What follows belongs to an exercise in optimizing a design on an open flow for small area; a production flow would make more cautious choices. Only simulation tests tie the RTL to the original design; equivalence was not proved. The series may have gaps, and a smaller design here may also do less where the tests do not look.

<file path="design/flow/run.sh">
#!/bin/bash
# synth_recipe.tcl (not shown) runs the flow's synth.tcl, then flattens the netlist and writes it again
# the make line also repeats each setting of config.mk as NAME=value (left out here)
make -C /OpenROAD-flow-scripts/flow DESIGN_CONFIG=/design/flow/config.mk WORK_HOME=/design/flow/orfs CLKGATE_MAP_FILE= SYNTH_SCRIPT=/design/flow/synth_recipe.tcl finish
</file>
<file path="design/flow/config.mk">
export PLATFORM = sky130hd
export DESIGN_NAME = UART
export DESIGN_NICKNAME = UART
export VERILOG_FILES = /design/flow/design.v
export SDC_FILE = /design/flow/constraint.sdc
export NUM_CORES = 4
export LEC_CHECK = 0
export CAP_MARGIN = 20
export CORE_MARGIN = 2
export CORE_UTILIZATION = 40
export SLEW_MARGIN = 20
</file>
<file path="design/flow/constraint.sdc">
create_clock -name core_clock -period 10.0 [get_ports {clk}]
set_input_delay 2.0000 -clock core_clock [delete_from_list [all_inputs] [get_ports {clk}]]
set_output_delay 2.0000 -clock core_clock [all_outputs]
set_load 0.01 [all_outputs]
</file>
<file path="design/flow/design.v">
module frame (
    input clk,
    input reset,
    input [7:0] data,
    input tx_en,
    output reg [9:0] frame_out, 
    output reg frame_ready   
);
always @(posedge clk or posedge reset) begin
    if (reset) begin
        frame_out <= 10'b1111111111;
        frame_ready <= 1'b0;
    end
    else if (tx_en) begin
        frame_out <= {1'b1, data, 1'b0};
        frame_ready <= 1'b1;
    end
    else begin
        frame_ready <= 1'b0;
    end
end
endmodule
module baud_counter_TX (
    input clk,
    input reset,
    input frame_ready,
    output reg baud_tick,
    output reg done
);
parameter BAUD_DIV = 10417;
parameter BITS_PER_FRAME = 10;    
reg [13:0] baud_count;
reg [3:0] bit_count;
always @(posedge clk or posedge reset) begin
    if (reset) begin
        baud_count <= 14'b00000000000000;
        baud_tick <= 1'b0;
    end
    else if (frame_ready) begin
        if (baud_count < BAUD_DIV - 1) begin
            baud_count <= baud_count + 1'b1;
            baud_tick <= 1'b0;
        end 
        else begin
            baud_count <= 14'b00000000000000;
            baud_tick <= 1'b1;
        end
    end 
    else begin
        baud_count <= 14'b00000000000000;
        baud_tick <= 1'b0;
    end
end
always @(posedge clk or posedge reset) begin
    if (reset) begin
        bit_count <= 4'b0000;
        done <= 1'b0;
    end 
    else if (frame_ready) begin
        if (baud_tick) begin
            if (bit_count < BITS_PER_FRAME - 2) begin
                bit_count <= bit_count + 1'b1;
                done <= 1'b0;
            end 
            else begin
                bit_count <= 4'b0000;
                done <= 1'b1;
            end
        end
    end 
    else begin
        bit_count <= 4'b0000;
        done <= 1'b0;
    end
end
endmodule
module bit_select (
    input clk,
    input reset,
    input baud_tick,
    input frame_ready,
    output reg [3:0] bit_select
);
always @(posedge clk or posedge reset) begin
    if (reset) begin
        bit_select <= 4'b0000;
    end
    else if (frame_ready) begin
        if (baud_tick) begin
            if (bit_select >= 4'd1 && bit_select <= 4'd8) begin
                bit_select <= bit_select + 1'b1;
            end 
            else if (bit_select == 4'd8) begin
                bit_select <= 4'd1;
            end 
            else begin
                bit_select <= 4'd1;
            end
        end
    end 
    else begin
        bit_select <= 4'b0000;
    end
end
endmodule
module multiplexer (
    input clk,
    input reset,
    input [9:0] frame_data,
    input [3:0] bit_select,
    input frame_ready,
    output reg tx_out,
    output reg busy
);
always @(posedge clk or posedge reset) begin
    if (reset) begin
        tx_out <= 1'b1;    
    end
    else if (frame_ready) begin
        case (bit_select)
            4'b0000: tx_out <= frame_data[0];    
            4'b0001: tx_out <= frame_data[1];    
            4'b0010: tx_out <= frame_data[2];    
            4'b0011: tx_out <= frame_data[3];    
            4'b0100: tx_out <= frame_data[4];    
            4'b0101: tx_out <= frame_data[5];    
            4'b0110: tx_out <= frame_data[6];    
            4'b0111: tx_out <= frame_data[7];    
            4'b1000: tx_out <= frame_data[8];    
            4'b1001: tx_out <= frame_data[9];    
            default: tx_out <= 1'b1;             
        endcase
    end else begin
        tx_out <= 1'b1;    
    end
end
always @(posedge clk or posedge reset) begin
    if (reset) begin
        busy <= 1'b0;
    end else if (frame_ready) begin
        busy <= 1'b1;
    end else begin
        busy <= 1'b0;
    end
end
endmodule
module UART_TX (
    input clk,
    input reset,
    input [7:0] data,
    input tx_en,
    output tx,
    output busy,
    output done
);
wire [9:0] frame_data;
wire frame_ready;
wire baud_tick;
wire [3:0] bit_select;
frame u_frame  (
    .clk(clk),
    .reset(reset),
    .data(data),
    .tx_en(tx_en),
    .frame_out(frame_data),
    .frame_ready(frame_ready)
);
baud_counter_TX u_baud_counter_TX  (
    .clk(clk),
    .reset(reset),
    .frame_ready(frame_ready),
    .baud_tick(baud_tick),
    .done(done)
);
bit_select u_bit_select  (
    .clk(clk),
    .reset(reset),
    .baud_tick(baud_tick),
    .frame_ready(frame_ready),
    .bit_select(bit_select)
);
multiplexer u_multiplexer  (
    .clk(clk),
    .reset(reset),
    .frame_data(frame_data),
    .bit_select(bit_select),
    .frame_ready(frame_ready),
    .tx_out(tx),
    .busy(busy)
);
endmodule
module edge_detector (   
    input clk,
    input reset,
    input rx,
    output reg edge_out
);
    localparam IDLE = 1'b0;
    localparam START = 1'b1; 
    reg cs, ns; 
    always @(posedge clk or posedge reset) begin
        if (reset)
            cs <= IDLE;
        else
            cs <= ns;
    end
    always @(*) begin
        case (cs)
            IDLE: begin
                if (~rx)  
                    ns = START;
                else
                    ns = IDLE;
            end
            START: begin
                if (rx)   
                    ns = IDLE;
                else
                    ns = START;
            end
            default: ns = IDLE;
        endcase
    end
    always @(*) begin
        case (cs)
            IDLE: begin
                edge_out = (~rx) ? 1'b1 : 1'b0;
            end
            START: begin
                edge_out = 1'b0;
            end
            default: edge_out = 1'b0;
        endcase
    end
endmodule
module baud_counter (
    input clk ,
    input reset, 
    input enable,   
    input start_counting ,
    output reg baud_out  
);
    localparam CLK_FREQ = 100_000_000;   
    localparam BAUD_RATE = 9600;         
    localparam COUNTER_MAX = CLK_FREQ / BAUD_RATE;   
    localparam ONE_HALF_BAUD_PERIOD = (COUNTER_MAX * 3) / 2;   
    reg [14:0] counter;
    always @(posedge clk or posedge reset) begin
        if (reset) begin
            counter <= 15'd0;
        end else if (start_counting) begin
            counter <= ONE_HALF_BAUD_PERIOD;   
        end else if (enable && (counter > 0)) begin
            counter <= counter - 1'b1;   
        end else if (enable && (counter == 0)) begin
                counter <= COUNTER_MAX;
        end
    end
    always @(posedge clk or posedge reset) begin
        if (reset)
            baud_out <= 1'b0;
        else
            baud_out <= (counter == 0) && enable;
    end
endmodule
module FSM (
    input clk,     
    input reset,        
    input edge_out,        
    input baud_out,
    input byte_complete,
    input rx,        
    output reg enable_baud,       
    output reg enable_SIPO,   
    output reg start_counting,
    output reg data_valid
);
    localparam  IDLE  = 3'b000,
                START = 3'b001, 
                DATA  = 3'b010,
                STOP  = 3'b011,
                ERR   = 3'b100, 
                DONE  = 3'b101;
    reg [2:0] cs, ns;
    always @ (posedge clk or posedge reset) begin
        if (reset)begin
            cs <= IDLE;
        end else begin
            cs <= ns;
        end
    end
    always @(*) begin
        case (cs)
            IDLE: begin
                if (edge_out)
                    ns = START;
                else
                    ns = IDLE;
            end
            START: begin
                if (baud_out)
                    ns = DATA;
                else
                    ns = START;
            end
            DATA: begin
                if (byte_complete)
                    ns = STOP;
                else
                    ns = DATA;
            end
            STOP: begin
                if (baud_out) begin
                    if (rx == 1'b1)
                        ns = DONE;   
                    else
                        ns = ERR;    
                end else
                    ns = STOP;
            end
            ERR:begin
                ns=ERR;
            end
            DONE:begin
                ns=DONE;
            end
            default: begin
                ns = IDLE;
            end
        endcase
    end
    always @(*) begin
        enable_baud    = 1'b0;
        enable_SIPO    = 1'b0;
        start_counting = 1'b0;
        data_valid     = 1'b0;
        case (cs)
            IDLE: begin
                enable_baud     = 1'b0;
                enable_SIPO     = 1'b0;
                start_counting  = 1'b0;
                data_valid      = 1'b0;
            end
            START: begin
                enable_baud     = 1'b1;
                enable_SIPO     = 1'b0;
                start_counting  = 1'b1;   
                data_valid      = 1'b0;
            end
            DATA: begin
                enable_baud     = 1'b1;
                enable_SIPO     = 1'b1;   
                start_counting  = 1'b0;
                data_valid      = 1'b0;
            end
            STOP: begin
                enable_baud     = 1'b1;
                enable_SIPO     = 1'b0; 
                start_counting  = 1'b0;
                data_valid      = 1'b0;
            end
            ERR: begin
                enable_baud     = 1'b0;
                enable_SIPO     = 1'b0;
                start_counting  = 1'b0;
                data_valid      = 1'b0;   
            end
            DONE: begin
                enable_baud     = 1'b0;
                enable_SIPO     = 1'b0;
                start_counting  = 1'b0;
                data_valid      = 1'b1;   
            end
        endcase
    end    
endmodule
module SIPO_shift_register #(
    parameter WIDTH = 8
)(
    input clk,
    input reset,
    input baud_out,
    input enable_SIPO,
    input rx,
    output reg [WIDTH-1:0] data,
    output reg busy,
    output reg byte_complete
);
    reg [WIDTH-1:0] shift_reg;
    reg [3:0] bit_count;  
    always @(posedge clk or posedge reset) begin
        if (reset) begin
            shift_reg <= {WIDTH{1'b0}};
            bit_count <= 4'd0;
            busy <= 1'b0;
            byte_complete <= 1'b0;
        end 
        else if (enable_SIPO && baud_out) begin
            shift_reg <= {rx, shift_reg[WIDTH-1:1]};
            if (bit_count == 4'd0)
                busy <= 1'b1;
            if (bit_count == WIDTH-1) begin
                bit_count <= 4'd0;
                busy <= 1'b0;
                byte_complete <= 1'b1;   
            end 
            else begin
                bit_count <= bit_count + 1'd1;
            end
        end
    end
    always @(posedge clk or posedge reset) begin
        if (reset) begin
            data <= {WIDTH{1'b0}};
        end else if (enable_SIPO && baud_out && (bit_count == WIDTH-1)) begin
            data <= {rx, shift_reg[WIDTH-1:1]};
        end
    end
endmodule
module UART_RX #(  
    parameter WIDTH = 8
)(
    input clk,
    input reset,
    input rx,
    output [WIDTH-1:0] data,
    output data_valid,
    output busy
);
    wire edge_out;
    wire baud_out;
    wire enable_baud;
    wire enable_SIPO;
    wire start_counting;
    wire byte_complete;
    edge_detector u_edge_detector (
        .clk(clk),
        .reset(reset),
        .rx(rx),
        .edge_out(edge_out)
    );
    baud_counter u_baud_counter (
        .clk(clk),
        .reset(reset),
        .enable(enable_baud),
        .start_counting(start_counting),
        .baud_out(baud_out)
    );
    FSM u_fsm (
        .clk(clk),
        .reset(reset),
        .edge_out(edge_out),
        .baud_out(baud_out),
        .byte_complete(byte_complete),
        .rx(rx),
        .enable_baud(enable_baud),
        .enable_SIPO(enable_SIPO),
        .start_counting(start_counting),
        .data_valid(data_valid)
    );
    SIPO_shift_register #(.WIDTH(WIDTH)) u_SIPO_shift_register  (
        .clk(clk),
        .reset(reset),
        .baud_out(baud_out),
        .enable_SIPO(enable_SIPO),
        .rx(rx),
        .data(data),
        .busy(busy),
        .byte_complete(byte_complete)
    );
endmodule
module UART #(
    parameter WIDTH = 8
)(
    input clk,
    input reset,
    input rx,                     
    output tx,                    
    input [WIDTH-1:0] tx_data,    
    input tx_en,                  
    output tx_busy,               
    output tx_done,               
    output [WIDTH-1:0] rx_data,   
    output rx_data_valid,         
    output rx_busy                
);
UART_TX uart_tx (
    .clk(clk),
    .reset(reset),
    .data(tx_data),
    .tx_en(tx_en),
    .tx(tx),
    .busy(tx_busy),
    .done(tx_done)
);
UART_RX #(.WIDTH(WIDTH)) uart_rx (
    .clk(clk),
    .reset(reset),
    .rx(rx),
    .data(rx_data),
    .data_valid(rx_data_valid),
    .busy(rx_busy)
);
endmodule
</file>
Fig. 1: run 1, signal wires on met1
Drawn at 4 px/um. Supply wires on this layer in gray.
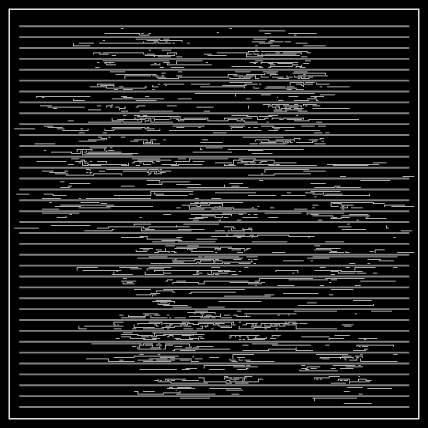
The longest straight run is 29.9 um. The wires run mostly horizontal. The layer holds 49% of the routed length.

Fig. 2: run 1, the whole layout, all layers
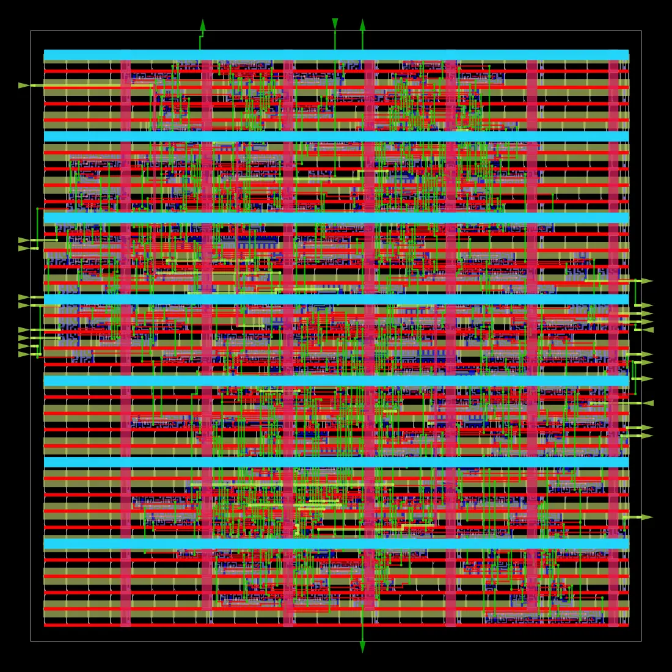
horizontal die dimension: 102 um
total I/O pin count: 25
row cnt: 35
final design utilization: 0.478
number of non-filler instances in the completed layout: 498

==> out/summary.log, run 1 <==
[flow_run] count of maximum capacitance violations 0
[placed_design] Routability Congestion 0.866
[global_routing] vias in the first global route 2653
[clock_tree] TritonCTS clock tree yes
[clock_tree] clock root buffer sky130_fd_sc_hd__clkbuf_8
[timing] Final Hold Slack 0.479 ns
[layout] most flop-heavy register uart_rx.u_baud_counter.counter
[clock_tree] CTS buffer count 9
[synth] Yosys warnings 8
[timing] sum of negative setup slack 0 ns
[setup_path] worst reg-to-reg path cell count 4
[setup_path] RR Endpoint uart_rx.u_SIPO_shift_register.bit_count[3]
[floorplan] Core Box Area 9280 um^2
[layout] non-clk buf share 0.0559
[global_routing] antenna violations before repair 0
[setup_path] Crit path largest cell delay 0.55 ns
[synth] cells after synthesis 341
[global_routing] met1 Use GR 0.216
[layout] share of final-layout standard cells stronger than drive strength 1 0.182
[synth] Seq/Total Area, Yosys 0.505
[clock_tree] Setup Fix Bufs, Post-CTS 0
[global_routing] first-pass GRT wire length 12.7 mm
[hold_path] critical hold path startpoint uart_rx.u_SIPO_shift_register.byte_complete
[routing] first-pass iteration count of the detailed router 4
[hold_path] hold endpoint uart_rx.u_SIPO_shift_register.byte_complete
[hold_path] type of the worst min-delay path reg -> reg
[clock_tree] count of hold buffers inserted by post-cts repair 0
[layout] count of fill cells added during filler insertion 869
[clock_tree] sink count of the clock tree 77
[hold_path] Hold Path Cell Cnt 1
[routing] post-route ant nets 0
[setup_path] Crit Path Max Fanout 8
[setup_path] Worst setup SP type flip-flop
[setup_path] arrival time of the worst setup path 2.04 ns
[run_status] run status complete, no violations
[layout] largest registers uart_rx.u_baud_counter.counter x15, uart_tx.u_baud_counter_TX.baud_count x14, uart_tx.u_frame.frame_out x9
[global_routing] met3 usage in global routing 0.0410
[timing] Max Clk Rate 248 MHz
[synth] mean cell area of the mapped netlist 11.3 um^2
[timing] worst-case clock skew 0.0145 ns
[setup_path] family with the most delay on the worst path simple AND/OR/NAND/NOR gates
[routing] Met1 Wirelength 3.53 mm
[global_routing] largest net degree at the start of global routing 78
[layout] total number of sequential cells 77
[setup_path] buffers and inverters on the worst path 1
[synth] xor and xnor fraction of the mapped netlist area 0.0297
[setup_path] Cell Chain, Critical Path nor2b_1 -> and2_1 -> clkdlybuf4s50_1
[floorplan] starting density of the core 0.414
[layout] leading cell type in the layout, fill and taps excluded sky130_fd_sc_hd__dfrtp_1
[synth] simple-gate portion of the synthesized area 0.167
[timing] count of final hold-check violations 0
[routing] routed length on met2 3.31 mm
[setup_path] CP max stage cell sky130_fd_sc_hd__dfrtp_1
[synth] Syn Std Cell Area 3840 um^2
[placed_design] cell total after placement 482
[floorplan] number of well-tap cells placed 129
[global_routing] total gr overflow 0
[setup_path] count of cell instances traversed by the critical path 3
[setup_path] critical path launch point uart_rx.u_fsm.cs[0]
[timing] shortest clock period the worst path allows after layout 4.04 ns
[synth] main combinational cell family by area after synthesis simple AND/OR/NAND/NOR gates
[setup_path] flop-to-flop setup slack 7.88 ns
[routing] top sig layer met4
[global_routing] met2 Use GR 0.238
[placed_design] number of buffer cells added on primary ports 24
[floorplan] Die Area 10400 um^2
[placed_design] detailed-placement wirelength estimate 4.81 mm
[layout] Clock-cell share 0.0561
[layout] largest cell class by area registers
[layout] area occupied by multi-input gates 1770 um^2
[timing] transition time at the pin with the least slew margin 0.946 ns
[synth] count of state elements after synthesis 77
[routing] remaining design rule violation count 0
[layout] Largest register FFs 15
[setup_path] Worst Path Required 8.00 ns
[synth] count of unique library cells instantiated by Yosys 59
[synth] mux share of post-synthesis cell area 0.0811
[layout] top library cells by usage in the layout, fill and taps aside 67 x sky130_fd_sc_hd__dfrtp_1, 25 x sky130_fd_sc_hd__mux2_2, 24 x sky130_fd_sc_hd__clkdlybuf4s50_1, 16 x sky130_fd_sc_hd__inv_1, 16 x sky130_fd_sc_hd__o21ai_0
[setup_path] CP Class reg -> out
[layout] Layout clock buffers 11
[layout] layout net count 386
[setup_path] Critical path destination rx_data_valid
[synth] prevailing post-synth register cell sky130_fd_sc_hd__dfrtp_1
[synth] Synthesized Nets 363
[clock_tree] post-cts resize count 0
[layout] area delta synth->final 15.5%
[setup_path] Worst R2R Start uart_rx.u_fsm.cs[1]
[layout] total number of multi-input combinational cells 234
[timing] final count of negative-setup-slack endpoints 0
[routing] length of routed met3 wiring 278 um
[layout] count of inserted antenna diode cells 0
[timing] setup repair after global routing missed its margin no
[synth] number of enable flip-flop cells after synthesis 0
[synth] fraction of the mapped netlist area in adder cells 0.0326
[synth] fraction of registers with async set/reset 1.00
[routing] Vias/cell 5.42
[synth] share of the synthesized area in compound gates (AO/OA/AOI/OAI) 0.151
[clock_tree] deepest clock path buffer count 2
[layout] Non-clk invs 17
[setup_path] crit end category primary output
[timing] number of pins with negative max-slew slack in the final report 0
[layout] Non-CTS buffers 25
[global_routing] layer with the highest usage met2
[clock_tree] clock-pin slew of the registers on the worst-case setup and hold paths 0.09 ns
[timing] Worst slew margin 0.370
[clock_tree] H-tree depth 3
[timing] share of the cycle needed by the critical path after routing 0.404
[layout] share of cell area taken by multi-input logic gates 0.400
[layout] fraction of standard cell area that is sequential 0.437
[clock_tree] clock latency reported for the late side of the worst-skew pair 0.35 ns
[routing] drt initial violations 131
[layout] combined flip-flop and latch cell area 1940 um^2
Fig. 3: run 1, floorplan with the power grid
Drawn at 4 px/um. Pins as bars on the die edge. Tap cells in gray.
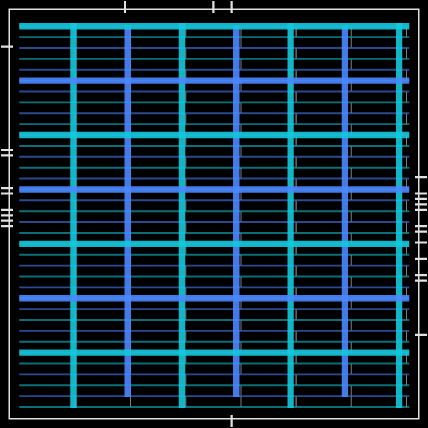
Blue shows VDD. Cyan shows VSS.
7 straps on met5. The core has 35 rows. 36 met1 rails follow the rows.

Fig. 4: run 1, routed metal per tile
Drawn at 4 px/um. 20 x 20 tiles, from black (low) to pale yellow (high), scaled to the fullest tile. Values are wire area over tile area, all layers added.
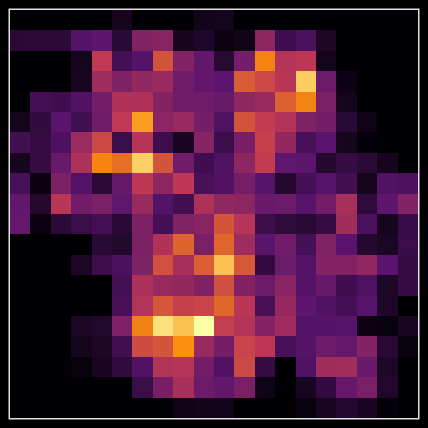
The emptiest ninth of the die: bottom left. 24% of the tiles are nearly empty. 11% of the tiles are over half the peak. The fullest tile reaches 0.48. The mean over all tiles is 0.11.
DR vias: 2698
WL per Instance: 14.5 um
Total Wirelength: 7.21 mm
overall track demand over capacity in global routing: 0.155

run 1: through the flow:
step | setup slack, ns | utilization | area (um^2)
6_report | 5.96 | 0.478 | 4440
5_1_grt | 5.79 | 0.478 | 4440
4_1_cts | 5.95 | 0.478 | 4440
3_5_place_dp | 6.37 | 0.451 | 4190
3_3_place_gp | 6.37 | 0.451 | 4190
2_1_floorplan | 6.05 | - | 3840
run 1: Yosys cell counts (all sizes together), types with 3 or more instances:
cell	instances	area share
dfrtp	67	0.44
mux2	25	0.073
o21ai	18	0.025
inv	17	0.017
nor2	15	0.015
a211oi	12	0.023
a21oi	12	0.016
nand3	12	0.016
nor3	12	0.026
nand2	11	0.011
dfstp	10	0.068
ha	10	0.033
a31oi	9	0.015
clkbuf	9	0.0088
nand4	9	0.016
nand2b	8	0.013
xnor2	8	0.018
nor4	7	0.019
nor2b	6	0.0098
a41oi	5	0.016
and2	5	0.0081
xor2	5	0.011
a21o	4	0.0081
buf	4	0.0075
o2bb2ai	4	0.0091
a2bb2oi	3	0.0068
and3	3	0.0049
mux2i	3	0.0078
or3	3	0.0049
==> inputs of run 2 (changes only) <==
==> design/flow/design.v (replaced) <==
module UART_TX (
    input clk,
    input reset,
    input [7:0] data,
    input tx_en,
    output tx,
    output busy,
    output done
);
reg fr, busy_r, txo, tick, sel;
reg [13:0] cnt;
reg [3:0] bs;
wire wrap = cnt[13] & cnt[11] & cnt[7] & cnt[5] & cnt[4];    
wire last = bs[3] & bs[0];                                    
reg [3:0] bs_n;
always @(*) begin
    if (!fr)
        bs_n = 4'd0;
    else if (tick)
        bs_n = last ? 4'd1 : bs + 4'd1;
    else
        bs_n = bs;
end
reg sel_n;
always @(*) begin
    case (bs_n)
        4'd0: sel_n = 1'b0;
        4'd1: sel_n = data[0];
        4'd2: sel_n = data[1];
        4'd3: sel_n = data[2];
        4'd4: sel_n = data[3];
        4'd5: sel_n = data[4];
        4'd6: sel_n = data[5];
        4'd7: sel_n = data[6];
        4'd8: sel_n = data[7];
        default: sel_n = 1'b1;
    endcase
end
always @(posedge clk or posedge reset) begin
    if (reset) begin
        fr     <= 1'b0;
        busy_r <= 1'b0;
        txo    <= 1'b1;
        bs     <= 4'd0;
    end else begin
        fr     <= tx_en;
        busy_r <= fr;
        txo    <= ~fr | sel;
        bs     <= bs_n;
    end
end
always @(posedge clk) begin
    cnt  <= (~fr | wrap) ? 14'd0 : cnt + 14'd1;
    tick <= fr & wrap;
    sel  <= sel_n;
end
assign tx   = txo;
assign busy = busy_r;
assign done = last;
endmodule
module UART_RX (
    input clk,
    input reset,
    input rx,
    output [7:0] data,
    output data_valid,
    output busy
);
localparam IDLE = 4'd15, DONE = 4'd9, ERR = 4'd10;
reg [3:0] st;
reg [13:0] cnt;
reg [7:0] sh;
wire ev  = cnt[13] & cnt[12] & cnt[11] & cnt[10] & cnt[8] & cnt[3] & cnt[1] & cnt[0];   
wire run = ~st[3] | (st == 4'd8);
always @(posedge clk or posedge reset) begin
    if (reset)
        st <= IDLE;
    else if (st == IDLE) begin
        if (~rx) st <= 4'd0;
    end else if (run && ev) begin
        if (st == 4'd8)
            st <= rx ? DONE : ERR;
        else
            st <= st + 4'd1;
    end
end
always @(posedge clk) begin
    if (st == IDLE)
        cnt <= 14'd0;
    else if (ev)
        cnt <= 14'd5211;
    else
        cnt <= cnt + 14'd1;
    if (ev && ~st[3])
        sh <= {rx, sh[7:1]};
end
assign data       = sh;
assign data_valid = (st == DONE);
assign busy       = ~st[3] & (st[2:0] != 3'd0);
endmodule
module UART #(
    parameter WIDTH = 8
)(
    input clk,
    input reset,
    input rx,
    output tx,
    input [WIDTH-1:0] tx_data,
    input tx_en,
    output tx_busy,
    output tx_done,
    output [WIDTH-1:0] rx_data,
    output rx_data_valid,
    output rx_busy
);
UART_TX uart_tx (
    .clk(clk),
    .reset(reset),
    .data(tx_data),
    .tx_en(tx_en),
    .tx(tx),
    .busy(tx_busy),
    .done(tx_done)
);
UART_RX uart_rx (
    .clk(clk),
    .reset(reset),
    .rx(rx),
    .data(rx_data),
    .data_valid(rx_data_valid),
    .busy(rx_busy)
);
endmodule
Fig. 5: run 2, routed metal per tile
Drawn at 4 px/um. 16 x 16 tiles, from black (low) to pale yellow (high), scaled to the fullest tile. Values are wire area over tile area, all layers added.
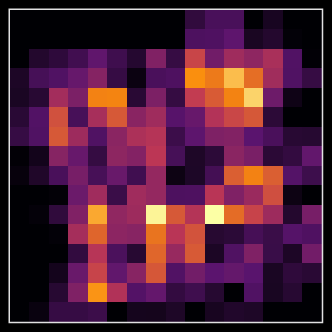
WL per Instance: 11.7 um
Total Wirelength: 3.82 mm

Fig. 6: run 2, floorplan with the power grid
Drawn at 6 px/um. Pins as bars on the die edge. Tap cells in gray.
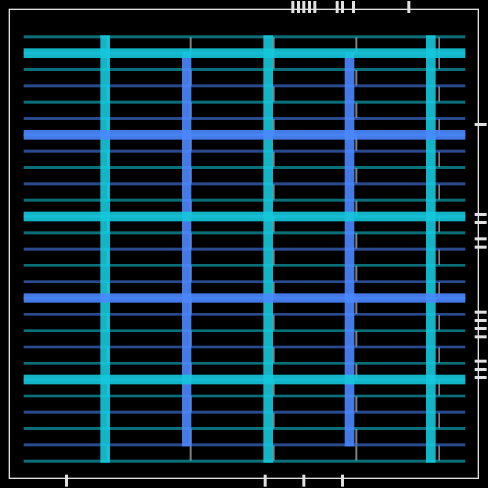
Blue shows VDD. Cyan shows VSS.
5 straps on met4. 5 straps on met5. 25 signal pins sit on the boundary. 27 met1 rails follow the rows.
Core Box Area: 5200 um^2
horizontal die dimension: 77.9 um
Die Height: 77.9 um

Fig. 7: run 2, the whole layout, all layers
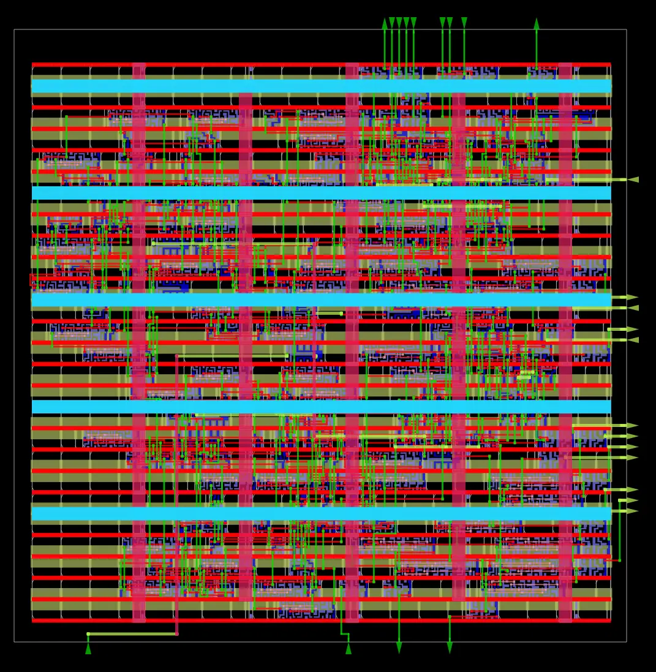
Die Area: 6070 um^2
final design utilization: 0.495

Fig. 8: run 2, clock network drawn from the DEF
Drawn at 8 px/um.
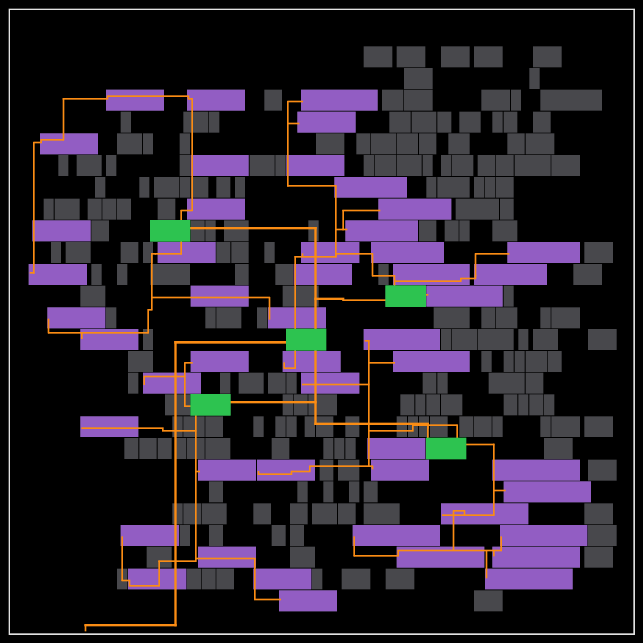
Purple shows flip-flops, count 49. Green shows clock-net drivers, count 5. Orange shows clock wires, length 550 um.
Position of the flops: widely spread. There are 6 routed clock nets.
clock latency reported for the late side of the worst-skew pair: 0.30 ns
worst-case clock skew: 0.00846 ns

==> out/summary.log, run 2 <==
[placed_design] post-placement worst setup slack 6.41 ns
[synth] number of enable flip-flop cells after synthesis 8
[timing] Final Hold Slack 0.437 ns
[setup_path] Worst setup SP type flip-flop
[setup_path] family with the most delay on the worst path buffers and inverters
[routing] remaining design rule violation count 0
[synth] Seq/Total Area, Yosys 0.513
[global_routing] met2 Use GR 0.198
[layout] layout net count 274
[global_routing] overall track demand over capacity in global routing 0.135
[timing] final count of negative-setup-slack endpoints 0
[setup_path] arrival time of the worst setup path 1.91 ns
[hold_path] hold endpoint uart_tx.txo
[layout] count of inserted antenna diode cells 0
[routing] drt initial violations 112
[setup_path] flop-to-flop setup slack 8.00 ns
[hold_path] type of the worst min-delay path reg -> reg
[synth] top cells by instance count after synthesis 33 x sky130_fd_sc_hd__nor2_1, 30 x sky130_fd_sc_hd__dfxtp_1, 26 x sky130_fd_sc_hd__nand2_1, 12 x sky130_fd_sc_hd__a21oi_1, 11 x sky130_fd_sc_hd__inv_1
[timing] setup repair after global routing missed its margin no
[layout] area delta synth->final 17.9%
[global_routing] largest net degree at the start of global routing 16
[floorplan] total I/O pin count 25
[routing] post-route ant nets 0
[routing] routed length on met2 1.62 mm
[layout] non-clk buf share 0.0932
[hold_path] critical hold path startpoint uart_tx.sel
[layout] share of final-layout standard cells stronger than drive strength 1 0.0778
[placed_design] Post-DP Area 2480 um^2
[timing] count of final hold-check violations 0
[global_routing] layer with the highest usage met2
[synth] count of state elements after synthesis 49
[setup_path] CP Class reg -> out
[timing] transition time at the pin with the least slew margin 0.590 ns
[timing] min setup slack post-route 6.09 ns
[global_routing] antenna violations before repair 0
[clock_tree] Setup Fix Bufs, Post-CTS 0
[setup_path] Worst R2R Start uart_rx.cnt[8]
[setup_path] crit end category primary output
[global_routing] met3 usage in global routing 0.0442
[synth] Syn Std Cell Area 2190 um^2
[floorplan] starting density of the core 0.420
[setup_path] Critical path destination rx_busy
[layout] total number of sequential cells 49
[run_status] run status complete, no violations
[synth] cell with the most instances after synthesis sky130_fd_sc_hd__nor2_1
[global_routing] first-pass GRT wire length 6.64 mm
[routing] Met1 Wirelength 1.97 mm
[layout] leading cell type in the layout, fill and taps excluded sky130_fd_sc_hd__nor2_1
[synth] Yosys warnings 2
[timing] share of the cycle needed by the critical path after routing 0.391
[timing] Worst slew margin 0.605
[hold_path] Hold Path Cell Cnt 1
[setup_path] Crit Path Max Fanout 4
[routing] first-pass iteration count of the detailed router 4
[synth] cells after synthesis 231
[global_routing] vias in the first global route 1516
[setup_path] worst reg-to-reg path cell count 3
[clock_tree] H-tree depth 2
[clock_tree] sink count of the clock tree 49
run 2: cell count changes after synthesis, moves of 6 or more:
| cell | before | now |
|---|---|---|
| sky130_fd_sc_hd__dfrtp_1 | 67 | 6 |
| sky130_fd_sc_hd__dfxtp_1 | 0 | 30 |
| sky130_fd_sc_hd__mux2_2 | 25 | 0 |
| sky130_fd_sc_hd__nor2_1 | 15 | 33 |
| sky130_fd_sc_hd__nand2_1 | 11 | 26 |
| sky130_fd_sc_hd__a211oi_1 | 12 | 0 |
| sky130_fd_sc_hd__edfxtp_1 | 0 | 8 |
| sky130_fd_sc_hd__nand2b_1 | 8 | 1 |
| sky130_fd_sc_hd__o21ai_0 | 16 | 9 |
| sky130_fd_sc_hd__inv_1 | 17 | 11 |
run 2: worst reg2reg max path: cells and delay by family (launching register included):
kind	cells	cell delay [ns]
simple gates	3	1.22
flops	1	0.42
run 2: logic make-up (layout without fill, tap and decap cells):
group	count (synthesis)	after routing	synth area share
compound gates	40	40	0.118
xor+xnor	17	17	0.0681
fa+ha+maj	6	6	0.0343
buf+inv	17	43	0.0326
flops	49	49	0.513
mux	1	1	0.00687
simple gates	101	101	0.226
==> inputs of run 3 (changes only) <==
==> design/flow/design.v (replaced) <==
module UART_TX (
    input clk,
    input reset,
    input [7:0] data,
    input tx_en,
    output tx,
    output busy,
    output done
);
localparam [13:0] START = 14'd15191, LAST = 14'd8157, LAST_MASK = 14'd8149;
localparam [13:0] POL = 14'b01010101010101;
localparam [3:0] Q0 = 4'd8, Q9 = 4'd9;
reg fr, busy_r, txo, done_r, sel;
reg [13:0] cnt;
reg [3:0] q;
wire wrap = ((cnt ^ LAST ^ POL) & LAST_MASK) == 14'd0;
reg [3:0] q_inc;
always @(*) begin
    case (q)
        4'd8: q_inc = 4'd0;
        4'd0: q_inc = 4'd1;
        4'd1: q_inc = 4'd3;
        4'd3: q_inc = 4'd2;
        4'd2: q_inc = 4'd6;
        4'd6: q_inc = 4'd7;
        4'd7: q_inc = 4'd5;
        4'd5: q_inc = 4'd4;
        4'd4: q_inc = 4'd9;
        4'd9: q_inc = 4'd0;
        default: q_inc = 4'bxxxx;
    endcase
end
reg sel_n;
always @(*) begin
    case (q)
        4'd8: sel_n = 0;
        4'd0: sel_n = data[0];
        4'd1: sel_n = data[1];
        4'd3: sel_n = data[2];
        4'd2: sel_n = data[3];
        4'd6: sel_n = data[4];
        4'd7: sel_n = data[5];
        4'd5: sel_n = data[6];
        4'd4: sel_n = data[7];
        4'd9: sel_n = 1;
        default: sel_n = 1'bx;
    endcase
end
always @(posedge clk or posedge reset) begin
    if (reset) begin
        fr     <= 1'b0;
        busy_r <= 1'b0;
        txo    <= 1'b1;
        done_r <= 1'b0;
    end else begin
        fr     <= tx_en;
        busy_r <= fr;
        txo    <= ~fr | sel;
        done_r <= fr & (q == Q9);
    end
end
always @(posedge clk) begin
    cnt <= (~fr | wrap) ? START ^ POL : {~cnt[12:0], cnt[13] ^ cnt[12] ^ POL[0]};
    q   <= (tx_en & fr) ? (wrap ? q_inc : q) : Q0;
    sel <= sel_n;
end
assign tx   = txo;
assign busy = busy_r;
assign done = done_r;
endmodule
module UART_RX (
    input clk,
    input reset,
    input rx,
    output [7:0] data,
    output data_valid,
    output busy
);
localparam [13:0] SB = 14'd7529, S0 = 14'd7531, END = 14'd9252, END_MASK = 14'd6139;
localparam [13:0] POL = 14'b01010101010101;
localparam [3:0] IDLE = 4'd12,
           HALF = 4'd13,
           R0 = 4'd0,
           R1 = 4'd1,
           R2 = 4'd2,
           R3 = 4'd3,
           R4 = 4'd4,
           R5 = 4'd5,
           R6 = 4'd6,
           R7 = 4'd7,
           BIT8 = 4'd8,
           DONE = 4'd10,
           ERR = 4'd9;
reg [3:0] st;      
reg [13:0] cnt;
reg [7:0] sh;
wire ev = ((cnt ^ END ^ POL) & END_MASK) == 14'd0;
reg shift, busy_n;
always @(*) begin
    case (st)
        R0, R1, R2, R3, R4, R5, R6, R7: shift = 1'b1;
        default: shift = 1'b0;
    endcase
    case (st)
        R1, R2, R3, R4, R5, R6, R7: busy_n = 1'b1;
        default: busy_n = 1'b0;
    endcase
end
always @(posedge clk or posedge reset) begin
    if (reset)
        st <= IDLE;
    else begin
        case (st)
            IDLE: if (~rx) st <= HALF;
            HALF: if (ev) st <= R0;
            R0: if (ev) st <= R1;
            R1: if (ev) st <= R2;
            R2: if (ev) st <= R3;
            R3: if (ev) st <= R4;
            R4: if (ev) st <= R5;
            R5: if (ev) st <= R6;
            R6: if (ev) st <= R7;
            R7: if (ev) st <= BIT8;
            BIT8: if (ev) st <= rx ? DONE : ERR;
            default: ;
        endcase
    end
end
always @(posedge clk) begin
    if (st == IDLE)
        cnt <= S0 ^ POL;
    else if (ev)
        cnt <= SB ^ POL;
    else
        cnt <= {~cnt[12:0], cnt[13] ^ cnt[12] ^ POL[0]};
    if (ev && shift)
        sh <= {rx, sh[7:1]};
end
assign data       = sh;
assign data_valid = (st == DONE);
assign busy       = busy_n;
endmodule
module UART #(
    parameter WIDTH = 8
)(
    input clk,
    input reset,
    input rx,
    output tx,
    input [WIDTH-1:0] tx_data,
    input tx_en,
    output tx_busy,
    output tx_done,
    output [WIDTH-1:0] rx_data,
    output rx_data_valid,
    output rx_busy
);
UART_TX uart_tx (
    .clk(clk),
    .reset(reset),
    .data(tx_data),
    .tx_en(tx_en),
    .tx(tx),
    .busy(tx_busy),
    .done(tx_done)
);
UART_RX uart_rx (
    .clk(clk),
    .reset(reset),
    .rx(rx),
    .data(rx_data),
    .data_valid(rx_data_valid),
    .busy(rx_busy)
);
endmodule
==> out/summary.log, run 3 <==
[floorplan] Core Box Area 4090 um^2
[synth] number of enable flip-flop cells after synthesis 8
[clock_tree] CTS buffer count 5
[run_status] run status complete, no violations
[setup_path] Worst R2R Start uart_rx.cnt[9]
[layout] Clock-cell share 0.0504
[timing] Worst slew margin 0.587
[layout] Non-CTS buffers 24
[floorplan] total I/O pin count 25
[setup_path] Crit Path Max Fanout 13
[clock_tree] clock latency reported for the late side of the worst-skew pair 0.29 ns
[timing] Final Hold Slack 0.370 ns
[timing] shortest clock period the worst path allows after layout 3.71 ns
[clock_tree] Setup Fix Bufs, Post-CTS 0
[layout] area occupied by multi-input gates 587 um^2
[clock_tree] H-tree depth 2
[synth] top cells by instance count after synthesis 33 x sky130_fd_sc_hd__dfxtp_1, 23 x sky130_fd_sc_hd__nor2_1, 21 x sky130_fd_sc_hd__nand2_1, 8 x sky130_fd_sc_hd__edfxtp_1
[hold_path] hold endpoint uart_rx.cnt[3]
[setup_path] RR Endpoint uart_rx.sh[0]
[synth] cell types with the largest area share after synthesis sky130_fd_sc_hd__dfxtp_1 38%, sky130_fd_sc_hd__edfxtp_1 14%, sky130_fd_sc_hd__dfrtp_1 7.3%, sky130_fd_sc_hd__nor2_1 5.0%, sky130_fd_sc_hd__dfstp_2 4.6%
[clock_tree] TritonCTS clock tree yes
[routing] remaining design rule violation count 0
[hold_path] Hold Path Cell Cnt 1
[synth] Seq/Total Area, Yosys 0.640
[synth] top cell type by total area after synthesis sky130_fd_sc_hd__dfxtp_1
[routing] drt initial violations 103
[global_routing] largest net degree at the start of global routing 15
[synth] Yosys top cell area share 0.383
[floorplan] Die Area 4850 um^2
[setup_path] arrival time of the worst setup path 1.71 ns
[global_routing] first-pass GRT wire length 4.80 mm
[setup_path] flop-to-flop setup slack 8.32 ns
[synth] mean cell area of the mapped netlist 11.0 um^2
[layout] count of inserted antenna diode cells 0
[setup_path] Crit path largest cell delay 0.64 ns
[routing] post-route ant nets 0
[layout] share of cell area taken by multi-input logic gates 0.278
[layout] Layout clock buffers 6
[floorplan] row cnt 23
[layout] leading cell type in the layout, fill and taps excluded sky130_fd_sc_hd__dfxtp_1
[synth] cells after synthesis 157
[clock_tree] deepest clock path buffer count 2
[synth] count of state elements after synthesis 49
[timing] transition time at the pin with the least slew margin 0.617 ns
[clock_tree] sink count of the clock tree 49
[timing] share of the cycle needed by the critical path after routing 0.371
[synth] prevailing post-synth register cell sky130_fd_sc_hd__dfxtp_1
[placed_design] detailed-placement wirelength estimate 2.03 mm
[layout] count of fill cells added during filler insertion 357
[timing] setup repair after global routing missed its margin no
[layout] total number of multi-input combinational cells 99
[global_routing] antenna violations before repair 0
[layout] Non-clk invs 3
[setup_path] Worst setup SP type flip-flop
[synth] count of unique library cells instantiated by Yosys 35
[setup_path] critical path launch point uart_rx.st[3]
[synth] cell with the most instances after synthesis sky130_fd_sc_hd__dfxtp_1
[setup_path] Worst Path Required 8.00 ns
[layout] final design utilization 0.517
[timing] worst-case clock skew 0.00849 ns
[floorplan] starting density of the core 0.422
[layout] total number of sequential cells 49
[layout] combined flip-flop and latch cell area 1100 um^2
[timing] final count of negative-setup-slack endpoints 0
[setup_path] Cell Chain, Critical Path nand2_1 -> nor3_1 -> clkdlybuf4s50_1
[global_routing] total gr overflow 0
[floorplan] Die Height 69.7 um
[setup_path] CP max stage cell sky130_fd_sc_hd__dfstp_2
[placed_design] number of buffer cells added on primary ports 24
[layout] share of final-layout standard cells stronger than drive strength 1 0.0874
[layout] largest registers uart_rx.cnt x14, uart_tx.cnt x14, uart_rx.sh x8
[layout] largest cell class by area registers
[layout] non-clk buf share 0.114
[layout] fraction of standard cell area that is sequential 0.523
[layout] area delta synth->final 22.4%
[global_routing] vias in the first global route 1107
[timing] Max Clk Rate 269 MHz
[floorplan] number of well-tap cells placed 50
[hold_path] type of the worst min-delay path reg -> reg
[run 3: critical path: cells and delay by family (launching register included)]
family	cells	cell delay [ns]
buffers and inverters	1	0.56
DFF	1	0.64
and+or+nand+nor	2	0.23
[run 3: routing by layer]
metal  track usage  up-vias  share of wire
met1         0.158      539           0.49
met3        0.0480        5          0.067
met5             0        -              0
met2         0.187       40           0.43
met4        0.0577        0          0.018
li1              -      583              -
[run 3: metrics by stage]
step | std cells | cell area [um^2] | setup WS, ns
2_1_floorplan | 157 | 1730 | 6.88
3_3_place_gp | 225 | 2010 | 6.62
3_5_place_dp | 225 | 2010 | 6.60
4_1_cts | 233 | 2110 | 6.27
5_1_grt | 233 | 2110 | 6.18
6_report | 233 | 2110 | 6.29
[run 3: logic make-up (layout without fill, tap and decap cells)]
group                  Yosys count  in the layout  synth area share
flip-flops                      49             49             0.640
XOR/XNOR                         2              2            0.0102
AO/OA/AOI/OAI                   20             20            0.0703
AND/OR/NAND/NOR                 72             72             0.228
buffers and inverters            9             35            0.0196
multiplexers                     5              5            0.0312
Fig. 9: run 3, floorplan with the power grid
Drawn at 6 px/um. Pins as bars on the die edge. Tap cells in gray.
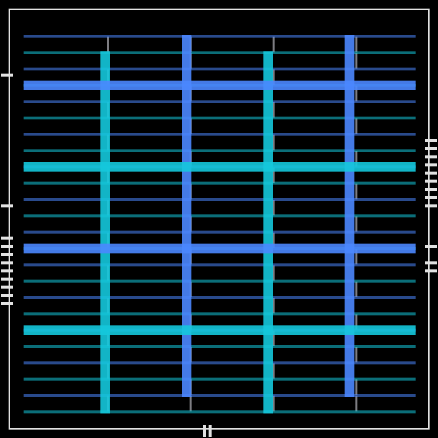
Cyan shows VSS. Blue shows VDD.
4 straps on met5. 24 met1 rails follow the rows.

Fig. 10: run 3, signal wires on met1
Drawn at 6 px/um. Supply wires on this layer in gray.
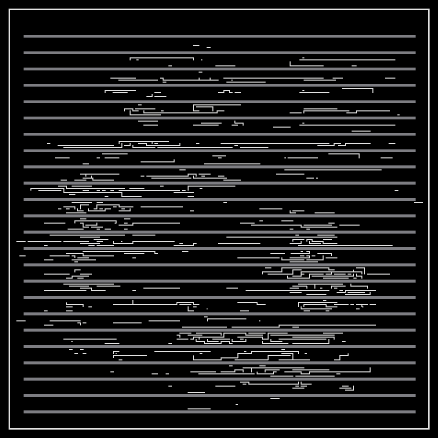
DR vias: 1167
Total Wirelength: 2.73 mm

Fig. 11: run 3, routed metal per tile
Drawn at 6 px/um. 14 x 14 tiles, from black (low) to pale yellow (high), scaled to the fullest tile. Values are wire area over tile area, all layers added.
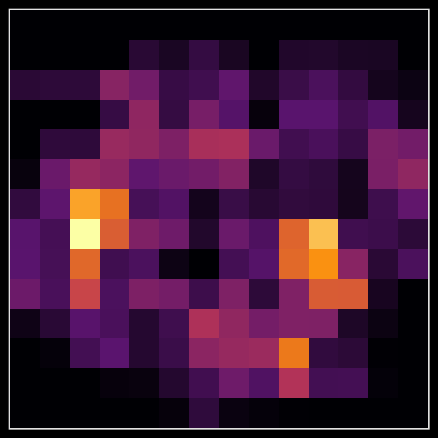
The mean over all tiles is 0.091. The fullest tile reaches 0.49. 26% of the tiles are nearly empty.
overall track demand over capacity in global routing: 0.124
WL per Instance: 11.7 um

Fig. 12: run 3, clock network drawn from the DEF
Drawn at 8 px/um.
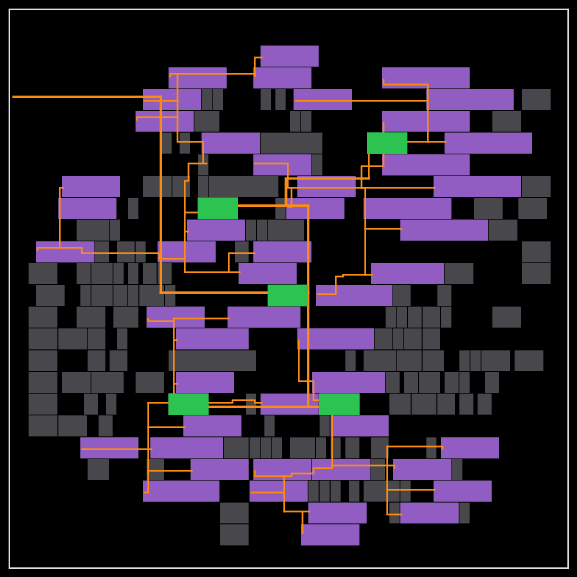
Orange shows clock wires, length 485 um. Green shows clock-net drivers, count 5. Purple shows flip-flops, count 49.
There are 6 routed clock nets.

==> inputs of run 4 (changes only) <==
--- a/design/flow/config.mk
+++ b/design/flow/config.mk
@@ -10,2 +10,4 @@
 export CORE_UTILIZATION = 40
+export CTS_CLUSTER_DIAMETER = 500
+export CTS_CLUSTER_SIZE = 50
 export SLEW_MARGIN = 20
==> out/summary.log, run 4 <==
[timing] transition time at the pin with the least slew margin 0.617 ns
[timing] share of the cycle needed by the critical path after routing 0.371
[setup_path] arrival time of the worst setup path 1.71 ns
[timing] count of final hold-check violations 0
[floorplan] Core Box Area 4090 um^2
[layout] combined flip-flop and latch cell area 1100 um^2
[timing] final count of negative-setup-slack endpoints 0
[layout] share of cell area taken by multi-input logic gates 0.278
[synth] mean cell area of the mapped netlist 11.0 um^2
[routing] routed length on met2 1.17 mm
[layout] layout net count 194
[setup_path] Worst Path Required 8.00 ns
[clock_tree] sink count of the clock tree 49
[layout] final design instance area without fill 2110 um^2
[clock_tree] Setup Fix Bufs, Post-CTS 0
[synth] fraction of registers with async set/reset 0.163
[floorplan] row cnt 23
[setup_path] flop-to-flop setup slack 8.32 ns
[routing] remaining design rule violation count 0
[layout] fraction of standard cell area that is sequential 0.523
[synth] prevailing post-synth register cell sky130_fd_sc_hd__dfxtp_1
[run_status] run status complete, no violations
[floorplan] Die Area 4850 um^2
[layout] count of fill cells added during filler insertion 357
[layout] share of final-layout standard cells stronger than drive strength 1 0.0874
[layout] area occupied by multi-input gates 587 um^2
[timing] shortest clock period the worst path allows after layout 3.71 ns
[setup_path] Cell Chain, Critical Path nand2_1 -> nor3_1 -> clkdlybuf4s50_1
[global_routing] largest net degree at the start of global routing 15
[clock_tree] post-cts resize count 0
[timing] Max Clk Rate 269 MHz
[clock_tree] clock latency reported for the late side of the worst-skew pair 0.29 ns
[synth] count of state elements after synthesis 49
[placed_design] Routability Congestion 0.846
[layout] leading cell type in the layout, fill and taps excluded sky130_fd_sc_hd__dfxtp_1
[global_routing] layer with the highest usage met2
[timing] sum of negative setup slack 0 ns
[synth] cell types with the largest area share after synthesis sky130_fd_sc_hd__dfxtp_1 38%, sky130_fd_sc_hd__edfxtp_1 14%, sky130_fd_sc_hd__dfrtp_1 7.3%, sky130_fd_sc_hd__nor2_1 5.0%, sky130_fd_sc_hd__dfstp_2 4.6%
[floorplan] number of well-tap cells placed 50
[timing] setup repair after global routing missed its margin no
[placed_design] number of buffer cells added on primary ports 24
[floorplan] horizontal die dimension 69.7 um
[routing] Total Wirelength 2.73 mm
[global_routing] first-pass GRT wire length 4.80 mm
[timing] Worst slew margin 0.587
[placed_design] Post-DP Area 2010 um^2
[layout] area delta synth->final 22.4%
[clock_tree] H-tree depth 2
[layout] Non-clk invs 3
[setup_path] Worst setup SP type flip-flop
[synth] Seq/Total Area, Yosys 0.640
[routing] post-route ant nets 0
[setup_path] family with the most delay on the worst path flip-flops
[synth] top cell type by total area after synthesis sky130_fd_sc_hd__dfxtp_1
[layout] total number of sequential cells 49
[layout] top library cells by usage in the layout, fill and taps aside 33 x sky130_fd_sc_hd__dfxtp_1, 24 x sky130_fd_sc_hd__clkdlybuf4s50_1, 23 x sky130_fd_sc_hd__nor2_1, 21 x sky130_fd_sc_hd__nand2_1, 8 x sky130_fd_sc_hd__edfxtp_1
[global_routing] antenna violations before repair 0
[clock_tree] CTS buffer count 5
[layout] total number of multi-input combinational cells 99
[clock_tree] deepest clock path buffer count 2
[routing] DR vias 1167
[floorplan] Die Height 69.7 um
[floorplan] total I/O pin count 25
[global_routing] vias in the first global route 1107
[setup_path] Crit Path Max Fanout 13
[layout] largest registers uart_rx.cnt x14, uart_tx.cnt x14, uart_rx.sh x8
[setup_path] CP max stage cell sky130_fd_sc_hd__dfstp_2
[timing] worst-case clock skew 0.00849 ns
[global_routing] total gr overflow 0
[routing] top sig layer met4
[clock_tree] clock root buffer sky130_fd_sc_hd__clkbuf_8
[floorplan] starting density of the core 0.422
[clock_tree] clock-pin slew of the registers on the worst-case setup and hold paths 0.08 ns
[synth] cell with the most instances after synthesis sky130_fd_sc_hd__dfxtp_1
[synth] Synthesized Nets 169
[global_routing] overall track demand over capacity in global routing 0.124
[routing] first-pass iteration count of the detailed router 4
[routing] WL per Instance 11.7 um
[layout] count of inserted antenna diode cells 0
[synth] top cells by instance count after synthesis 33 x sky130_fd_sc_hd__dfxtp_1, 23 x sky130_fd_sc_hd__nor2_1, 21 x sky130_fd_sc_hd__nand2_1, 8 x sky130_fd_sc_hd__edfxtp_1
[placed_design] cell total after placement 225
[routing] drt initial violations 103
[setup_path] worst reg-to-reg path cell count 3
[layout] non-clk buf share 0.114
[synth] Syn Std Cell Area 1730 um^2
[layout] final design utilization 0.517
[layout] number of non-filler instances in the completed layout 233
[synth] cells after synthesis 157
[setup_path] Crit path largest cell delay 0.64 ns
[synth] number of enable flip-flop cells after synthesis 8
[routing] Met1 Wirelength 1.33 mm
[placed_design] post-placement worst setup slack 6.60 ns
[global_routing] met1 Use GR 0.158
[flow_run] count of maximum capacitance violations 0
[layout] Layout clock buffers 6
[layout] Non-CTS buffers 24
[hold_path] type of the worst min-delay path reg -> reg
[routing] length of routed met3 wiring 182 um
[clock_tree] count of hold buffers inserted by post-cts repair 0
[timing] min setup slack post-route 6.29 ns
[setup_path] buffers and inverters on the worst path 1
[synth] Yosys top cell area share 0.383
[setup_path] RR Endpoint uart_rx.sh[0]
[synth] count of unique library cells instantiated by Yosys 35
[placed_design] detailed-placement wirelength estimate 2.03 mm
[hold_path] hold endpoint uart_rx.cnt[3]
[setup_path] crit end category primary output
[layout] largest cell class by area registers
[hold_path] critical hold path startpoint uart_rx.cnt[2]
[routing] Vias/cell 5.01
[global_routing] met3 usage in global routing 0.0480
[clock_tree] TritonCTS clock tree yes
[hold_path] Hold Path Cell Cnt 1
[global_routing] met2 Use GR 0.187
[timing] Final Hold Slack 0.370 ns
[layout] Clock-cell share 0.0504
[timing] number of pins with negative max-slew slack in the final report 0
[setup_path] CP Class reg -> out
[synth] Yosys warnings 2
[setup_path] Worst R2R Start uart_rx.cnt[9]
==> run 4: cell counts in the layout (fill, tap and decap cells not counted) <==
No cell type changed its count.
==> run 4: cell families (layout without fill, tap and decap cells) <==
family          Yosys count  after routing  synth area share
compound gates           20             20            0.0703
buf+inv                   9             35            0.0196
xor+xnor                  2              2            0.0102
simple gates             72             72             0.228
flops                    49             49             0.640
mux                       5              5            0.0312
==> run 4: worst max-delay path by stage <==
| stage | slack [ns] | endpoint | from | cells past startpoint |
|---|---|---|---|---|
| 3_3_place_gp | 6.62 | rx_data_valid | uart_rx.st[3] | 3 |
| 2_1_floorplan | 6.88 | rx_data_valid | uart_rx.st[3] | 3 |
| 4_1_cts | 6.27 | rx_data_valid | uart_rx.st[3] | 3 |
| 5_1_grt | 6.18 | rx_data_valid | uart_rx.st[3] | 3 |
| 3_5_place_dp | 6.60 | rx_data_valid | uart_rx.st[3] | 3 |
| 6_report | 6.29 | rx_data_valid | uart_rx.st[3] | 3 |
==> inputs of run 5 (changes only) <==
--- a/design/flow/config.mk
+++ b/design/flow/config.mk
@@ -10,2 +10,3 @@
 export CORE_UTILIZATION = 40
+export CTS_BUF_LIST = sky130_fd_sc_hd__clkbuf_16
 export CTS_CLUSTER_DIAMETER = 500
Fig. 13: run 5, clock network drawn from the DEF
Drawn at 8 px/um.
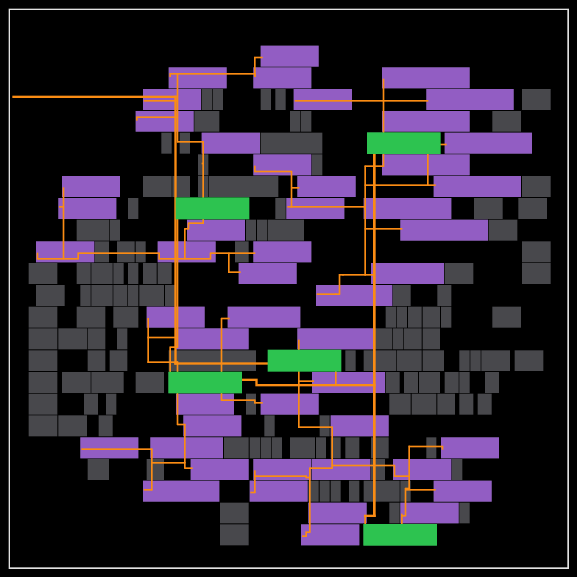
Purple shows flip-flops, count 49. Green shows clock-net drivers, count 5. Orange shows clock wires, length 504 um.
There are 6 routed clock nets.
worst-case clock skew: 0.00555 ns

Fig. 14: run 5, signal wires on met1
Drawn at 6 px/um. Supply wires on this layer in gray.
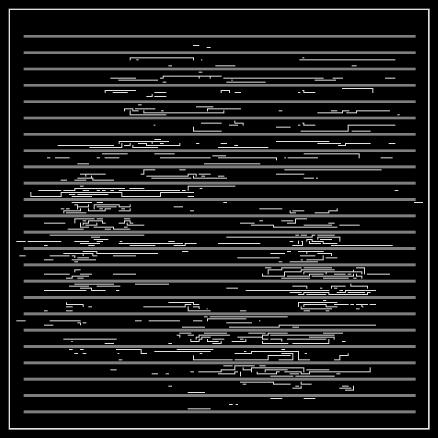
The layer holds 47% of the routed length. The longest straight run is 16.6 um.

Fig. 15: run 5, routed metal per tile
Drawn at 6 px/um. 14 x 14 tiles, from black (low) to pale yellow (high), scaled to the fullest tile. Values are wire area over tile area, all layers added.
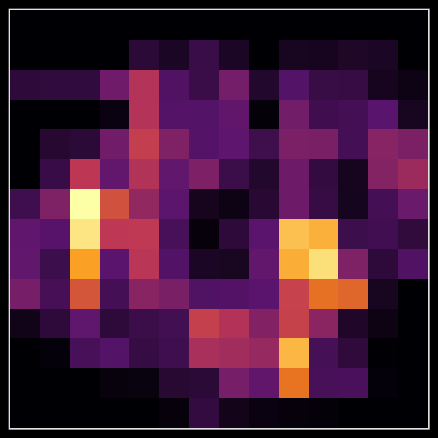
The mean over all tiles is 0.092. 9.2% of the tiles are over half the peak. 25% of the tiles are nearly empty. The fullest tile reaches 0.45. The densest ninth of the die: left middle.

==> out/summary.log, run 5 <==
[floorplan] Core Box Area 4090 um^2
[global_routing] largest net degree at the start of global routing 15
[hold_path] type of the worst min-delay path reg -> reg
[setup_path] flop-to-flop setup slack 8.33 ns
[timing] final count of negative-setup-slack endpoints 0
[setup_path] buffers and inverters on the worst path 1
[floorplan] horizontal die dimension 69.7 um
[clock_tree] TritonCTS clock tree yes
[synth] share of the synthesized area in compound gates (AO/OA/AOI/OAI) 0.0703
[synth] Yosys warnings 2
[clock_tree] clock latency reported for the late side of the worst-skew pair 0.28 ns
[routing] Vias/cell 5.05
[setup_path] family with the most delay on the worst path flip-flops
[global_routing] first-pass GRT wire length 4.77 mm
[setup_path] Worst R2R Start uart_rx.cnt[9]
[synth] cells after synthesis 157
[clock_tree] deepest clock path buffer count 2
[setup_path] Cell Chain, Critical Path nand2_1 -> nor3_1 -> clkdlybuf4s50_1
[synth] simple-gate portion of the synthesized area 0.228
[flow_run] count of maximum capacitance violations 0
[floorplan] total I/O pin count 25
[synth] fraction of registers with async set/reset 0.163
[timing] shortest clock period the worst path allows after layout 3.70 ns
[hold_path] critical hold path startpoint uart_rx.cnt[2]
[layout] area delta synth->final 25.7%
[run_status] run status complete, no violations
[routing] post-route ant nets 0
[timing] setup repair after global routing missed its margin no
[global_routing] antenna violations before repair 0
[clock_tree] count of hold buffers inserted by post-cts repair 0
[layout] area occupied by multi-input gates 587 um^2
[clock_tree] CTS buffer count 5
[hold_path] Hold Path Cell Cnt 1
[layout] count of fill cells added during filler insertion 353
[synth] cell types with the largest area share after synthesis sky130_fd_sc_hd__dfxtp_1 38%, sky130_fd_sc_hd__edfxtp_1 14%, sky130_fd_sc_hd__dfrtp_1 7.3%, sky130_fd_sc_hd__nor2_1 5.0%, sky130_fd_sc_hd__dfstp_2 4.6%
[setup_path] arrival time of the worst setup path 1.70 ns
[clock_tree] H-tree depth 2
[timing] transition time at the pin with the least slew margin 0.609 ns
[layout] layout net count 194
[timing] count of final hold-check violations 0
[setup_path] CP max stage cell sky130_fd_sc_hd__dfstp_2
[setup_path] Crit path largest cell delay 0.63 ns
[floorplan] row cnt 23
[synth] top cells by instance count after synthesis 33 x sky130_fd_sc_hd__dfxtp_1, 23 x sky130_fd_sc_hd__nor2_1, 21 x sky130_fd_sc_hd__nand2_1, 8 x sky130_fd_sc_hd__edfxtp_1
[synth] mux share of post-synthesis cell area 0.0312
[setup_path] RR Endpoint uart_rx.sh[0]
[layout] number of non-filler instances in the completed layout 233
[layout] final design utilization 0.531
[routing] drt initial violations 101
[timing] min setup slack post-route 6.30 ns
[clock_tree] post-cts resize count 0
[floorplan] Die Area 4850 um^2
[global_routing] vias in the first global route 1104
[clock_tree] clock root buffer sky130_fd_sc_hd__clkbuf_16
[setup_path] critical path launch point uart_rx.st[3]
[layout] top library cells by usage in the layout, fill and taps aside 33 x sky130_fd_sc_hd__dfxtp_1, 24 x sky130_fd_sc_hd__clkdlybuf4s50_1, 23 x sky130_fd_sc_hd__nor2_1, 21 x sky130_fd_sc_hd__nand2_1, 8 x sky130_fd_sc_hd__edfxtp_1
[timing] Worst slew margin 0.593
[placed_design] Routability Congestion 0.846
[routing] WL per Instance 11.8 um
[clock_tree] clock-pin slew of the registers on the worst-case setup and hold paths 0.06 ns
[run 5: cell type report]
cell class / count / area share
multi-input cells: 99 / 0.271
flip-flops and latches: 49 / 0.510
clock buffers: 5 / 0.0577
clock inverters: 3 / 0.0173
repair buffers: 24 / 0.111
well taps: 50 / 0.0289
inverters: 3 / 0.00519
[run 5: kinds of logic (layout without fill, tap and decap cells)]
family                    after synthesis  after routing
and+or+nand+nor                        72             72
DFF                                    49             49
AOI/OAI and AO/OA                      20             20
buffers and inverters                   9             35
muxes                                   5              5
xor gates and xnor gates                2              2
[run 5: per-layer routing]
layer | wire length [um] | up-vias | track usage
li1 | - | 582 | -
met1 | 1300 | 554 | 0.154
met2 | 1230 | 35 | 0.187
met3 | 151 | 5 | 0.0523
met4 | 79 | 0 | 0.0769
met5 | 0 | - | 0
[run 5: per-stage QoR]
| stage | cell area [um^2] | hold slack, ns |
|---|---|---|
| CTS | 2170 | 0.365 |
| global route | 2170 | 0.396 |
| finish | 2170 | 0.365 |
| floorplan | 1730 | 0.343 |
| detailed placement | 2010 | 0.351 |
| global placement | 2010 | 0.346 |
==> inputs of run 6 (changes only) <==
--- a/design/flow/config.mk
+++ b/design/flow/config.mk
@@ -10,5 +10,4 @@
 export CORE_UTILIZATION = 40
-export CTS_BUF_LIST = sky130_fd_sc_hd__clkbuf_16
-export CTS_CLUSTER_DIAMETER = 500
-export CTS_CLUSTER_SIZE = 50
+export CTS_CLUSTER_DIAMETER = 200
+export CTS_CLUSTER_SIZE = 25
 export SLEW_MARGIN = 20
==> out/summary.log, run 6 <==
[run_status] run status complete, no violations
[placed_design] cell total after placement 225
[synth] count of unique library cells instantiated by Yosys 35
[synth] Yosys top cell area share 0.383
[setup_path] crit end category primary output
[layout] combined flip-flop and latch cell area 1100 um^2
[placed_design] post-placement worst setup slack 6.60 ns
[setup_path] count of cell instances traversed by the critical path 3
[global_routing] overall track demand over capacity in global routing 0.124
[routing] Total Wirelength 2.73 mm
[synth] cells after synthesis 157
[layout] number of non-filler instances in the completed layout 233
[setup_path] arrival time of the worst setup path 1.71 ns
[synth] count of state elements after synthesis 49
[timing] sum of negative setup slack 0 ns
[setup_path] Crit path largest cell delay 0.64 ns
[clock_tree] clock root buffer sky130_fd_sc_hd__clkbuf_8
[global_routing] layer with the highest usage met2
[placed_design] Post-DP Area 2010 um^2
[clock_tree] TritonCTS clock tree yes
[timing] final count of negative-setup-slack endpoints 0
[setup_path] Critical path destination rx_data_valid
[setup_path] Cell Chain, Critical Path nand2_1 -> nor3_1 -> clkdlybuf4s50_1
[clock_tree] clock latency reported for the late side of the worst-skew pair 0.29 ns
[floorplan] Die Area 4850 um^2
[setup_path] flop-to-flop setup slack 8.32 ns
[clock_tree] CTS buffer count 5
[floorplan] horizontal die dimension 69.7 um
[global_routing] met1 Use GR 0.158
[routing] DR vias 1167
[setup_path] Worst R2R Start uart_rx.cnt[9]
[routing] Met1 Wirelength 1.33 mm
[routing] first-pass iteration count of the detailed router 4
[global_routing] total gr overflow 0
[synth] prevailing post-synth register cell sky130_fd_sc_hd__dfxtp_1
[synth] number of enable flip-flop cells after synthesis 8
[global_routing] vias in the first global route 1107
[timing] transition time at the pin with the least slew margin 0.617 ns
[layout] area occupied by multi-input gates 587 um^2
[flow_run] count of maximum capacitance violations 0
[synth] cell types with the largest area share after synthesis sky130_fd_sc_hd__dfxtp_1 38%, sky130_fd_sc_hd__edfxtp_1 14%, sky130_fd_sc_hd__dfrtp_1 7.3%, sky130_fd_sc_hd__nor2_1 5.0%, sky130_fd_sc_hd__dfstp_2 4.6%
[synth] Yosys warnings 2
[routing] length of routed met3 wiring 182 um
[layout] share of final-layout standard cells stronger than drive strength 1 0.0874
[synth] top cell type by total area after synthesis sky130_fd_sc_hd__dfxtp_1
[layout] largest registers uart_rx.cnt x14, uart_tx.cnt x14, uart_rx.sh x8
[global_routing] antenna violations before repair 0
[routing] remaining design rule violation count 0
[global_routing] largest net degree at the start of global routing 15
[routing] top sig layer met4
[floorplan] total I/O pin count 25
[setup_path] RR Endpoint uart_rx.sh[0]
[clock_tree] H-tree depth 2
[timing] share of the cycle needed by the critical path after routing 0.371
[placed_design] detailed-placement wirelength estimate 2.03 mm
[layout] leading cell type in the layout, fill and taps excluded sky130_fd_sc_hd__dfxtp_1
[synth] mean cell area of the mapped netlist 11.0 um^2
[clock_tree] deepest clock path buffer count 2
[timing] Max Clk Rate 269 MHz
[timing] Final Hold Slack 0.370 ns
[layout] count of fill cells added during filler insertion 357
[layout] top library cells by usage in the layout, fill and taps aside 33 x sky130_fd_sc_hd__dfxtp_1, 24 x sky130_fd_sc_hd__clkdlybuf4s50_1, 23 x sky130_fd_sc_hd__nor2_1, 21 x sky130_fd_sc_hd__nand2_1, 8 x sky130_fd_sc_hd__edfxtp_1
[timing] count of final hold-check violations 0
[floorplan] starting density of the core 0.422
[timing] Worst slew margin 0.587
[setup_path] Worst setup SP type flip-flop
[timing] worst-case clock skew 0.00849 ns
[setup_path] CP max stage cell sky130_fd_sc_hd__dfstp_2
[global_routing] met2 Use GR 0.187
[setup_path] Crit Path Max Fanout 13
[global_routing] met3 usage in global routing 0.0480
[timing] min setup slack post-route 6.29 ns
[setup_path] worst reg-to-reg path cell count 3
[clock_tree] clock-pin slew of the registers on the worst-case setup and hold paths 0.08 ns
[hold_path] type of the worst min-delay path reg -> reg
[placed_design] Routability Congestion 0.846
[clock_tree] Setup Fix Bufs, Post-CTS 0
[timing] setup repair after global routing missed its margin no
[clock_tree] count of hold buffers inserted by post-cts repair 0
[setup_path] buffers and inverters on the worst path 1
[timing] shortest clock period the worst path allows after layout 3.71 ns
[clock_tree] sink count of the clock tree 49
[layout] final design instance area without fill 2110 um^2
[synth] fraction of registers with async set/reset 0.163
[synth] top cells by instance count after synthesis 33 x sky130_fd_sc_hd__dfxtp_1, 23 x sky130_fd_sc_hd__nor2_1, 21 x sky130_fd_sc_hd__nand2_1, 8 x sky130_fd_sc_hd__edfxtp_1
[global_routing] first-pass GRT wire length 4.80 mm
[floorplan] Die Height 69.7 um
[timing] number of pins with negative max-slew slack in the final report 0
[synth] Synthesized Nets 169
[layout] area delta synth->final 22.4%
[clock_tree] post-cts resize count 0
[layout] layout net count 194
[routing] WL per Instance 11.7 um
[layout] count of inserted antenna diode cells 0
[routing] drt initial violations 103
[setup_path] CP Class reg -> out
[floorplan] Core Box Area 4090 um^2
[layout] final design utilization 0.517
[setup_path] critical path launch point uart_rx.st[3]
[synth] Syn Std Cell Area 1730 um^2
[setup_path] Worst Path Required 8.00 ns
[setup_path] family with the most delay on the worst path flip-flops
[synth] Seq/Total Area, Yosys 0.640
[routing] post-route ant nets 0
[placed_design] number of buffer cells added on primary ports 24
[synth] cell with the most instances after synthesis sky130_fd_sc_hd__dfxtp_1
[routing] routed length on met2 1.17 mm
[routing] Vias/cell 5.01
[floorplan] row cnt 23
==> run 6: cell counts after synthesis <==
No cell type changed its count.
==> run 6: worst min path at each step <==
stage,depth (start not counted),start,endpoint,slack [ns]
after global placement,1,uart_rx.cnt[2],uart_rx.cnt[3],0.35
final,1,uart_rx.cnt[2],uart_rx.cnt[3],0.37
after detailed placement,1,uart_rx.cnt[2],uart_rx.cnt[3],0.35
after floorplan,1,uart_rx.cnt[2],uart_rx.cnt[3],0.34
after CTS,1,uart_rx.cnt[2],uart_rx.cnt[3],0.37
after global routing,1,uart_rx.cnt[0],uart_rx.cnt[1],0.40
==> run 6: cell families after synthesis <==
kind of cell | Yosys count | share of synthesized area
AO/OA/AOI/OAI | 20 | 0.0703
XOR/XNOR | 2 | 0.0102
buffers and inverters | 9 | 0.0196
flip-flops | 49 | 0.640
multiplexers | 5 | 0.0312
AND/OR/NAND/NOR | 72 | 0.228
==> run 6: layout make-up <==
class / count / share of cell area
inverters: 3 / 0.00533
clock inverters: 2 / 0.0160
multi-input cells: 99 / 0.278
well taps: 50 / 0.0296
flip-flops and latches: 49 / 0.523
clock buffers: 6 / 0.0344
repair buffers: 24 / 0.114
==> inputs of run 7 (changes only) <==
--- a/design/flow/config.mk
+++ b/design/flow/config.mk
@@ -10,4 +10,3 @@
 export CORE_UTILIZATION = 40
-export CTS_CLUSTER_DIAMETER = 200
-export CTS_CLUSTER_SIZE = 25
+export CTS_BUF_LIST = sky130_fd_sc_hd__clkbuf_4
 export SLEW_MARGIN = 20
==> out/summary.log, run 7 <==
[run_status] run status complete, no violations
[synth] Yosys top cell area share 0.383
[placed_design] Routability Congestion 0.846
[synth] simple-gate portion of the synthesized area 0.228
[synth] number of enable flip-flop cells after synthesis 8
[floorplan] starting density of the core 0.422
[synth] count of state elements after synthesis 49
[routing] top sig layer met4
[placed_design] post-placement worst setup slack 6.60 ns
[routing] first-pass iteration count of the detailed router 4
[hold_path] Hold Path Cell Cnt 1
[synth] cell types with the largest area share after synthesis sky130_fd_sc_hd__dfxtp_1 38%, sky130_fd_sc_hd__edfxtp_1 14%, sky130_fd_sc_hd__dfrtp_1 7.3%, sky130_fd_sc_hd__nor2_1 5.0%, sky130_fd_sc_hd__dfstp_2 4.6%
[placed_design] detailed-placement wirelength estimate 2.03 mm
[timing] transition time at the pin with the least slew margin 0.610 ns
[global_routing] vias in the first global route 1115
[timing] number of pins with negative max-slew slack in the final report 0
[setup_path] critical path launch point uart_rx.st[3]
[layout] final design utilization 0.510
[layout] final design instance area without fill 2080 um^2
[layout] largest registers uart_rx.cnt x14, uart_tx.cnt x14, uart_rx.sh x8
[routing] length of routed met3 wiring 168 um
[hold_path] hold endpoint uart_rx.cnt[3]
[floorplan] Die Area 4850 um^2
[timing] count of final hold-check violations 0
[setup_path] Worst Path Required 8.00 ns
[clock_tree] clock-pin slew of the registers on the worst-case setup and hold paths 0.12 ns
[routing] remaining design rule violation count 0
[synth] prevailing post-synth register cell sky130_fd_sc_hd__dfxtp_1
[setup_path] Crit Path Max Fanout 13
[clock_tree] deepest clock path buffer count 2
[global_routing] largest net degree at the start of global routing 15
[synth] main combinational cell family by area after synthesis simple AND/OR/NAND/NOR gates
[synth] fraction of the mapped netlist area in adder cells 0
[timing] Max Clk Rate 264 MHz
[clock_tree] H-tree depth 2
[timing] sum of negative setup slack 0 ns
[synth] xor and xnor fraction of the mapped netlist area 0.0102
[synth] fraction of registers with async set/reset 0.163
[clock_tree] TritonCTS clock tree yes
[synth] top cell type by total area after synthesis sky130_fd_sc_hd__dfxtp_1
[setup_path] worst reg-to-reg path cell count 3
[global_routing] first-pass GRT wire length 4.77 mm
[layout] area delta synth->final 20.8%
[floorplan] horizontal die dimension 69.7 um
[timing] share of the cycle needed by the critical path after routing 0.378
[synth] Yosys warnings 2
[setup_path] Critical path destination rx_data_valid
[synth] count of unique library cells instantiated by Yosys 35
[routing] routed length on met2 1.20 mm
[synth] mux share of post-synthesis cell area 0.0312
[setup_path] crit end category primary output
[routing] Met1 Wirelength 1.29 mm
[synth] cell with the most instances after synthesis sky130_fd_sc_hd__dfxtp_1
[timing] Worst slew margin 0.592
[timing] min setup slack post-route 6.22 ns
[synth] top cells by instance count after synthesis 33 x sky130_fd_sc_hd__dfxtp_1, 23 x sky130_fd_sc_hd__nor2_1, 21 x sky130_fd_sc_hd__nand2_1, 8 x sky130_fd_sc_hd__edfxtp_1
[layout] share of final-layout standard cells stronger than drive strength 1 0.0929
[synth] share of the synthesized area in compound gates (AO/OA/AOI/OAI) 0.0703
[clock_tree] count of hold buffers inserted by post-cts repair 0
[synth] Seq/Total Area, Yosys 0.640
[timing] setup repair after global routing missed its margin no
[setup_path] RR Endpoint uart_rx.sh[0]
[floorplan] row cnt 23
[synth] Syn Std Cell Area 1730 um^2
[clock_tree] clock root buffer sky130_fd_sc_hd__clkbuf_4
[global_routing] total gr overflow 0
[hold_path] critical hold path startpoint uart_rx.cnt[2]
[global_routing] antenna violations before repair 0
[setup_path] Worst setup SP type flip-flop
[hold_path] type of the worst min-delay path reg -> reg
[clock_tree] Setup Fix Bufs, Post-CTS 0
[floorplan] Core Box Area 4090 um^2
[synth] mean cell area of the mapped netlist 11.0 um^2
[layout] layout net count 194
[layout] count of inserted antenna diode cells 0
[setup_path] flop-to-flop setup slack 8.32 ns
[setup_path] arrival time of the worst setup path 1.78 ns
[timing] Final Hold Slack 0.380 ns
[clock_tree] post-cts resize count 0
[layout] top library cells by usage in the layout, fill and taps aside 33 x sky130_fd_sc_hd__dfxtp_1, 24 x sky130_fd_sc_hd__clkdlybuf4s50_1, 23 x sky130_fd_sc_hd__nor2_1, 21 x sky130_fd_sc_hd__nand2_1, 8 x sky130_fd_sc_hd__edfxtp_1
[floorplan] total I/O pin count 25
[layout] number of non-filler instances in the completed layout 233
[floorplan] Die Height 69.7 um
[routing] post-route ant nets 0
[routing] Vias/cell 5.05
[clock_tree] CTS buffer count 5
[placed_design] cell total after placement 225
[timing] final count of negative-setup-slack endpoints 0
[timing] shortest clock period the worst path allows after layout 3.78 ns
[clock_tree] sink count of the clock tree 49
[routing] drt initial violations 116
[flow_run] count of maximum capacitance violations 0
[synth] Synthesized Nets 169
[placed_design] number of buffer cells added on primary ports 24
[placed_design] Post-DP Area 2010 um^2
[synth] cells after synthesis 157
[setup_path] CP Class reg -> out
[layout] leading cell type in the layout, fill and taps excluded sky130_fd_sc_hd__dfxtp_1
[setup_path] Worst R2R Start uart_rx.cnt[9]
-- run 7: kinds of logic (layout without fill, tap and decap cells) --
kind of cell / Yosys count / count (layout)
AND/OR/NAND/NOR: 72 / 72
flip-flops: 49 / 49
AO/OA/AOI/OAI: 20 / 20
buffers and inverters: 9 / 35
multiplexers: 5 / 5
XOR/XNOR: 2 / 2
-- run 7: layout make-up --
class | count | area (um^2)
Fill cell | 363 | 2000
Tap cell | 50 | 62.6
Sequential cell | 49 | 1100
Inverter | 3 | 11.3
Multi-Input combinational cell | 99 | 587
Timing Repair Buffer | 24 | 240
Clock inverter | 2 | 33.8
Clock buffer | 6 | 45.0
-- run 7: routing by layer --
layer | up-vias | track usage
met5 | - | 0
met4 | 0 | 0.0577
met3 | 5 | 0.0480
met2 | 36 | 0.189
met1 | 549 | 0.155
li1 | 586 | -
-- run 7: worst max-delay path, cell delays in order, from the launching register on --
cell                              delay (ns)
sky130_fd_sc_hd__dfstp_2                0.66
sky130_fd_sc_hd__nand2_1                0.09
sky130_fd_sc_hd__nor3_1                 0.14
sky130_fd_sc_hd__clkdlybuf4s50_1        0.56
Fig. 16: run 7, routed metal per tile
Drawn at 6 px/um. 14 x 14 tiles, from black (low) to pale yellow (high), scaled to the fullest tile. Values are wire area over tile area, all layers added.
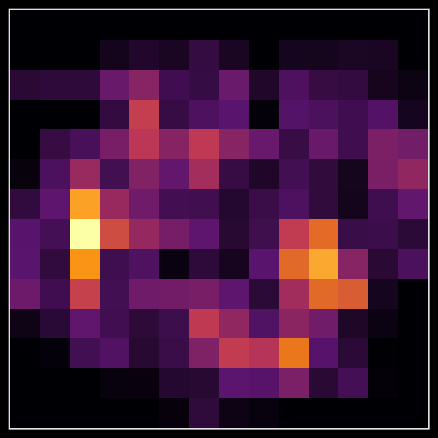
24% of the tiles are nearly empty. The mean over all tiles is 0.090. The densest ninth of the die: left middle.
overall track demand over capacity in global routing: 0.124
Total Wirelength: 2.71 mm
WL per Instance: 11.6 um
DR vias: 1176

Fig. 17: run 7, clock network drawn from the DEF
Drawn at 8 px/um.
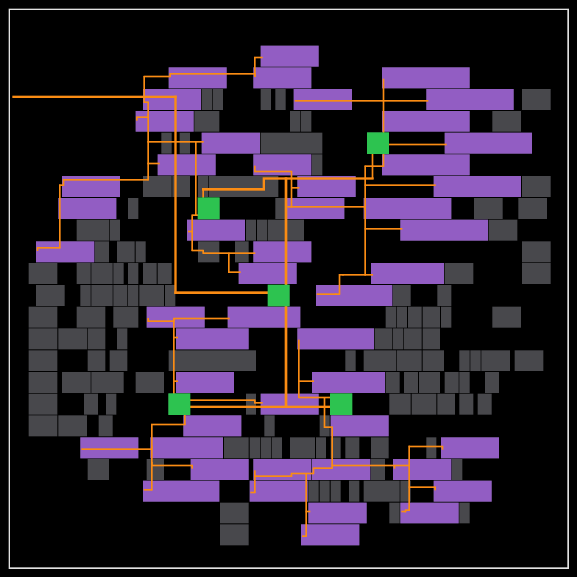
Green shows clock-net drivers, count 5. Purple shows flip-flops, count 49. Orange shows clock wires, length 456 um.
There are 6 routed clock nets.
clock latency reported for the late side of the worst-skew pair: 0.34 ns
worst-case clock skew: 0.00935 ns

Fig. 18: run 7, signal wires on met1
Drawn at 6 px/um. Supply wires on this layer in gray.
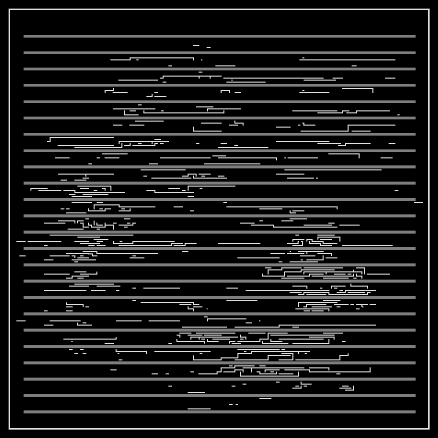
met1 Use GR: 0.155

==> inputs of run 8 (changes only) <==
==> design/flow/flow/run.sh (new file) <==
#!/bin/bash
# Layout flow: the standard flow (standard.sh) unchanged except for two
# arguments ORFS takes from the environment:
#  - the port buffers buffer_ports inserts are buf_1 cells;
#  - CTS inserts no dummy loads and builds the tree from clkbuf_4 cells.
# The full output of the flow goes to flow.log in the work folder; ORFS
# keeps each step's own log under orfs/logs/.
set -euo pipefail
export BUFFER_PORTS_ARGS="-buffer_cell sky130_fd_sc_hd__buf_1"
export CTS_ARGS="-sink_clustering_enable -repair_clock_nets -dont_use_dummy_load -buf_list {sky130_fd_sc_hd__clkbuf_2 sky130_fd_sc_hd__clkbuf_4 sky130_fd_sc_hd__clkbuf_8}"
bash standard.sh > flow.log 2>&1
==> design/flow/standard.sh (new file) <==
#!/bin/bash
# synth_recipe.tcl (not shown) runs the flow's synth.tcl, then flattens the netlist and writes it again
# the make line also repeats each setting of config.mk as NAME=value (left out here)
make -C /OpenROAD-flow-scripts/flow DESIGN_CONFIG=/design/flow/config.mk WORK_HOME=/design/flow/orfs CLKGATE_MAP_FILE= SYNTH_SCRIPT=/design/flow/synth_recipe.tcl "${@:-finish}"
--- a/design/flow/config.mk
+++ b/design/flow/config.mk
@@ -10,3 +10,2 @@
 export CORE_UTILIZATION = 40
-export CTS_BUF_LIST = sky130_fd_sc_hd__clkbuf_4
 export SLEW_MARGIN = 20
removed: design/flow/run.sh
Fig. 19: run 8, clock network drawn from the DEF
Drawn at 8 px/um.
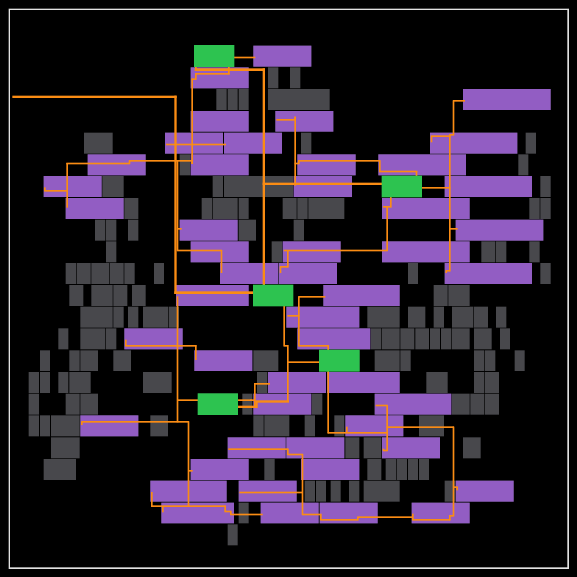
Orange shows clock wires, length 498 um. Green shows clock-net drivers, count 5. Purple shows flip-flops, count 49.
There are 6 routed clock nets.

Fig. 20: run 8, signal wires on met1
Drawn at 6 px/um. Supply wires on this layer in gray.
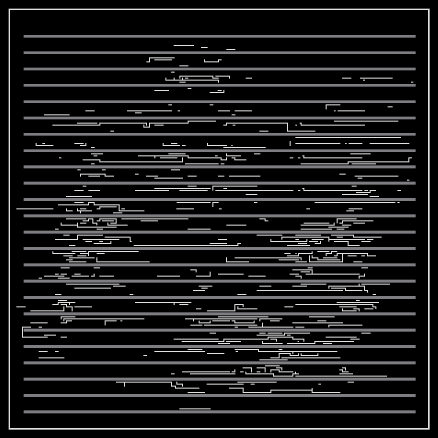
Total Wirelength: 2.87 mm
met1 Use GR: 0.145

==> out/summary.log, run 8 <==
[hold_path] type of the worst min-delay path reg -> reg
[setup_path] arrival time of the worst setup path 1.37 ns
[placed_design] cell total after placement 225
[global_routing] overall track demand over capacity in global routing 0.125
[synth] count of state elements after synthesis 49
[placed_design] Routability Congestion 0.764
[layout] final design instance area without fill 1920 um^2
[timing] worst-case clock skew 0.0161 ns
[routing] post-route ant nets 0
[floorplan] Core Box Area 4090 um^2
[clock_tree] deepest clock path buffer count 2
[floorplan] Die Area 4850 um^2
[routing] remaining design rule violation count 0
[clock_tree] count of hold buffers inserted by post-cts repair 0
[clock_tree] Setup Fix Bufs, Post-CTS 0
[setup_path] CP Class reg -> out
[hold_path] critical hold path startpoint uart_rx.cnt[0]
[layout] count of fill cells added during filler insertion 389
[synth] mux share of post-synthesis cell area 0.0312
[setup_path] worst reg-to-reg path cell count 3
[setup_path] Worst R2R Start uart_rx.cnt[9]
[global_routing] largest net degree at the start of global routing 15
[layout] layout net count 194
[setup_path] Cell Chain, Critical Path nand2_1 -> nor3_1 -> buf_1
[timing] sum of negative setup slack 0 ns
[setup_path] flop-to-flop setup slack 8.32 ns
[placed_design] detailed-placement wirelength estimate 2.14 mm
[global_routing] vias in the first global route 1095
[timing] Max Clk Rate 297 MHz
[clock_tree] clock-pin slew of the registers on the worst-case setup and hold paths 0.09 ns
[setup_path] crit end category primary output
[timing] Final Hold Slack 0.368 ns
[synth] Yosys top cell area share 0.383
[synth] fraction of the mapped netlist area in adder cells 0
[placed_design] Post-DP Area 1860 um^2
[synth] cell with the most instances after synthesis sky130_fd_sc_hd__dfxtp_1
[clock_tree] clock root buffer sky130_fd_sc_hd__clkbuf_8
[setup_path] Crit path largest cell delay 0.64 ns
[routing] DR vias 1197
[synth] cell types with the largest area share after synthesis sky130_fd_sc_hd__dfxtp_1 38%, sky130_fd_sc_hd__edfxtp_1 14%, sky130_fd_sc_hd__dfrtp_1 7.3%, sky130_fd_sc_hd__nor2_1 5.0%, sky130_fd_sc_hd__dfstp_2 4.6%
[synth] main combinational cell family by area after synthesis simple AND/OR/NAND/NOR gates
[setup_path] RR Endpoint uart_rx.sh[6]
[layout] area occupied by multi-input gates 587 um^2
[synth] prevailing post-synth register cell sky130_fd_sc_hd__dfxtp_1
[synth] Seq/Total Area, Yosys 0.640
[synth] Yosys warnings 2
[setup_path] CP max stage cell sky130_fd_sc_hd__dfstp_2
[global_routing] first-pass GRT wire length 4.77 mm
[setup_path] Crit Path Max Fanout 13
[routing] first-pass iteration count of the detailed router 4
[timing] min setup slack post-route 6.63 ns
[layout] combined flip-flop and latch cell area 1100 um^2
[timing] final count of negative-setup-slack endpoints 0
[floorplan] Die Height 69.7 um
[synth] fraction of registers with async set/reset 0.163
[setup_path] family with the most delay on the worst path flip-flops
[layout] count of inserted antenna diode cells 0
[setup_path] buffers and inverters on the worst path 1
[timing] count of final hold-check violations 0
[routing] drt initial violations 91
[synth] share of the synthesized area in compound gates (AO/OA/AOI/OAI) 0.0703
[run_status] run status complete, no violations
[placed_design] number of buffer cells added on primary ports 24
[timing] Worst slew margin 0.582
[layout] area delta synth->final 11.5%
[routing] Vias/cell 5.20
[clock_tree] TritonCTS clock tree yes
[layout] leading cell type in the layout, fill and taps excluded sky130_fd_sc_hd__dfxtp_1
[setup_path] Worst setup SP type flip-flop
[hold_path] Hold Path Cell Cnt 1
[global_routing] total gr overflow 0
[routing] WL per Instance 12.5 um
[flow_run] count of maximum capacitance violations 0
[clock_tree] post-cts resize count 0
[clock_tree] clock latency reported for the late side of the worst-skew pair 0.30 ns
[global_routing] antenna violations before repair 0
[timing] setup repair after global routing missed its margin no
[timing] share of the cycle needed by the critical path after routing 0.337
[layout] final design utilization 0.471
[synth] cells after synthesis 157
[layout] top library cells by usage in the layout, fill and taps aside 33 x sky130_fd_sc_hd__dfxtp_1, 24 x sky130_fd_sc_hd__buf_1, 23 x sky130_fd_sc_hd__nor2_1, 21 x sky130_fd_sc_hd__nand2_1, 8 x sky130_fd_sc_hd__edfxtp_1
[synth] Synthesized Nets 169
[clock_tree] H-tree depth 2
[clock_tree] CTS buffer count 5
[synth] top cells by instance count after synthesis 33 x sky130_fd_sc_hd__dfxtp_1, 23 x sky130_fd_sc_hd__nor2_1, 21 x sky130_fd_sc_hd__nand2_1, 8 x sky130_fd_sc_hd__edfxtp_1
[floorplan] horizontal die dimension 69.7 um
[floorplan] total I/O pin count 25
[synth] mean cell area of the mapped netlist 11.0 um^2
[synth] xor and xnor fraction of the mapped netlist area 0.0102
[synth] count of unique library cells instantiated by Yosys 35
[floorplan] row cnt 23
[synth] number of enable flip-flop cells after synthesis 8
[timing] shortest clock period the worst path allows after layout 3.37 ns
[synth] simple-gate portion of the synthesized area 0.228
[placed_design] post-placement worst setup slack 6.93 ns
[hold_path] hold endpoint uart_rx.cnt[1]
[layout] largest registers uart_rx.cnt x14, uart_tx.cnt x14, uart_rx.sh x8
[floorplan] starting density of the core 0.422
[timing] number of pins with negative max-slew slack in the final report 0
[synth] top cell type by total area after synthesis sky130_fd_sc_hd__dfxtp_1
[layout] number of non-filler instances in the completed layout 230
[clock_tree] sink count of the clock tree 49
[timing] transition time at the pin with the least slew margin 0.625 ns
[synth] Syn Std Cell Area 1730 um^2
[layout] share of final-layout standard cells stronger than drive strength 1 0.0833
[setup_path] Worst Path Required 8.00 ns
Fig. 21: run 8, routed metal per tile
Drawn at 6 px/um. 14 x 14 tiles, from black (low) to pale yellow (high), scaled to the fullest tile. Values are wire area over tile area, all layers added.
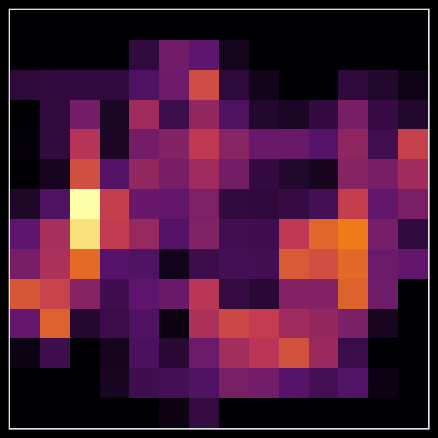
26% of the tiles are nearly empty. The fullest tile reaches 0.44. 12% of the tiles are over half the peak.

## run 8: worst max path at each step
stage	from	end	slack, ns	cells after the start
6_report	uart_rx.st[3]	rx_data_valid	6.63	3
3_3_place_gp	uart_rx.st[3]	rx_data_valid	7.01	3
4_1_cts	uart_rx.st[3]	rx_data_valid	6.60	3
2_1_floorplan	uart_rx.st[3]	rx_data_valid	6.88	3
3_5_place_dp	uart_rx.st[3]	rx_data_valid	6.93	3
5_1_grt	uart_rx.st[3]	rx_data_valid	6.54	3
## run 8: per-layer routing
metal / vias up / GRT usage / wire (um)
li1: 583 / - / -
met1: 575 / 0.145 / 1310
met2: 34 / 0.201 / 1330
met3: 5 / 0.0451 / 181
met4: 0 / 0.0705 / 52
met5: - / 0 / 0
## run 8: area by class of cell
class                           instances  area share
Tap cell                               50      0.0325
Timing Repair Buffer                   24      0.0468
Inverter                                3     0.00585
Multi-Input combinational cell         99       0.305
Clock buffer                            5      0.0358
Sequential cell                        49       0.574
==> inputs of run 9 (changes only) <==
--- a/design/flow/flow/run.sh
+++ b/design/flow/flow/run.sh
@@ -9,3 +9,3 @@
 export BUFFER_PORTS_ARGS="-buffer_cell sky130_fd_sc_hd__buf_1"
-export CTS_ARGS="-sink_clustering_enable -repair_clock_nets -dont_use_dummy_load -buf_list {sky130_fd_sc_hd__clkbuf_2 sky130_fd_sc_hd__clkbuf_4 sky130_fd_sc_hd__clkbuf_8}"
+export CTS_ARGS="-sink_clustering_enable -repair_clock_nets -dont_use_dummy_load -buf_list {sky130_fd_sc_hd__clkbuf_4 sky130_fd_sc_hd__clkbuf_8}"
 bash standard.sh > flow.log 2>&1
==> out/summary.log, run 9 <==
[run_status] run status complete, no violations
[placed_design] detailed-placement wirelength estimate 2.14 mm
[setup_path] RR Endpoint uart_rx.sh[6]
[setup_path] CP max stage cell sky130_fd_sc_hd__dfstp_2
[timing] count of final hold-check violations 0
[clock_tree] clock-pin slew of the registers on the worst-case setup and hold paths 0.09 ns
[clock_tree] count of hold buffers inserted by post-cts repair 0
[layout] count of fill cells added during filler insertion 389
[routing] Vias/cell 5.20
[global_routing] total gr overflow 0
[clock_tree] deepest clock path buffer count 2
[timing] worst-case clock skew 0.0161 ns
[clock_tree] H-tree depth 2
[synth] Synthesized Nets 169
[layout] count of inserted antenna diode cells 0
[clock_tree] Setup Fix Bufs, Post-CTS 0
[layout] top library cells by usage in the layout, fill and taps aside 33 x sky130_fd_sc_hd__dfxtp_1, 24 x sky130_fd_sc_hd__buf_1, 23 x sky130_fd_sc_hd__nor2_1, 21 x sky130_fd_sc_hd__nand2_1, 8 x sky130_fd_sc_hd__edfxtp_1
[synth] cell types with the largest area share after synthesis sky130_fd_sc_hd__dfxtp_1 38%, sky130_fd_sc_hd__edfxtp_1 14%, sky130_fd_sc_hd__dfrtp_1 7.3%, sky130_fd_sc_hd__nor2_1 5.0%, sky130_fd_sc_hd__dfstp_2 4.6%
[hold_path] Hold Path Cell Cnt 1
[setup_path] Cell Chain, Critical Path nand2_1 -> nor3_1 -> buf_1
[floorplan] Die Height 69.7 um
[synth] cells after synthesis 157
[timing] share of the cycle needed by the critical path after routing 0.337
[setup_path] critical path launch point uart_rx.st[3]
[timing] Worst slew margin 0.582
[setup_path] Critical path destination rx_data_valid
[global_routing] met2 Use GR 0.201
[hold_path] critical hold path startpoint uart_rx.cnt[0]
[floorplan] row cnt 23
[setup_path] crit end category primary output
[clock_tree] post-cts resize count 0
[synth] count of unique library cells instantiated by Yosys 35
[synth] prevailing post-synth register cell sky130_fd_sc_hd__dfxtp_1
[timing] sum of negative setup slack 0 ns
[routing] WL per Instance 12.5 um
[global_routing] layer with the highest usage met2
[routing] first-pass iteration count of the detailed router 4
[placed_design] number of buffer cells added on primary ports 24
[timing] setup repair after global routing missed its margin no
[routing] top sig layer met4
[global_routing] met3 usage in global routing 0.0451
[setup_path] Crit path largest cell delay 0.64 ns
[global_routing] met1 Use GR 0.145
[setup_path] Crit Path Max Fanout 13
[routing] routed length on met2 1.33 mm
[layout] area delta synth->final 11.5%
[placed_design] Routability Congestion 0.764
[routing] drt initial violations 91
[routing] length of routed met3 wiring 181 um
[synth] fraction of registers with async set/reset 0.163
[synth] count of state elements after synthesis 49
[layout] layout net count 194
[global_routing] largest net degree at the start of global routing 15
[floorplan] starting density of the core 0.422
[timing] number of pins with negative max-slew slack in the final report 0
[synth] Seq/Total Area, Yosys 0.640
[global_routing] overall track demand over capacity in global routing 0.125
[synth] Yosys top cell area share 0.383
[setup_path] worst reg-to-reg path cell count 3
[timing] shortest clock period the worst path allows after layout 3.37 ns
[routing] DR vias 1197
[hold_path] hold endpoint uart_rx.cnt[1]
[flow_run] count of maximum capacitance violations 0
[synth] cell with the most instances after synthesis sky130_fd_sc_hd__dfxtp_1
[routing] remaining design rule violation count 0
[layout] largest registers uart_rx.cnt x14, uart_tx.cnt x14, uart_rx.sh x8
[floorplan] total I/O pin count 25
[synth] Yosys warnings 2
[synth] top cells by instance count after synthesis 33 x sky130_fd_sc_hd__dfxtp_1, 23 x sky130_fd_sc_hd__nor2_1, 21 x sky130_fd_sc_hd__nand2_1, 8 x sky130_fd_sc_hd__edfxtp_1
[clock_tree] TritonCTS clock tree yes
[timing] final count of negative-setup-slack endpoints 0
[floorplan] horizontal die dimension 69.7 um
[setup_path] arrival time of the worst setup path 1.37 ns
[timing] Max Clk Rate 297 MHz
[routing] Total Wirelength 2.87 mm
[global_routing] vias in the first global route 1095
[setup_path] Worst R2R Start uart_rx.cnt[9]
[global_routing] antenna violations before repair 0
[placed_design] post-placement worst setup slack 6.93 ns
[setup_path] Worst Path Required 8.00 ns
[timing] min setup slack post-route 6.63 ns
[setup_path] Worst setup SP type flip-flop
[clock_tree] sink count of the clock tree 49
[layout] leading cell type in the layout, fill and taps excluded sky130_fd_sc_hd__dfxtp_1
[hold_path] type of the worst min-delay path reg -> reg
[floorplan] Die Area 4850 um^2
[routing] post-route ant nets 0
[synth] mean cell area of the mapped netlist 11.0 um^2
[layout] share of final-layout standard cells stronger than drive strength 1 0.0833
[setup_path] CP Class reg -> out
[routing] Met1 Wirelength 1.31 mm
[clock_tree] clock root buffer sky130_fd_sc_hd__clkbuf_8
[synth] top cell type by total area after synthesis sky130_fd_sc_hd__dfxtp_1
[synth] Syn Std Cell Area 1730 um^2
[timing] transition time at the pin with the least slew margin 0.625 ns
[setup_path] flop-to-flop setup slack 8.32 ns
[floorplan] Core Box Area 4090 um^2
[global_routing] first-pass GRT wire length 4.77 mm
[clock_tree] clock latency reported for the late side of the worst-skew pair 0.30 ns
[clock_tree] CTS buffer count 5
[synth] number of enable flip-flop cells after synthesis 8
==> run 9: cell counts after synthesis <==
No cell type changed its count.
==> run 9: final cells by class <==
cell class | instances | area, um^2 | area share
flip-flops and latches | 49 | 1100 | 0.574
multi-input cells | 99 | 587 | 0.305
repair buffers | 24 | 90.1 | 0.0468
clock buffers | 5 | 68.8 | 0.0358
well taps | 50 | 62.6 | 0.0325
inverters | 3 | 11.3 | 0.00585
==> run 9: critical path, delay by kind of cell, from the launching register on <==
| kind | cells | cell delay, ns |
|---|---|---|
| buffers and inverters | 1 | 0.17 |
| AND/OR/NAND/NOR | 2 | 0.25 |
| flip-flops | 1 | 0.64 |
==> run 9: stage by stage <==
stage,instances,util,area (um^2),hold slack (ns)
6_report,230,0.471,1920,0.368
3_5_place_dp,225,0.454,1860,0.355
2_1_floorplan,157,-,1730,0.343
3_3_place_gp,225,0.454,1860,0.346
5_1_grt,230,0.471,1920,0.382
4_1_cts,230,0.471,1920,0.375
==> run 9: logic make-up (layout without fill, tap and decap cells) <==
kind of cell,count (synthesis),count (layout),share of synthesized area
mux,5,5,0.0312
xor+xnor,2,2,0.0102
compound gates,20,20,0.0703
simple gates,72,72,0.228
flops,49,49,0.640
buf+inv,9,32,0.0196
==> inputs of run 10 (changes only) <==
--- a/design/flow/flow/run.sh
+++ b/design/flow/flow/run.sh
@@ -9,3 +9,3 @@
 export BUFFER_PORTS_ARGS="-buffer_cell sky130_fd_sc_hd__buf_1"
-export CTS_ARGS="-sink_clustering_enable -repair_clock_nets -dont_use_dummy_load -buf_list {sky130_fd_sc_hd__clkbuf_4 sky130_fd_sc_hd__clkbuf_8}"
+export CTS_ARGS="-sink_clustering_enable -repair_clock_nets -dont_use_dummy_load -buf_list sky130_fd_sc_hd__clkbuf_8"
 bash standard.sh > flow.log 2>&1
==> out/summary.log, run 10 <==
[layout] final design instance area without fill 1920 um^2
[routing] Met1 Wirelength 1.31 mm
[run_status] run status complete, no violations
[clock_tree] clock root buffer sky130_fd_sc_hd__clkbuf_8
[clock_tree] deepest clock path buffer count 2
[placed_design] Routability Congestion 0.764
[timing] sum of negative setup slack 0 ns
[routing] first-pass iteration count of the detailed router 4
[clock_tree] CTS buffer count 5
[hold_path] Hold Path Cell Cnt 1
[timing] transition time at the pin with the least slew margin 0.625 ns
[layout] final design utilization 0.471
[setup_path] Worst Path Required 8.00 ns
[synth] top cells by instance count after synthesis 33 x sky130_fd_sc_hd__dfxtp_1, 23 x sky130_fd_sc_hd__nor2_1, 21 x sky130_fd_sc_hd__nand2_1, 8 x sky130_fd_sc_hd__edfxtp_1
[synth] mux share of post-synthesis cell area 0.0312
[global_routing] antenna violations before repair 0
[floorplan] row cnt 23
[layout] leading cell type in the layout, fill and taps excluded sky130_fd_sc_hd__dfxtp_1
[routing] length of routed met3 wiring 181 um
[clock_tree] clock latency reported for the late side of the worst-skew pair 0.30 ns
[synth] Seq/Total Area, Yosys 0.640
[timing] shortest clock period the worst path allows after layout 3.37 ns
[synth] cell with the most instances after synthesis sky130_fd_sc_hd__dfxtp_1
[routing] post-route ant nets 0
[synth] cells after synthesis 157
[placed_design] detailed-placement wirelength estimate 2.14 mm
[floorplan] starting density of the core 0.422
[global_routing] first-pass GRT wire length 4.77 mm
[synth] main combinational cell family by area after synthesis simple AND/OR/NAND/NOR gates
[setup_path] Critical path destination rx_data_valid
[timing] count of final hold-check violations 0
[timing] worst-case clock skew 0.0161 ns
[synth] Syn Std Cell Area 1730 um^2
[synth] mean cell area of the mapped netlist 11.0 um^2
[setup_path] arrival time of the worst setup path 1.37 ns
[setup_path] critical path launch point uart_rx.st[3]
[routing] routed length on met2 1.33 mm
[layout] top library cells by usage in the layout, fill and taps aside 33 x sky130_fd_sc_hd__dfxtp_1, 24 x sky130_fd_sc_hd__buf_1, 23 x sky130_fd_sc_hd__nor2_1, 21 x sky130_fd_sc_hd__nand2_1, 8 x sky130_fd_sc_hd__edfxtp_1
[clock_tree] TritonCTS clock tree yes
[synth] prevailing post-synth register cell sky130_fd_sc_hd__dfxtp_1
[clock_tree] Setup Fix Bufs, Post-CTS 0
[synth] count of state elements after synthesis 49
[synth] top cell type by total area after synthesis sky130_fd_sc_hd__dfxtp_1
[timing] Worst slew margin 0.582
[floorplan] Die Area 4850 um^2
[timing] share of the cycle needed by the critical path after routing 0.337
[clock_tree] H-tree depth 2
[synth] Yosys top cell area share 0.383
[synth] fraction of registers with async set/reset 0.163
[routing] remaining design rule violation count 0
[setup_path] RR Endpoint uart_rx.sh[6]
[floorplan] Core Box Area 4090 um^2
[routing] WL per Instance 12.5 um
[global_routing] largest net degree at the start of global routing 15
[synth] simple-gate portion of the synthesized area 0.228
[setup_path] CP Class reg -> out
[floorplan] Die Height 69.7 um
[layout] number of non-filler instances in the completed layout 230
[layout] layout net count 194
[routing] DR vias 1197
[clock_tree] sink count of the clock tree 49
[floorplan] horizontal die dimension 69.7 um
[timing] final count of negative-setup-slack endpoints 0
[placed_design] Post-DP Area 1860 um^2
[routing] drt initial violations 91
[timing] Max Clk Rate 297 MHz
[timing] Final Hold Slack 0.368 ns
[setup_path] Worst R2R Start uart_rx.cnt[9]
[timing] number of pins with negative max-slew slack in the final report 0
[floorplan] total I/O pin count 25
[setup_path] flop-to-flop setup slack 8.32 ns
[setup_path] worst reg-to-reg path cell count 3
[layout] share of final-layout standard cells stronger than drive strength 1 0.0833
[clock_tree] clock-pin slew of the registers on the worst-case setup and hold paths 0.09 ns
[layout] count of inserted antenna diode cells 0
[synth] fraction of the mapped netlist area in adder cells 0
[hold_path] type of the worst min-delay path reg -> reg
[placed_design] number of buffer cells added on primary ports 24
[timing] min setup slack post-route 6.63 ns
[synth] number of enable flip-flop cells after synthesis 8
[global_routing] total gr overflow 0
[layout] largest registers uart_rx.cnt x14, uart_tx.cnt x14, uart_rx.sh x8
[setup_path] Worst setup SP type flip-flop
[hold_path] critical hold path startpoint uart_rx.cnt[0]
[clock_tree] post-cts resize count 0
[routing] top sig layer met4
[clock_tree] count of hold buffers inserted by post-cts repair 0
[synth] xor and xnor fraction of the mapped netlist area 0.0102
[global_routing] vias in the first global route 1095
[synth] cell types with the largest area share after synthesis sky130_fd_sc_hd__dfxtp_1 38%, sky130_fd_sc_hd__edfxtp_1 14%, sky130_fd_sc_hd__dfrtp_1 7.3%, sky130_fd_sc_hd__nor2_1 5.0%, sky130_fd_sc_hd__dfstp_2 4.6%
[routing] Total Wirelength 2.87 mm
[setup_path] Crit Path Max Fanout 13
[routing] Vias/cell 5.20
[global_routing] overall track demand over capacity in global routing 0.125
[synth] count of unique library cells instantiated by Yosys 35
[placed_design] cell total after placement 225
[synth] Synthesized Nets 169
[hold_path] hold endpoint uart_rx.cnt[1]
[flow_run] count of maximum capacitance violations 0
[placed_design] post-placement worst setup slack 6.93 ns
[synth] share of the synthesized area in compound gates (AO/OA/AOI/OAI) 0.0703
[layout] area delta synth->final 11.5%
[timing] setup repair after global routing missed its margin no
[synth] Yosys warnings 2
[setup_path] crit end category primary output
[run 10: cell counts in the layout (fill, tap and decap cells not counted)]
Identical to the previous run, type by type.
[run 10: layout make-up]
| class | instances | area (um^2) |
|---|---|---|
| Multi-Input combinational cell | 99 | 587 |
| Clock buffer | 5 | 68.8 |
| Sequential cell | 49 | 1100 |
| Fill cell | 389 | 2160 |
| Tap cell | 50 | 62.6 |
| Inverter | 3 | 11.3 |
| Timing Repair Buffer | 24 | 90.1 |
[run 10: worst max-delay path, stage by stage (launching register included)]
cell                      delay (ns)
sky130_fd_sc_hd__dfstp_2        0.64
sky130_fd_sc_hd__nand2_1        0.10
sky130_fd_sc_hd__nor3_1         0.15
sky130_fd_sc_hd__buf_1          0.17
[run 10: routing by layer]
layer | vias up | global-route usage
met2 | 34 | 0.201
met5 | - | 0
met1 | 575 | 0.145
li1 | 583 | -
met3 | 5 | 0.0451
met4 | 0 | 0.0705
[run 10: cells by family after synthesis]
kind of cell,Yosys count
AO/OA/AOI/OAI,20
XOR/XNOR,2
buffers and inverters,9
flip-flops,49
multiplexers,5
AND/OR/NAND/NOR,72
==> inputs of run 11 (changes only) <==
--- a/design/flow/flow/run.sh
+++ b/design/flow/flow/run.sh
@@ -9,3 +9,3 @@
 export BUFFER_PORTS_ARGS="-buffer_cell sky130_fd_sc_hd__buf_1"
-export CTS_ARGS="-sink_clustering_enable -repair_clock_nets -dont_use_dummy_load -buf_list sky130_fd_sc_hd__clkbuf_8"
+export CTS_ARGS="-repair_clock_nets -dont_use_dummy_load -buf_list sky130_fd_sc_hd__clkbuf_16"
 bash standard.sh > flow.log 2>&1
Fig. 22: run 11, routed metal per tile
Drawn at 6 px/um. 14 x 14 tiles, from black (low) to pale yellow (high), scaled to the fullest tile. Values are wire area over tile area, all layers added.
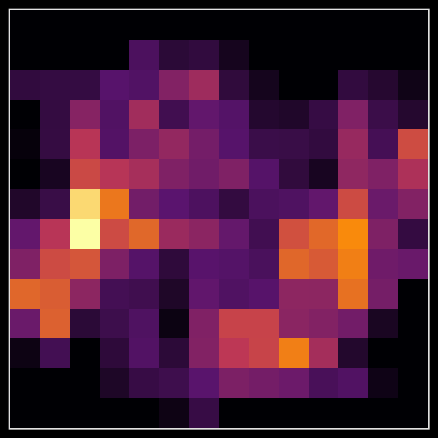
WL per Instance: 12.4 um
Total Wirelength: 2.86 mm
overall track demand over capacity in global routing: 0.124
DR vias: 1184

Fig. 23: run 11, clock network drawn from the DEF
Drawn at 8 px/um.
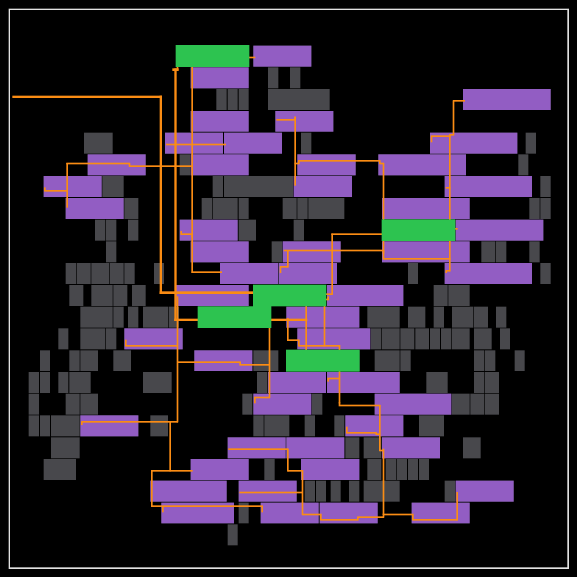
Orange shows clock wires, length 476 um. Purple shows flip-flops, count 49. Green shows clock-net drivers, count 5.
There are 6 routed clock nets.
clock latency reported for the late side of the worst-skew pair: 0.28 ns
worst-case clock skew: 0.00763 ns

==> out/summary.log, run 11 <==
[run_status] run status complete, no violations
[layout] share of final-layout standard cells stronger than drive strength 1 0.0833
[synth] top cell type by total area after synthesis sky130_fd_sc_hd__dfxtp_1
[placed_design] Routability Congestion 0.764
[layout] area occupied by multi-input gates 587 um^2
[clock_tree] Setup Fix Bufs, Post-CTS 0
[hold_path] type of the worst min-delay path reg -> reg
[floorplan] horizontal die dimension 69.7 um
[timing] transition time at the pin with the least slew margin 0.625 ns
[layout] total number of sequential cells 49
[setup_path] Worst Path Required 8.00 ns
[hold_path] critical hold path startpoint uart_rx.cnt[2]
[layout] number of non-filler instances in the completed layout 230
[layout] top library cells by usage in the layout, fill and taps aside 33 x sky130_fd_sc_hd__dfxtp_1, 24 x sky130_fd_sc_hd__buf_1, 23 x sky130_fd_sc_hd__nor2_1, 21 x sky130_fd_sc_hd__nand2_1, 8 x sky130_fd_sc_hd__edfxtp_1
[setup_path] Worst setup SP type flip-flop
[synth] Synthesized Nets 169
[layout] area delta synth->final 14.8%
[setup_path] arrival time of the worst setup path 1.34 ns
[layout] total number of multi-input combinational cells 99
[flow_run] count of maximum capacitance violations 0
[routing] post-route ant nets 0
[timing] count of final hold-check violations 0
[layout] non-clk buf share 0.0455
[layout] layout net count 194
[global_routing] first-pass GRT wire length 4.73 mm
[layout] Non-CTS buffers 24
[setup_path] Crit Path Max Fanout 13
[clock_tree] clock root buffer sky130_fd_sc_hd__clkbuf_16
[layout] final design utilization 0.485
[synth] count of state elements after synthesis 49
[synth] Yosys warnings 2
[clock_tree] clock-pin slew of the registers on the worst-case setup and hold paths 0.06 ns
[routing] remaining design rule violation count 0
[timing] Max Clk Rate 299 MHz
[synth] Yosys top cell area share 0.383
[floorplan] Die Height 69.7 um
[global_routing] largest net degree at the start of global routing 15
[hold_path] Hold Path Cell Cnt 1
[clock_tree] post-cts resize count 0
[routing] Met1 Wirelength 1.32 mm
[timing] Worst slew margin 0.582
[layout] leading cell type in the layout, fill and taps excluded sky130_fd_sc_hd__dfxtp_1
[routing] drt initial violations 80
[routing] length of routed met3 wiring 144 um
[floorplan] number of well-tap cells placed 50
[layout] count of fill cells added during filler insertion 379
[floorplan] row cnt 23
[clock_tree] H-tree depth 2
[layout] Non-clk invs 3
[layout] combined flip-flop and latch cell area 1100 um^2
[timing] setup repair after global routing missed its margin no
[timing] number of pins with negative max-slew slack in the final report 0
[setup_path] worst reg-to-reg path cell count 3
[setup_path] CP Class reg -> out
[synth] prevailing post-synth register cell sky130_fd_sc_hd__dfxtp_1
Fig. 24: run 11, signal wires on met1
Drawn at 6 px/um. Supply wires on this layer in gray.
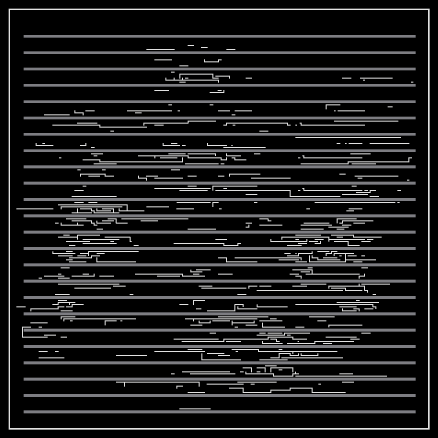
The layer holds 46% of the routed length. 165 nets have wire on it. The wires run mostly horizontal. The layer carries 1320 um of wire. The longest straight run is 17.5 um.
met1 Use GR: 0.143

[run 11: critical path, cell delays in order, from the launching register on]
cell                      delay [ns]
sky130_fd_sc_hd__dfstp_2        0.63
sky130_fd_sc_hd__nand2_1        0.10
sky130_fd_sc_hd__nor3_1         0.15
sky130_fd_sc_hd__buf_1          0.17
[run 11: cells by family (layout without fill, tap and decap cells)]
| logic type | after synthesis | in the layout | share of synthesized area |
|---|---|---|---|
| AOI/OAI and AO/OA | 20 | 20 | 0.0703 |
| xor gates and xnor gates | 2 | 2 | 0.0102 |
| buffers and inverters | 9 | 32 | 0.0196 |
| DFF | 49 | 49 | 0.640 |
| muxes | 5 | 5 | 0.0312 |
| and+or+nand+nor | 72 | 72 | 0.228 |
[run 11: metrics by stage]
step / hold WS [ns] / worst slack [ns] / instance area [um^2]
3_5_place_dp: 0.355 / 6.93 / 1860
2_1_floorplan: 0.343 / 6.88 / 1730
5_1_grt: 0.381 / 6.57 / 1980
4_1_cts: 0.369 / 6.63 / 1980
3_3_place_gp: 0.346 / 7.01 / 1860
6_report: 0.364 / 6.66 / 1980
==> inputs of run 12 (changes only) <==
--- a/design/flow/flow/run.sh
+++ b/design/flow/flow/run.sh
@@ -9,3 +9,3 @@
 export BUFFER_PORTS_ARGS="-buffer_cell sky130_fd_sc_hd__buf_1"
-export CTS_ARGS="-repair_clock_nets -dont_use_dummy_load -buf_list sky130_fd_sc_hd__clkbuf_16"
+export CTS_ARGS="-sink_clustering_enable -repair_clock_nets -dont_use_dummy_load -buf_list sky130_fd_sc_hd__clkbuf_16 -sink_clustering_size 50 -sink_clustering_max_diameter 1000"
 bash standard.sh > flow.log 2>&1
==> out/summary.log, run 12 <==
[run_status] run status complete, no violations
[setup_path] Critical path destination rx_data_valid
[setup_path] Crit Path Max Fanout 13
[floorplan] starting density of the core 0.422
[clock_tree] sink count of the clock tree 49
[hold_path] hold endpoint uart_rx.cnt[3]
[setup_path] CP max stage cell sky130_fd_sc_hd__dfstp_2
[placed_design] Post-DP Area 1860 um^2
[setup_path] RR Endpoint uart_rx.sh[0]
[routing] post-route ant nets 0
[global_routing] first-pass GRT wire length 4.73 mm
[routing] Total Wirelength 2.86 mm
[layout] largest registers uart_rx.cnt x14, uart_tx.cnt x14, uart_rx.sh x8
[floorplan] Die Area 4850 um^2
[setup_path] worst reg-to-reg path cell count 3
[synth] prevailing post-synth register cell sky130_fd_sc_hd__dfxtp_1
[global_routing] met3 usage in global routing 0.0451
[setup_path] Worst setup SP type flip-flop
[setup_path] Cell Chain, Critical Path nand2_1 -> nor3_1 -> buf_1
[clock_tree] post-cts resize count 0
[timing] final count of negative-setup-slack endpoints 0
[placed_design] detailed-placement wirelength estimate 2.14 mm
[routing] length of routed met3 wiring 144 um
[timing] Max Clk Rate 299 MHz
[synth] Seq/Total Area, Yosys 0.640
[setup_path] buffers and inverters on the worst path 1
[setup_path] Worst R2R Start uart_rx.cnt[9]
[synth] Yosys top cell area share 0.383
[clock_tree] deepest clock path buffer count 2
[global_routing] met2 Use GR 0.201
[timing] count of final hold-check violations 0
[synth] top cell type by total area after synthesis sky130_fd_sc_hd__dfxtp_1
[clock_tree] clock root buffer sky130_fd_sc_hd__clkbuf_16
[synth] fraction of registers with async set/reset 0.163
[clock_tree] H-tree depth 2
[timing] share of the cycle needed by the critical path after routing 0.334
[layout] count of fill cells added during filler insertion 379
[clock_tree] Setup Fix Bufs, Post-CTS 0
[synth] Synthesized Nets 169
[clock_tree] CTS buffer count 5
[setup_path] Crit path largest cell delay 0.63 ns
[global_routing] vias in the first global route 1098
[timing] sum of negative setup slack 0 ns
[synth] number of enable flip-flop cells after synthesis 8
[placed_design] cell total after placement 225
[setup_path] CP Class reg -> out
[synth] cell with the most instances after synthesis sky130_fd_sc_hd__dfxtp_1
[setup_path] family with the most delay on the worst path flip-flops
[global_routing] antenna violations before repair 0
[setup_path] count of cell instances traversed by the critical path 3
[hold_path] critical hold path startpoint uart_rx.cnt[2]
[routing] top sig layer met4
[floorplan] horizontal die dimension 69.7 um
[routing] Met1 Wirelength 1.32 mm
[global_routing] largest net degree at the start of global routing 15
[synth] mean cell area of the mapped netlist 11.0 um^2
[global_routing] met1 Use GR 0.143
[setup_path] critical path launch point uart_rx.st[3]
[synth] top cells by instance count after synthesis 33 x sky130_fd_sc_hd__dfxtp_1, 23 x sky130_fd_sc_hd__nor2_1, 21 x sky130_fd_sc_hd__nand2_1, 8 x sky130_fd_sc_hd__edfxtp_1
[floorplan] Die Height 69.7 um
[setup_path] Worst Path Required 8.00 ns
[floorplan] row cnt 23
[timing] setup repair after global routing missed its margin no
[hold_path] type of the worst min-delay path reg -> reg
[placed_design] number of buffer cells added on primary ports 24
[clock_tree] clock-pin slew of the registers on the worst-case setup and hold paths 0.06 ns
[routing] routed length on met2 1.34 mm
[layout] final design utilization 0.485
[setup_path] crit end category primary output
[placed_design] post-placement worst setup slack 6.93 ns
[timing] transition time at the pin with the least slew margin 0.625 ns
[hold_path] Hold Path Cell Cnt 1
[layout] number of non-filler instances in the completed layout 230
[layout] share of final-layout standard cells stronger than drive strength 1 0.0833
[setup_path] arrival time of the worst setup path 1.34 ns
[synth] cell types with the largest area share after synthesis sky130_fd_sc_hd__dfxtp_1 38%, sky130_fd_sc_hd__edfxtp_1 14%, sky130_fd_sc_hd__dfrtp_1 7.3%, sky130_fd_sc_hd__nor2_1 5.0%, sky130_fd_sc_hd__dfstp_2 4.6%
[setup_path] flop-to-flop setup slack 8.33 ns
[synth] Yosys warnings 2
[routing] first-pass iteration count of the detailed router 4
[global_routing] overall track demand over capacity in global routing 0.124
[clock_tree] count of hold buffers inserted by post-cts repair 0
[timing] shortest clock period the worst path allows after layout 3.34 ns
[routing] DR vias 1184
[global_routing] total gr overflow 0
[timing] Final Hold Slack 0.364 ns
[routing] remaining design rule violation count 0
[synth] cells after synthesis 157
[floorplan] Core Box Area 4090 um^2
[clock_tree] TritonCTS clock tree yes
[global_routing] layer with the highest usage met2
[routing] WL per Instance 12.4 um
[timing] min setup slack post-route 6.66 ns
[flow_run] count of maximum capacitance violations 0
[synth] count of state elements after synthesis 49
[layout] top library cells by usage in the layout, fill and taps aside 33 x sky130_fd_sc_hd__dfxtp_1, 24 x sky130_fd_sc_hd__buf_1, 23 x sky130_fd_sc_hd__nor2_1, 21 x sky130_fd_sc_hd__nand2_1, 8 x sky130_fd_sc_hd__edfxtp_1
[timing] worst-case clock skew 0.00763 ns
[clock_tree] clock latency reported for the late side of the worst-skew pair 0.28 ns
[layout] count of inserted antenna diode cells 0
[placed_design] Routability Congestion 0.764
[layout] area delta synth->final 14.8%
[synth] count of unique library cells instantiated by Yosys 35
[floorplan] total I/O pin count 25
[timing] Worst slew margin 0.582
[synth] Syn Std Cell Area 1730 um^2
[timing] number of pins with negative max-slew slack in the final report 0
[layout] leading cell type in the layout, fill and taps excluded sky130_fd_sc_hd__dfxtp_1
[layout] final design instance area without fill 1980 um^2
[layout] layout net count 194
[routing] Vias/cell 5.15
[run 12: cell counts in the layout (fill, tap and decap cells not counted)]
Identical to the previous run, type by type.
[run 12: final cells by class]
class / instances / area [um^2] / share of cell area
Timing Repair Buffer: 24 / 90.1 / 0.0455
Inverter: 3 / 11.3 / 0.00569
Tap cell: 50 / 62.6 / 0.0316
Clock buffer: 5 / 125 / 0.0632
Sequential cell: 49 / 1100 / 0.558
Multi-Input combinational cell: 99 / 587 / 0.296
[run 12: cell families after synthesis]
family                 count (synthesis)  share of synthesized area
buffers and inverters                  9                     0.0196
multiplexers                           5                     0.0312
AO/OA/AOI/OAI                         20                     0.0703
AND/OR/NAND/NOR                       72                      0.228
flip-flops                            49                      0.640
XOR/XNOR                               2                     0.0102
==> inputs of run 13 (changes only) <==
--- a/design/flow/flow/run.sh
+++ b/design/flow/flow/run.sh
@@ -9,3 +9,3 @@
 export BUFFER_PORTS_ARGS="-buffer_cell sky130_fd_sc_hd__buf_1"
-export CTS_ARGS="-sink_clustering_enable -repair_clock_nets -dont_use_dummy_load -buf_list sky130_fd_sc_hd__clkbuf_16 -sink_clustering_size 50 -sink_clustering_max_diameter 1000"
+export CTS_ARGS="-sink_clustering_enable -repair_clock_nets -dont_use_dummy_load -buf_list sky130_fd_sc_hd__clkbuf_8 -sink_clustering_size 30 -sink_clustering_max_diameter 1000"
 bash standard.sh > flow.log 2>&1
==> out/summary.log, run 13 <==
[setup_path] RR Endpoint uart_rx.sh[6]
[synth] main combinational cell family by area after synthesis simple AND/OR/NAND/NOR gates
[clock_tree] post-cts resize count 0
[global_routing] vias in the first global route 1095
[global_routing] largest net degree at the start of global routing 15
[routing] Vias/cell 5.20
[layout] number of non-filler instances in the completed layout 230
[setup_path] Worst Path Required 8.00 ns
[hold_path] Hold Path Cell Cnt 1
[synth] share of the synthesized area in compound gates (AO/OA/AOI/OAI) 0.0703
[clock_tree] H-tree depth 2
[placed_design] number of buffer cells added on primary ports 24
[global_routing] met1 Use GR 0.145
[setup_path] crit end category primary output
[routing] routed length on met2 1.33 mm
[clock_tree] clock latency reported for the late side of the worst-skew pair 0.30 ns
[clock_tree] count of hold buffers inserted by post-cts repair 0
[setup_path] count of cell instances traversed by the critical path 3
[run_status] run status complete, no violations
[floorplan] Die Area 4850 um^2
[timing] worst-case clock skew 0.0161 ns
[synth] cell with the most instances after synthesis sky130_fd_sc_hd__dfxtp_1
[synth] mux share of post-synthesis cell area 0.0312
[layout] layout net count 194
[synth] Yosys warnings 2
[layout] count of inserted antenna diode cells 0
[clock_tree] Setup Fix Bufs, Post-CTS 0
[floorplan] starting density of the core 0.422
[floorplan] horizontal die dimension 69.7 um
[synth] number of enable flip-flop cells after synthesis 8
[setup_path] CP max stage cell sky130_fd_sc_hd__dfstp_2
[synth] fraction of the mapped netlist area in adder cells 0
[routing] length of routed met3 wiring 181 um
[synth] Synthesized Nets 169
[routing] WL per Instance 12.5 um
[flow_run] count of maximum capacitance violations 0
[synth] xor and xnor fraction of the mapped netlist area 0.0102
[global_routing] first-pass GRT wire length 4.77 mm
[synth] count of state elements after synthesis 49
[routing] Total Wirelength 2.87 mm
[timing] share of the cycle needed by the critical path after routing 0.337
[hold_path] type of the worst min-delay path reg -> reg
[setup_path] buffers and inverters on the worst path 1
[setup_path] Cell Chain, Critical Path nand2_1 -> nor3_1 -> buf_1
[timing] sum of negative setup slack 0 ns
[routing] DR vias 1197
[synth] Syn Std Cell Area 1730 um^2
[routing] first-pass iteration count of the detailed router 4
[setup_path] Crit path largest cell delay 0.64 ns
[setup_path] CP Class reg -> out
[synth] top cell type by total area after synthesis sky130_fd_sc_hd__dfxtp_1
[layout] final design utilization 0.471
[timing] number of pins with negative max-slew slack in the final report 0
[synth] fraction of registers with async set/reset 0.163
[hold_path] hold endpoint uart_rx.cnt[1]
[layout] top library cells by usage in the layout, fill and taps aside 33 x sky130_fd_sc_hd__dfxtp_1, 24 x sky130_fd_sc_hd__buf_1, 23 x sky130_fd_sc_hd__nor2_1, 21 x sky130_fd_sc_hd__nand2_1, 8 x sky130_fd_sc_hd__edfxtp_1
[synth] Yosys top cell area share 0.383
[setup_path] Critical path destination rx_data_valid
[routing] top sig layer met4
[routing] remaining design rule violation count 0
[setup_path] Worst R2R Start uart_rx.cnt[9]
[setup_path] Worst setup SP type flip-flop
[floorplan] Die Height 69.7 um
[synth] mean cell area of the mapped netlist 11.0 um^2
[setup_path] family with the most delay on the worst path flip-flops
[layout] leading cell type in the layout, fill and taps excluded sky130_fd_sc_hd__dfxtp_1
[floorplan] total I/O pin count 25
[timing] Worst slew margin 0.582
[routing] post-route ant nets 0
[layout] area delta synth->final 11.5%
[timing] transition time at the pin with the least slew margin 0.625 ns
[setup_path] flop-to-flop setup slack 8.32 ns
[timing] final count of negative-setup-slack endpoints 0
[global_routing] met3 usage in global routing 0.0451
[setup_path] worst reg-to-reg path cell count 3
[layout] largest registers uart_rx.cnt x14, uart_tx.cnt x14, uart_rx.sh x8
[timing] count of final hold-check violations 0
[synth] top cells by instance count after synthesis 33 x sky130_fd_sc_hd__dfxtp_1, 23 x sky130_fd_sc_hd__nor2_1, 21 x sky130_fd_sc_hd__nand2_1, 8 x sky130_fd_sc_hd__edfxtp_1
[clock_tree] CTS buffer count 5
[hold_path] critical hold path startpoint uart_rx.cnt[0]
[timing] setup repair after global routing missed its margin no
[synth] count of unique library cells instantiated by Yosys 35
[synth] prevailing post-synth register cell sky130_fd_sc_hd__dfxtp_1
[setup_path] Crit Path Max Fanout 13
[routing] drt initial violations 91
[placed_design] cell total after placement 225
[floorplan] row cnt 23
[placed_design] detailed-placement wirelength estimate 2.14 mm
[placed_design] Routability Congestion 0.764
[synth] Seq/Total Area, Yosys 0.640
[synth] simple-gate portion of the synthesized area 0.228
[clock_tree] TritonCTS clock tree yes
[layout] share of final-layout standard cells stronger than drive strength 1 0.0833
[global_routing] layer with the highest usage met2
[setup_path] arrival time of the worst setup path 1.37 ns
[floorplan] Core Box Area 4090 um^2
[clock_tree] clock-pin slew of the registers on the worst-case setup and hold paths 0.09 ns
[clock_tree] clock root buffer sky130_fd_sc_hd__clkbuf_8
[global_routing] antenna violations before repair 0
[synth] cells after synthesis 157
[timing] shortest clock period the worst path allows after layout 3.37 ns
[synth] cell types with the largest area share after synthesis sky130_fd_sc_hd__dfxtp_1 38%, sky130_fd_sc_hd__edfxtp_1 14%, sky130_fd_sc_hd__dfrtp_1 7.3%, sky130_fd_sc_hd__nor2_1 5.0%, sky130_fd_sc_hd__dfstp_2 4.6%
[clock_tree] sink count of the clock tree 49
[routing] Met1 Wirelength 1.31 mm
[clock_tree] deepest clock path buffer count 2
[global_routing] overall track demand over capacity in global routing 0.125
[global_routing] total gr overflow 0
[timing] Max Clk Rate 297 MHz
[setup_path] critical path launch point uart_rx.st[3]
[global_routing] met2 Use GR 0.201
-- run 13: cell types whose count changed in the layout (fill, tap and decap cells not counted) --
cell,change
sky130_fd_sc_hd__clkbuf_16,-5
sky130_fd_sc_hd__clkbuf_8,+5
-- run 13: metrics by stage --
| stage | area [um^2] | hold WS (ns) | worst slack (ns) |
|---|---|---|---|
| after global placement | 1860 | 0.346 | 7.01 |
| after detailed placement | 1860 | 0.355 | 6.93 |
| after global routing | 1920 | 0.382 | 6.54 |
| after floorplan | 1730 | 0.343 | 6.88 |
| final | 1920 | 0.368 | 6.63 |
| after CTS | 1920 | 0.375 | 6.60 |
-- run 13: cell type report --
cell class	count	area (um^2)
fillers	389	2160
flip-flops and latches	49	1100
multi-input cells	99	587
repair buffers	24	90.1
clock buffers	5	68.8
well taps	50	62.6
inverters	3	11.3
-- run 13: kinds of logic after synthesis --
| kind of cell | Yosys count |
|---|---|
| xor gates and xnor gates | 2 |
| DFF | 49 |
| AOI/OAI and AO/OA | 20 |
| and+or+nand+nor | 72 |
| muxes | 5 |
| buffers and inverters | 9 |

-- re-timing with driven ports --
No port has a modelled driver above. Below, the same layouts with a new extraction and two added sets of constraints. Step 1: set_driving_cell puts a clkbuf_16 on clk and a buf_2 on each other input, an assumption about the parent block. Step 2, shift: input delay + t, output delay - t, t = (earliest + latest rising clock arrival at the registers) / 2. This alone moves slack from input paths to output paths. a / b / c = ideal / step 1 / step 2; a / b = the first two.
| run | shift t [ns] | slack for setup (ns) | worst setup path at the end |
|---|---|---|---|
| run 1 | 0.378 | 5.961 / 5.930 / 6.308 | register to output |
| run 2 | 0.321 | 6.092 / 6.066 / 6.386 | register to output |
| run 3 | 0.312 | 6.289 / 6.263 / 6.576 | register to output |
| run 4 | 0.312 | 6.289 / 6.263 / 6.576 | register to output |
| run 5 | 0.313 | 6.301 / 6.269 / 6.582 | register to output |
| run 6 | 0.312 | 6.289 / 6.263 / 6.576 | register to output |
| run 7 | 0.361 | 6.215 / 6.192 / 6.553 | register to output |
| run 8 | 0.312 | 6.628 / 6.603 / 6.915 | register to output |
| run 9 | 0.312 | 6.628 / 6.603 / 6.915 | register to output |
| run 10 | 0.312 | 6.628 / 6.603 / 6.915 | register to output |
| run 11 | 0.303 | 6.656 / 6.626 / 6.930 | register to output |
| run 12 | 0.303 | 6.656 / 6.626 / 6.930 | register to output |
| run 13 | 0.312 | 6.628 / 6.603 / 6.915 | register to output |
After both steps setup and hold are still met in every run listed.
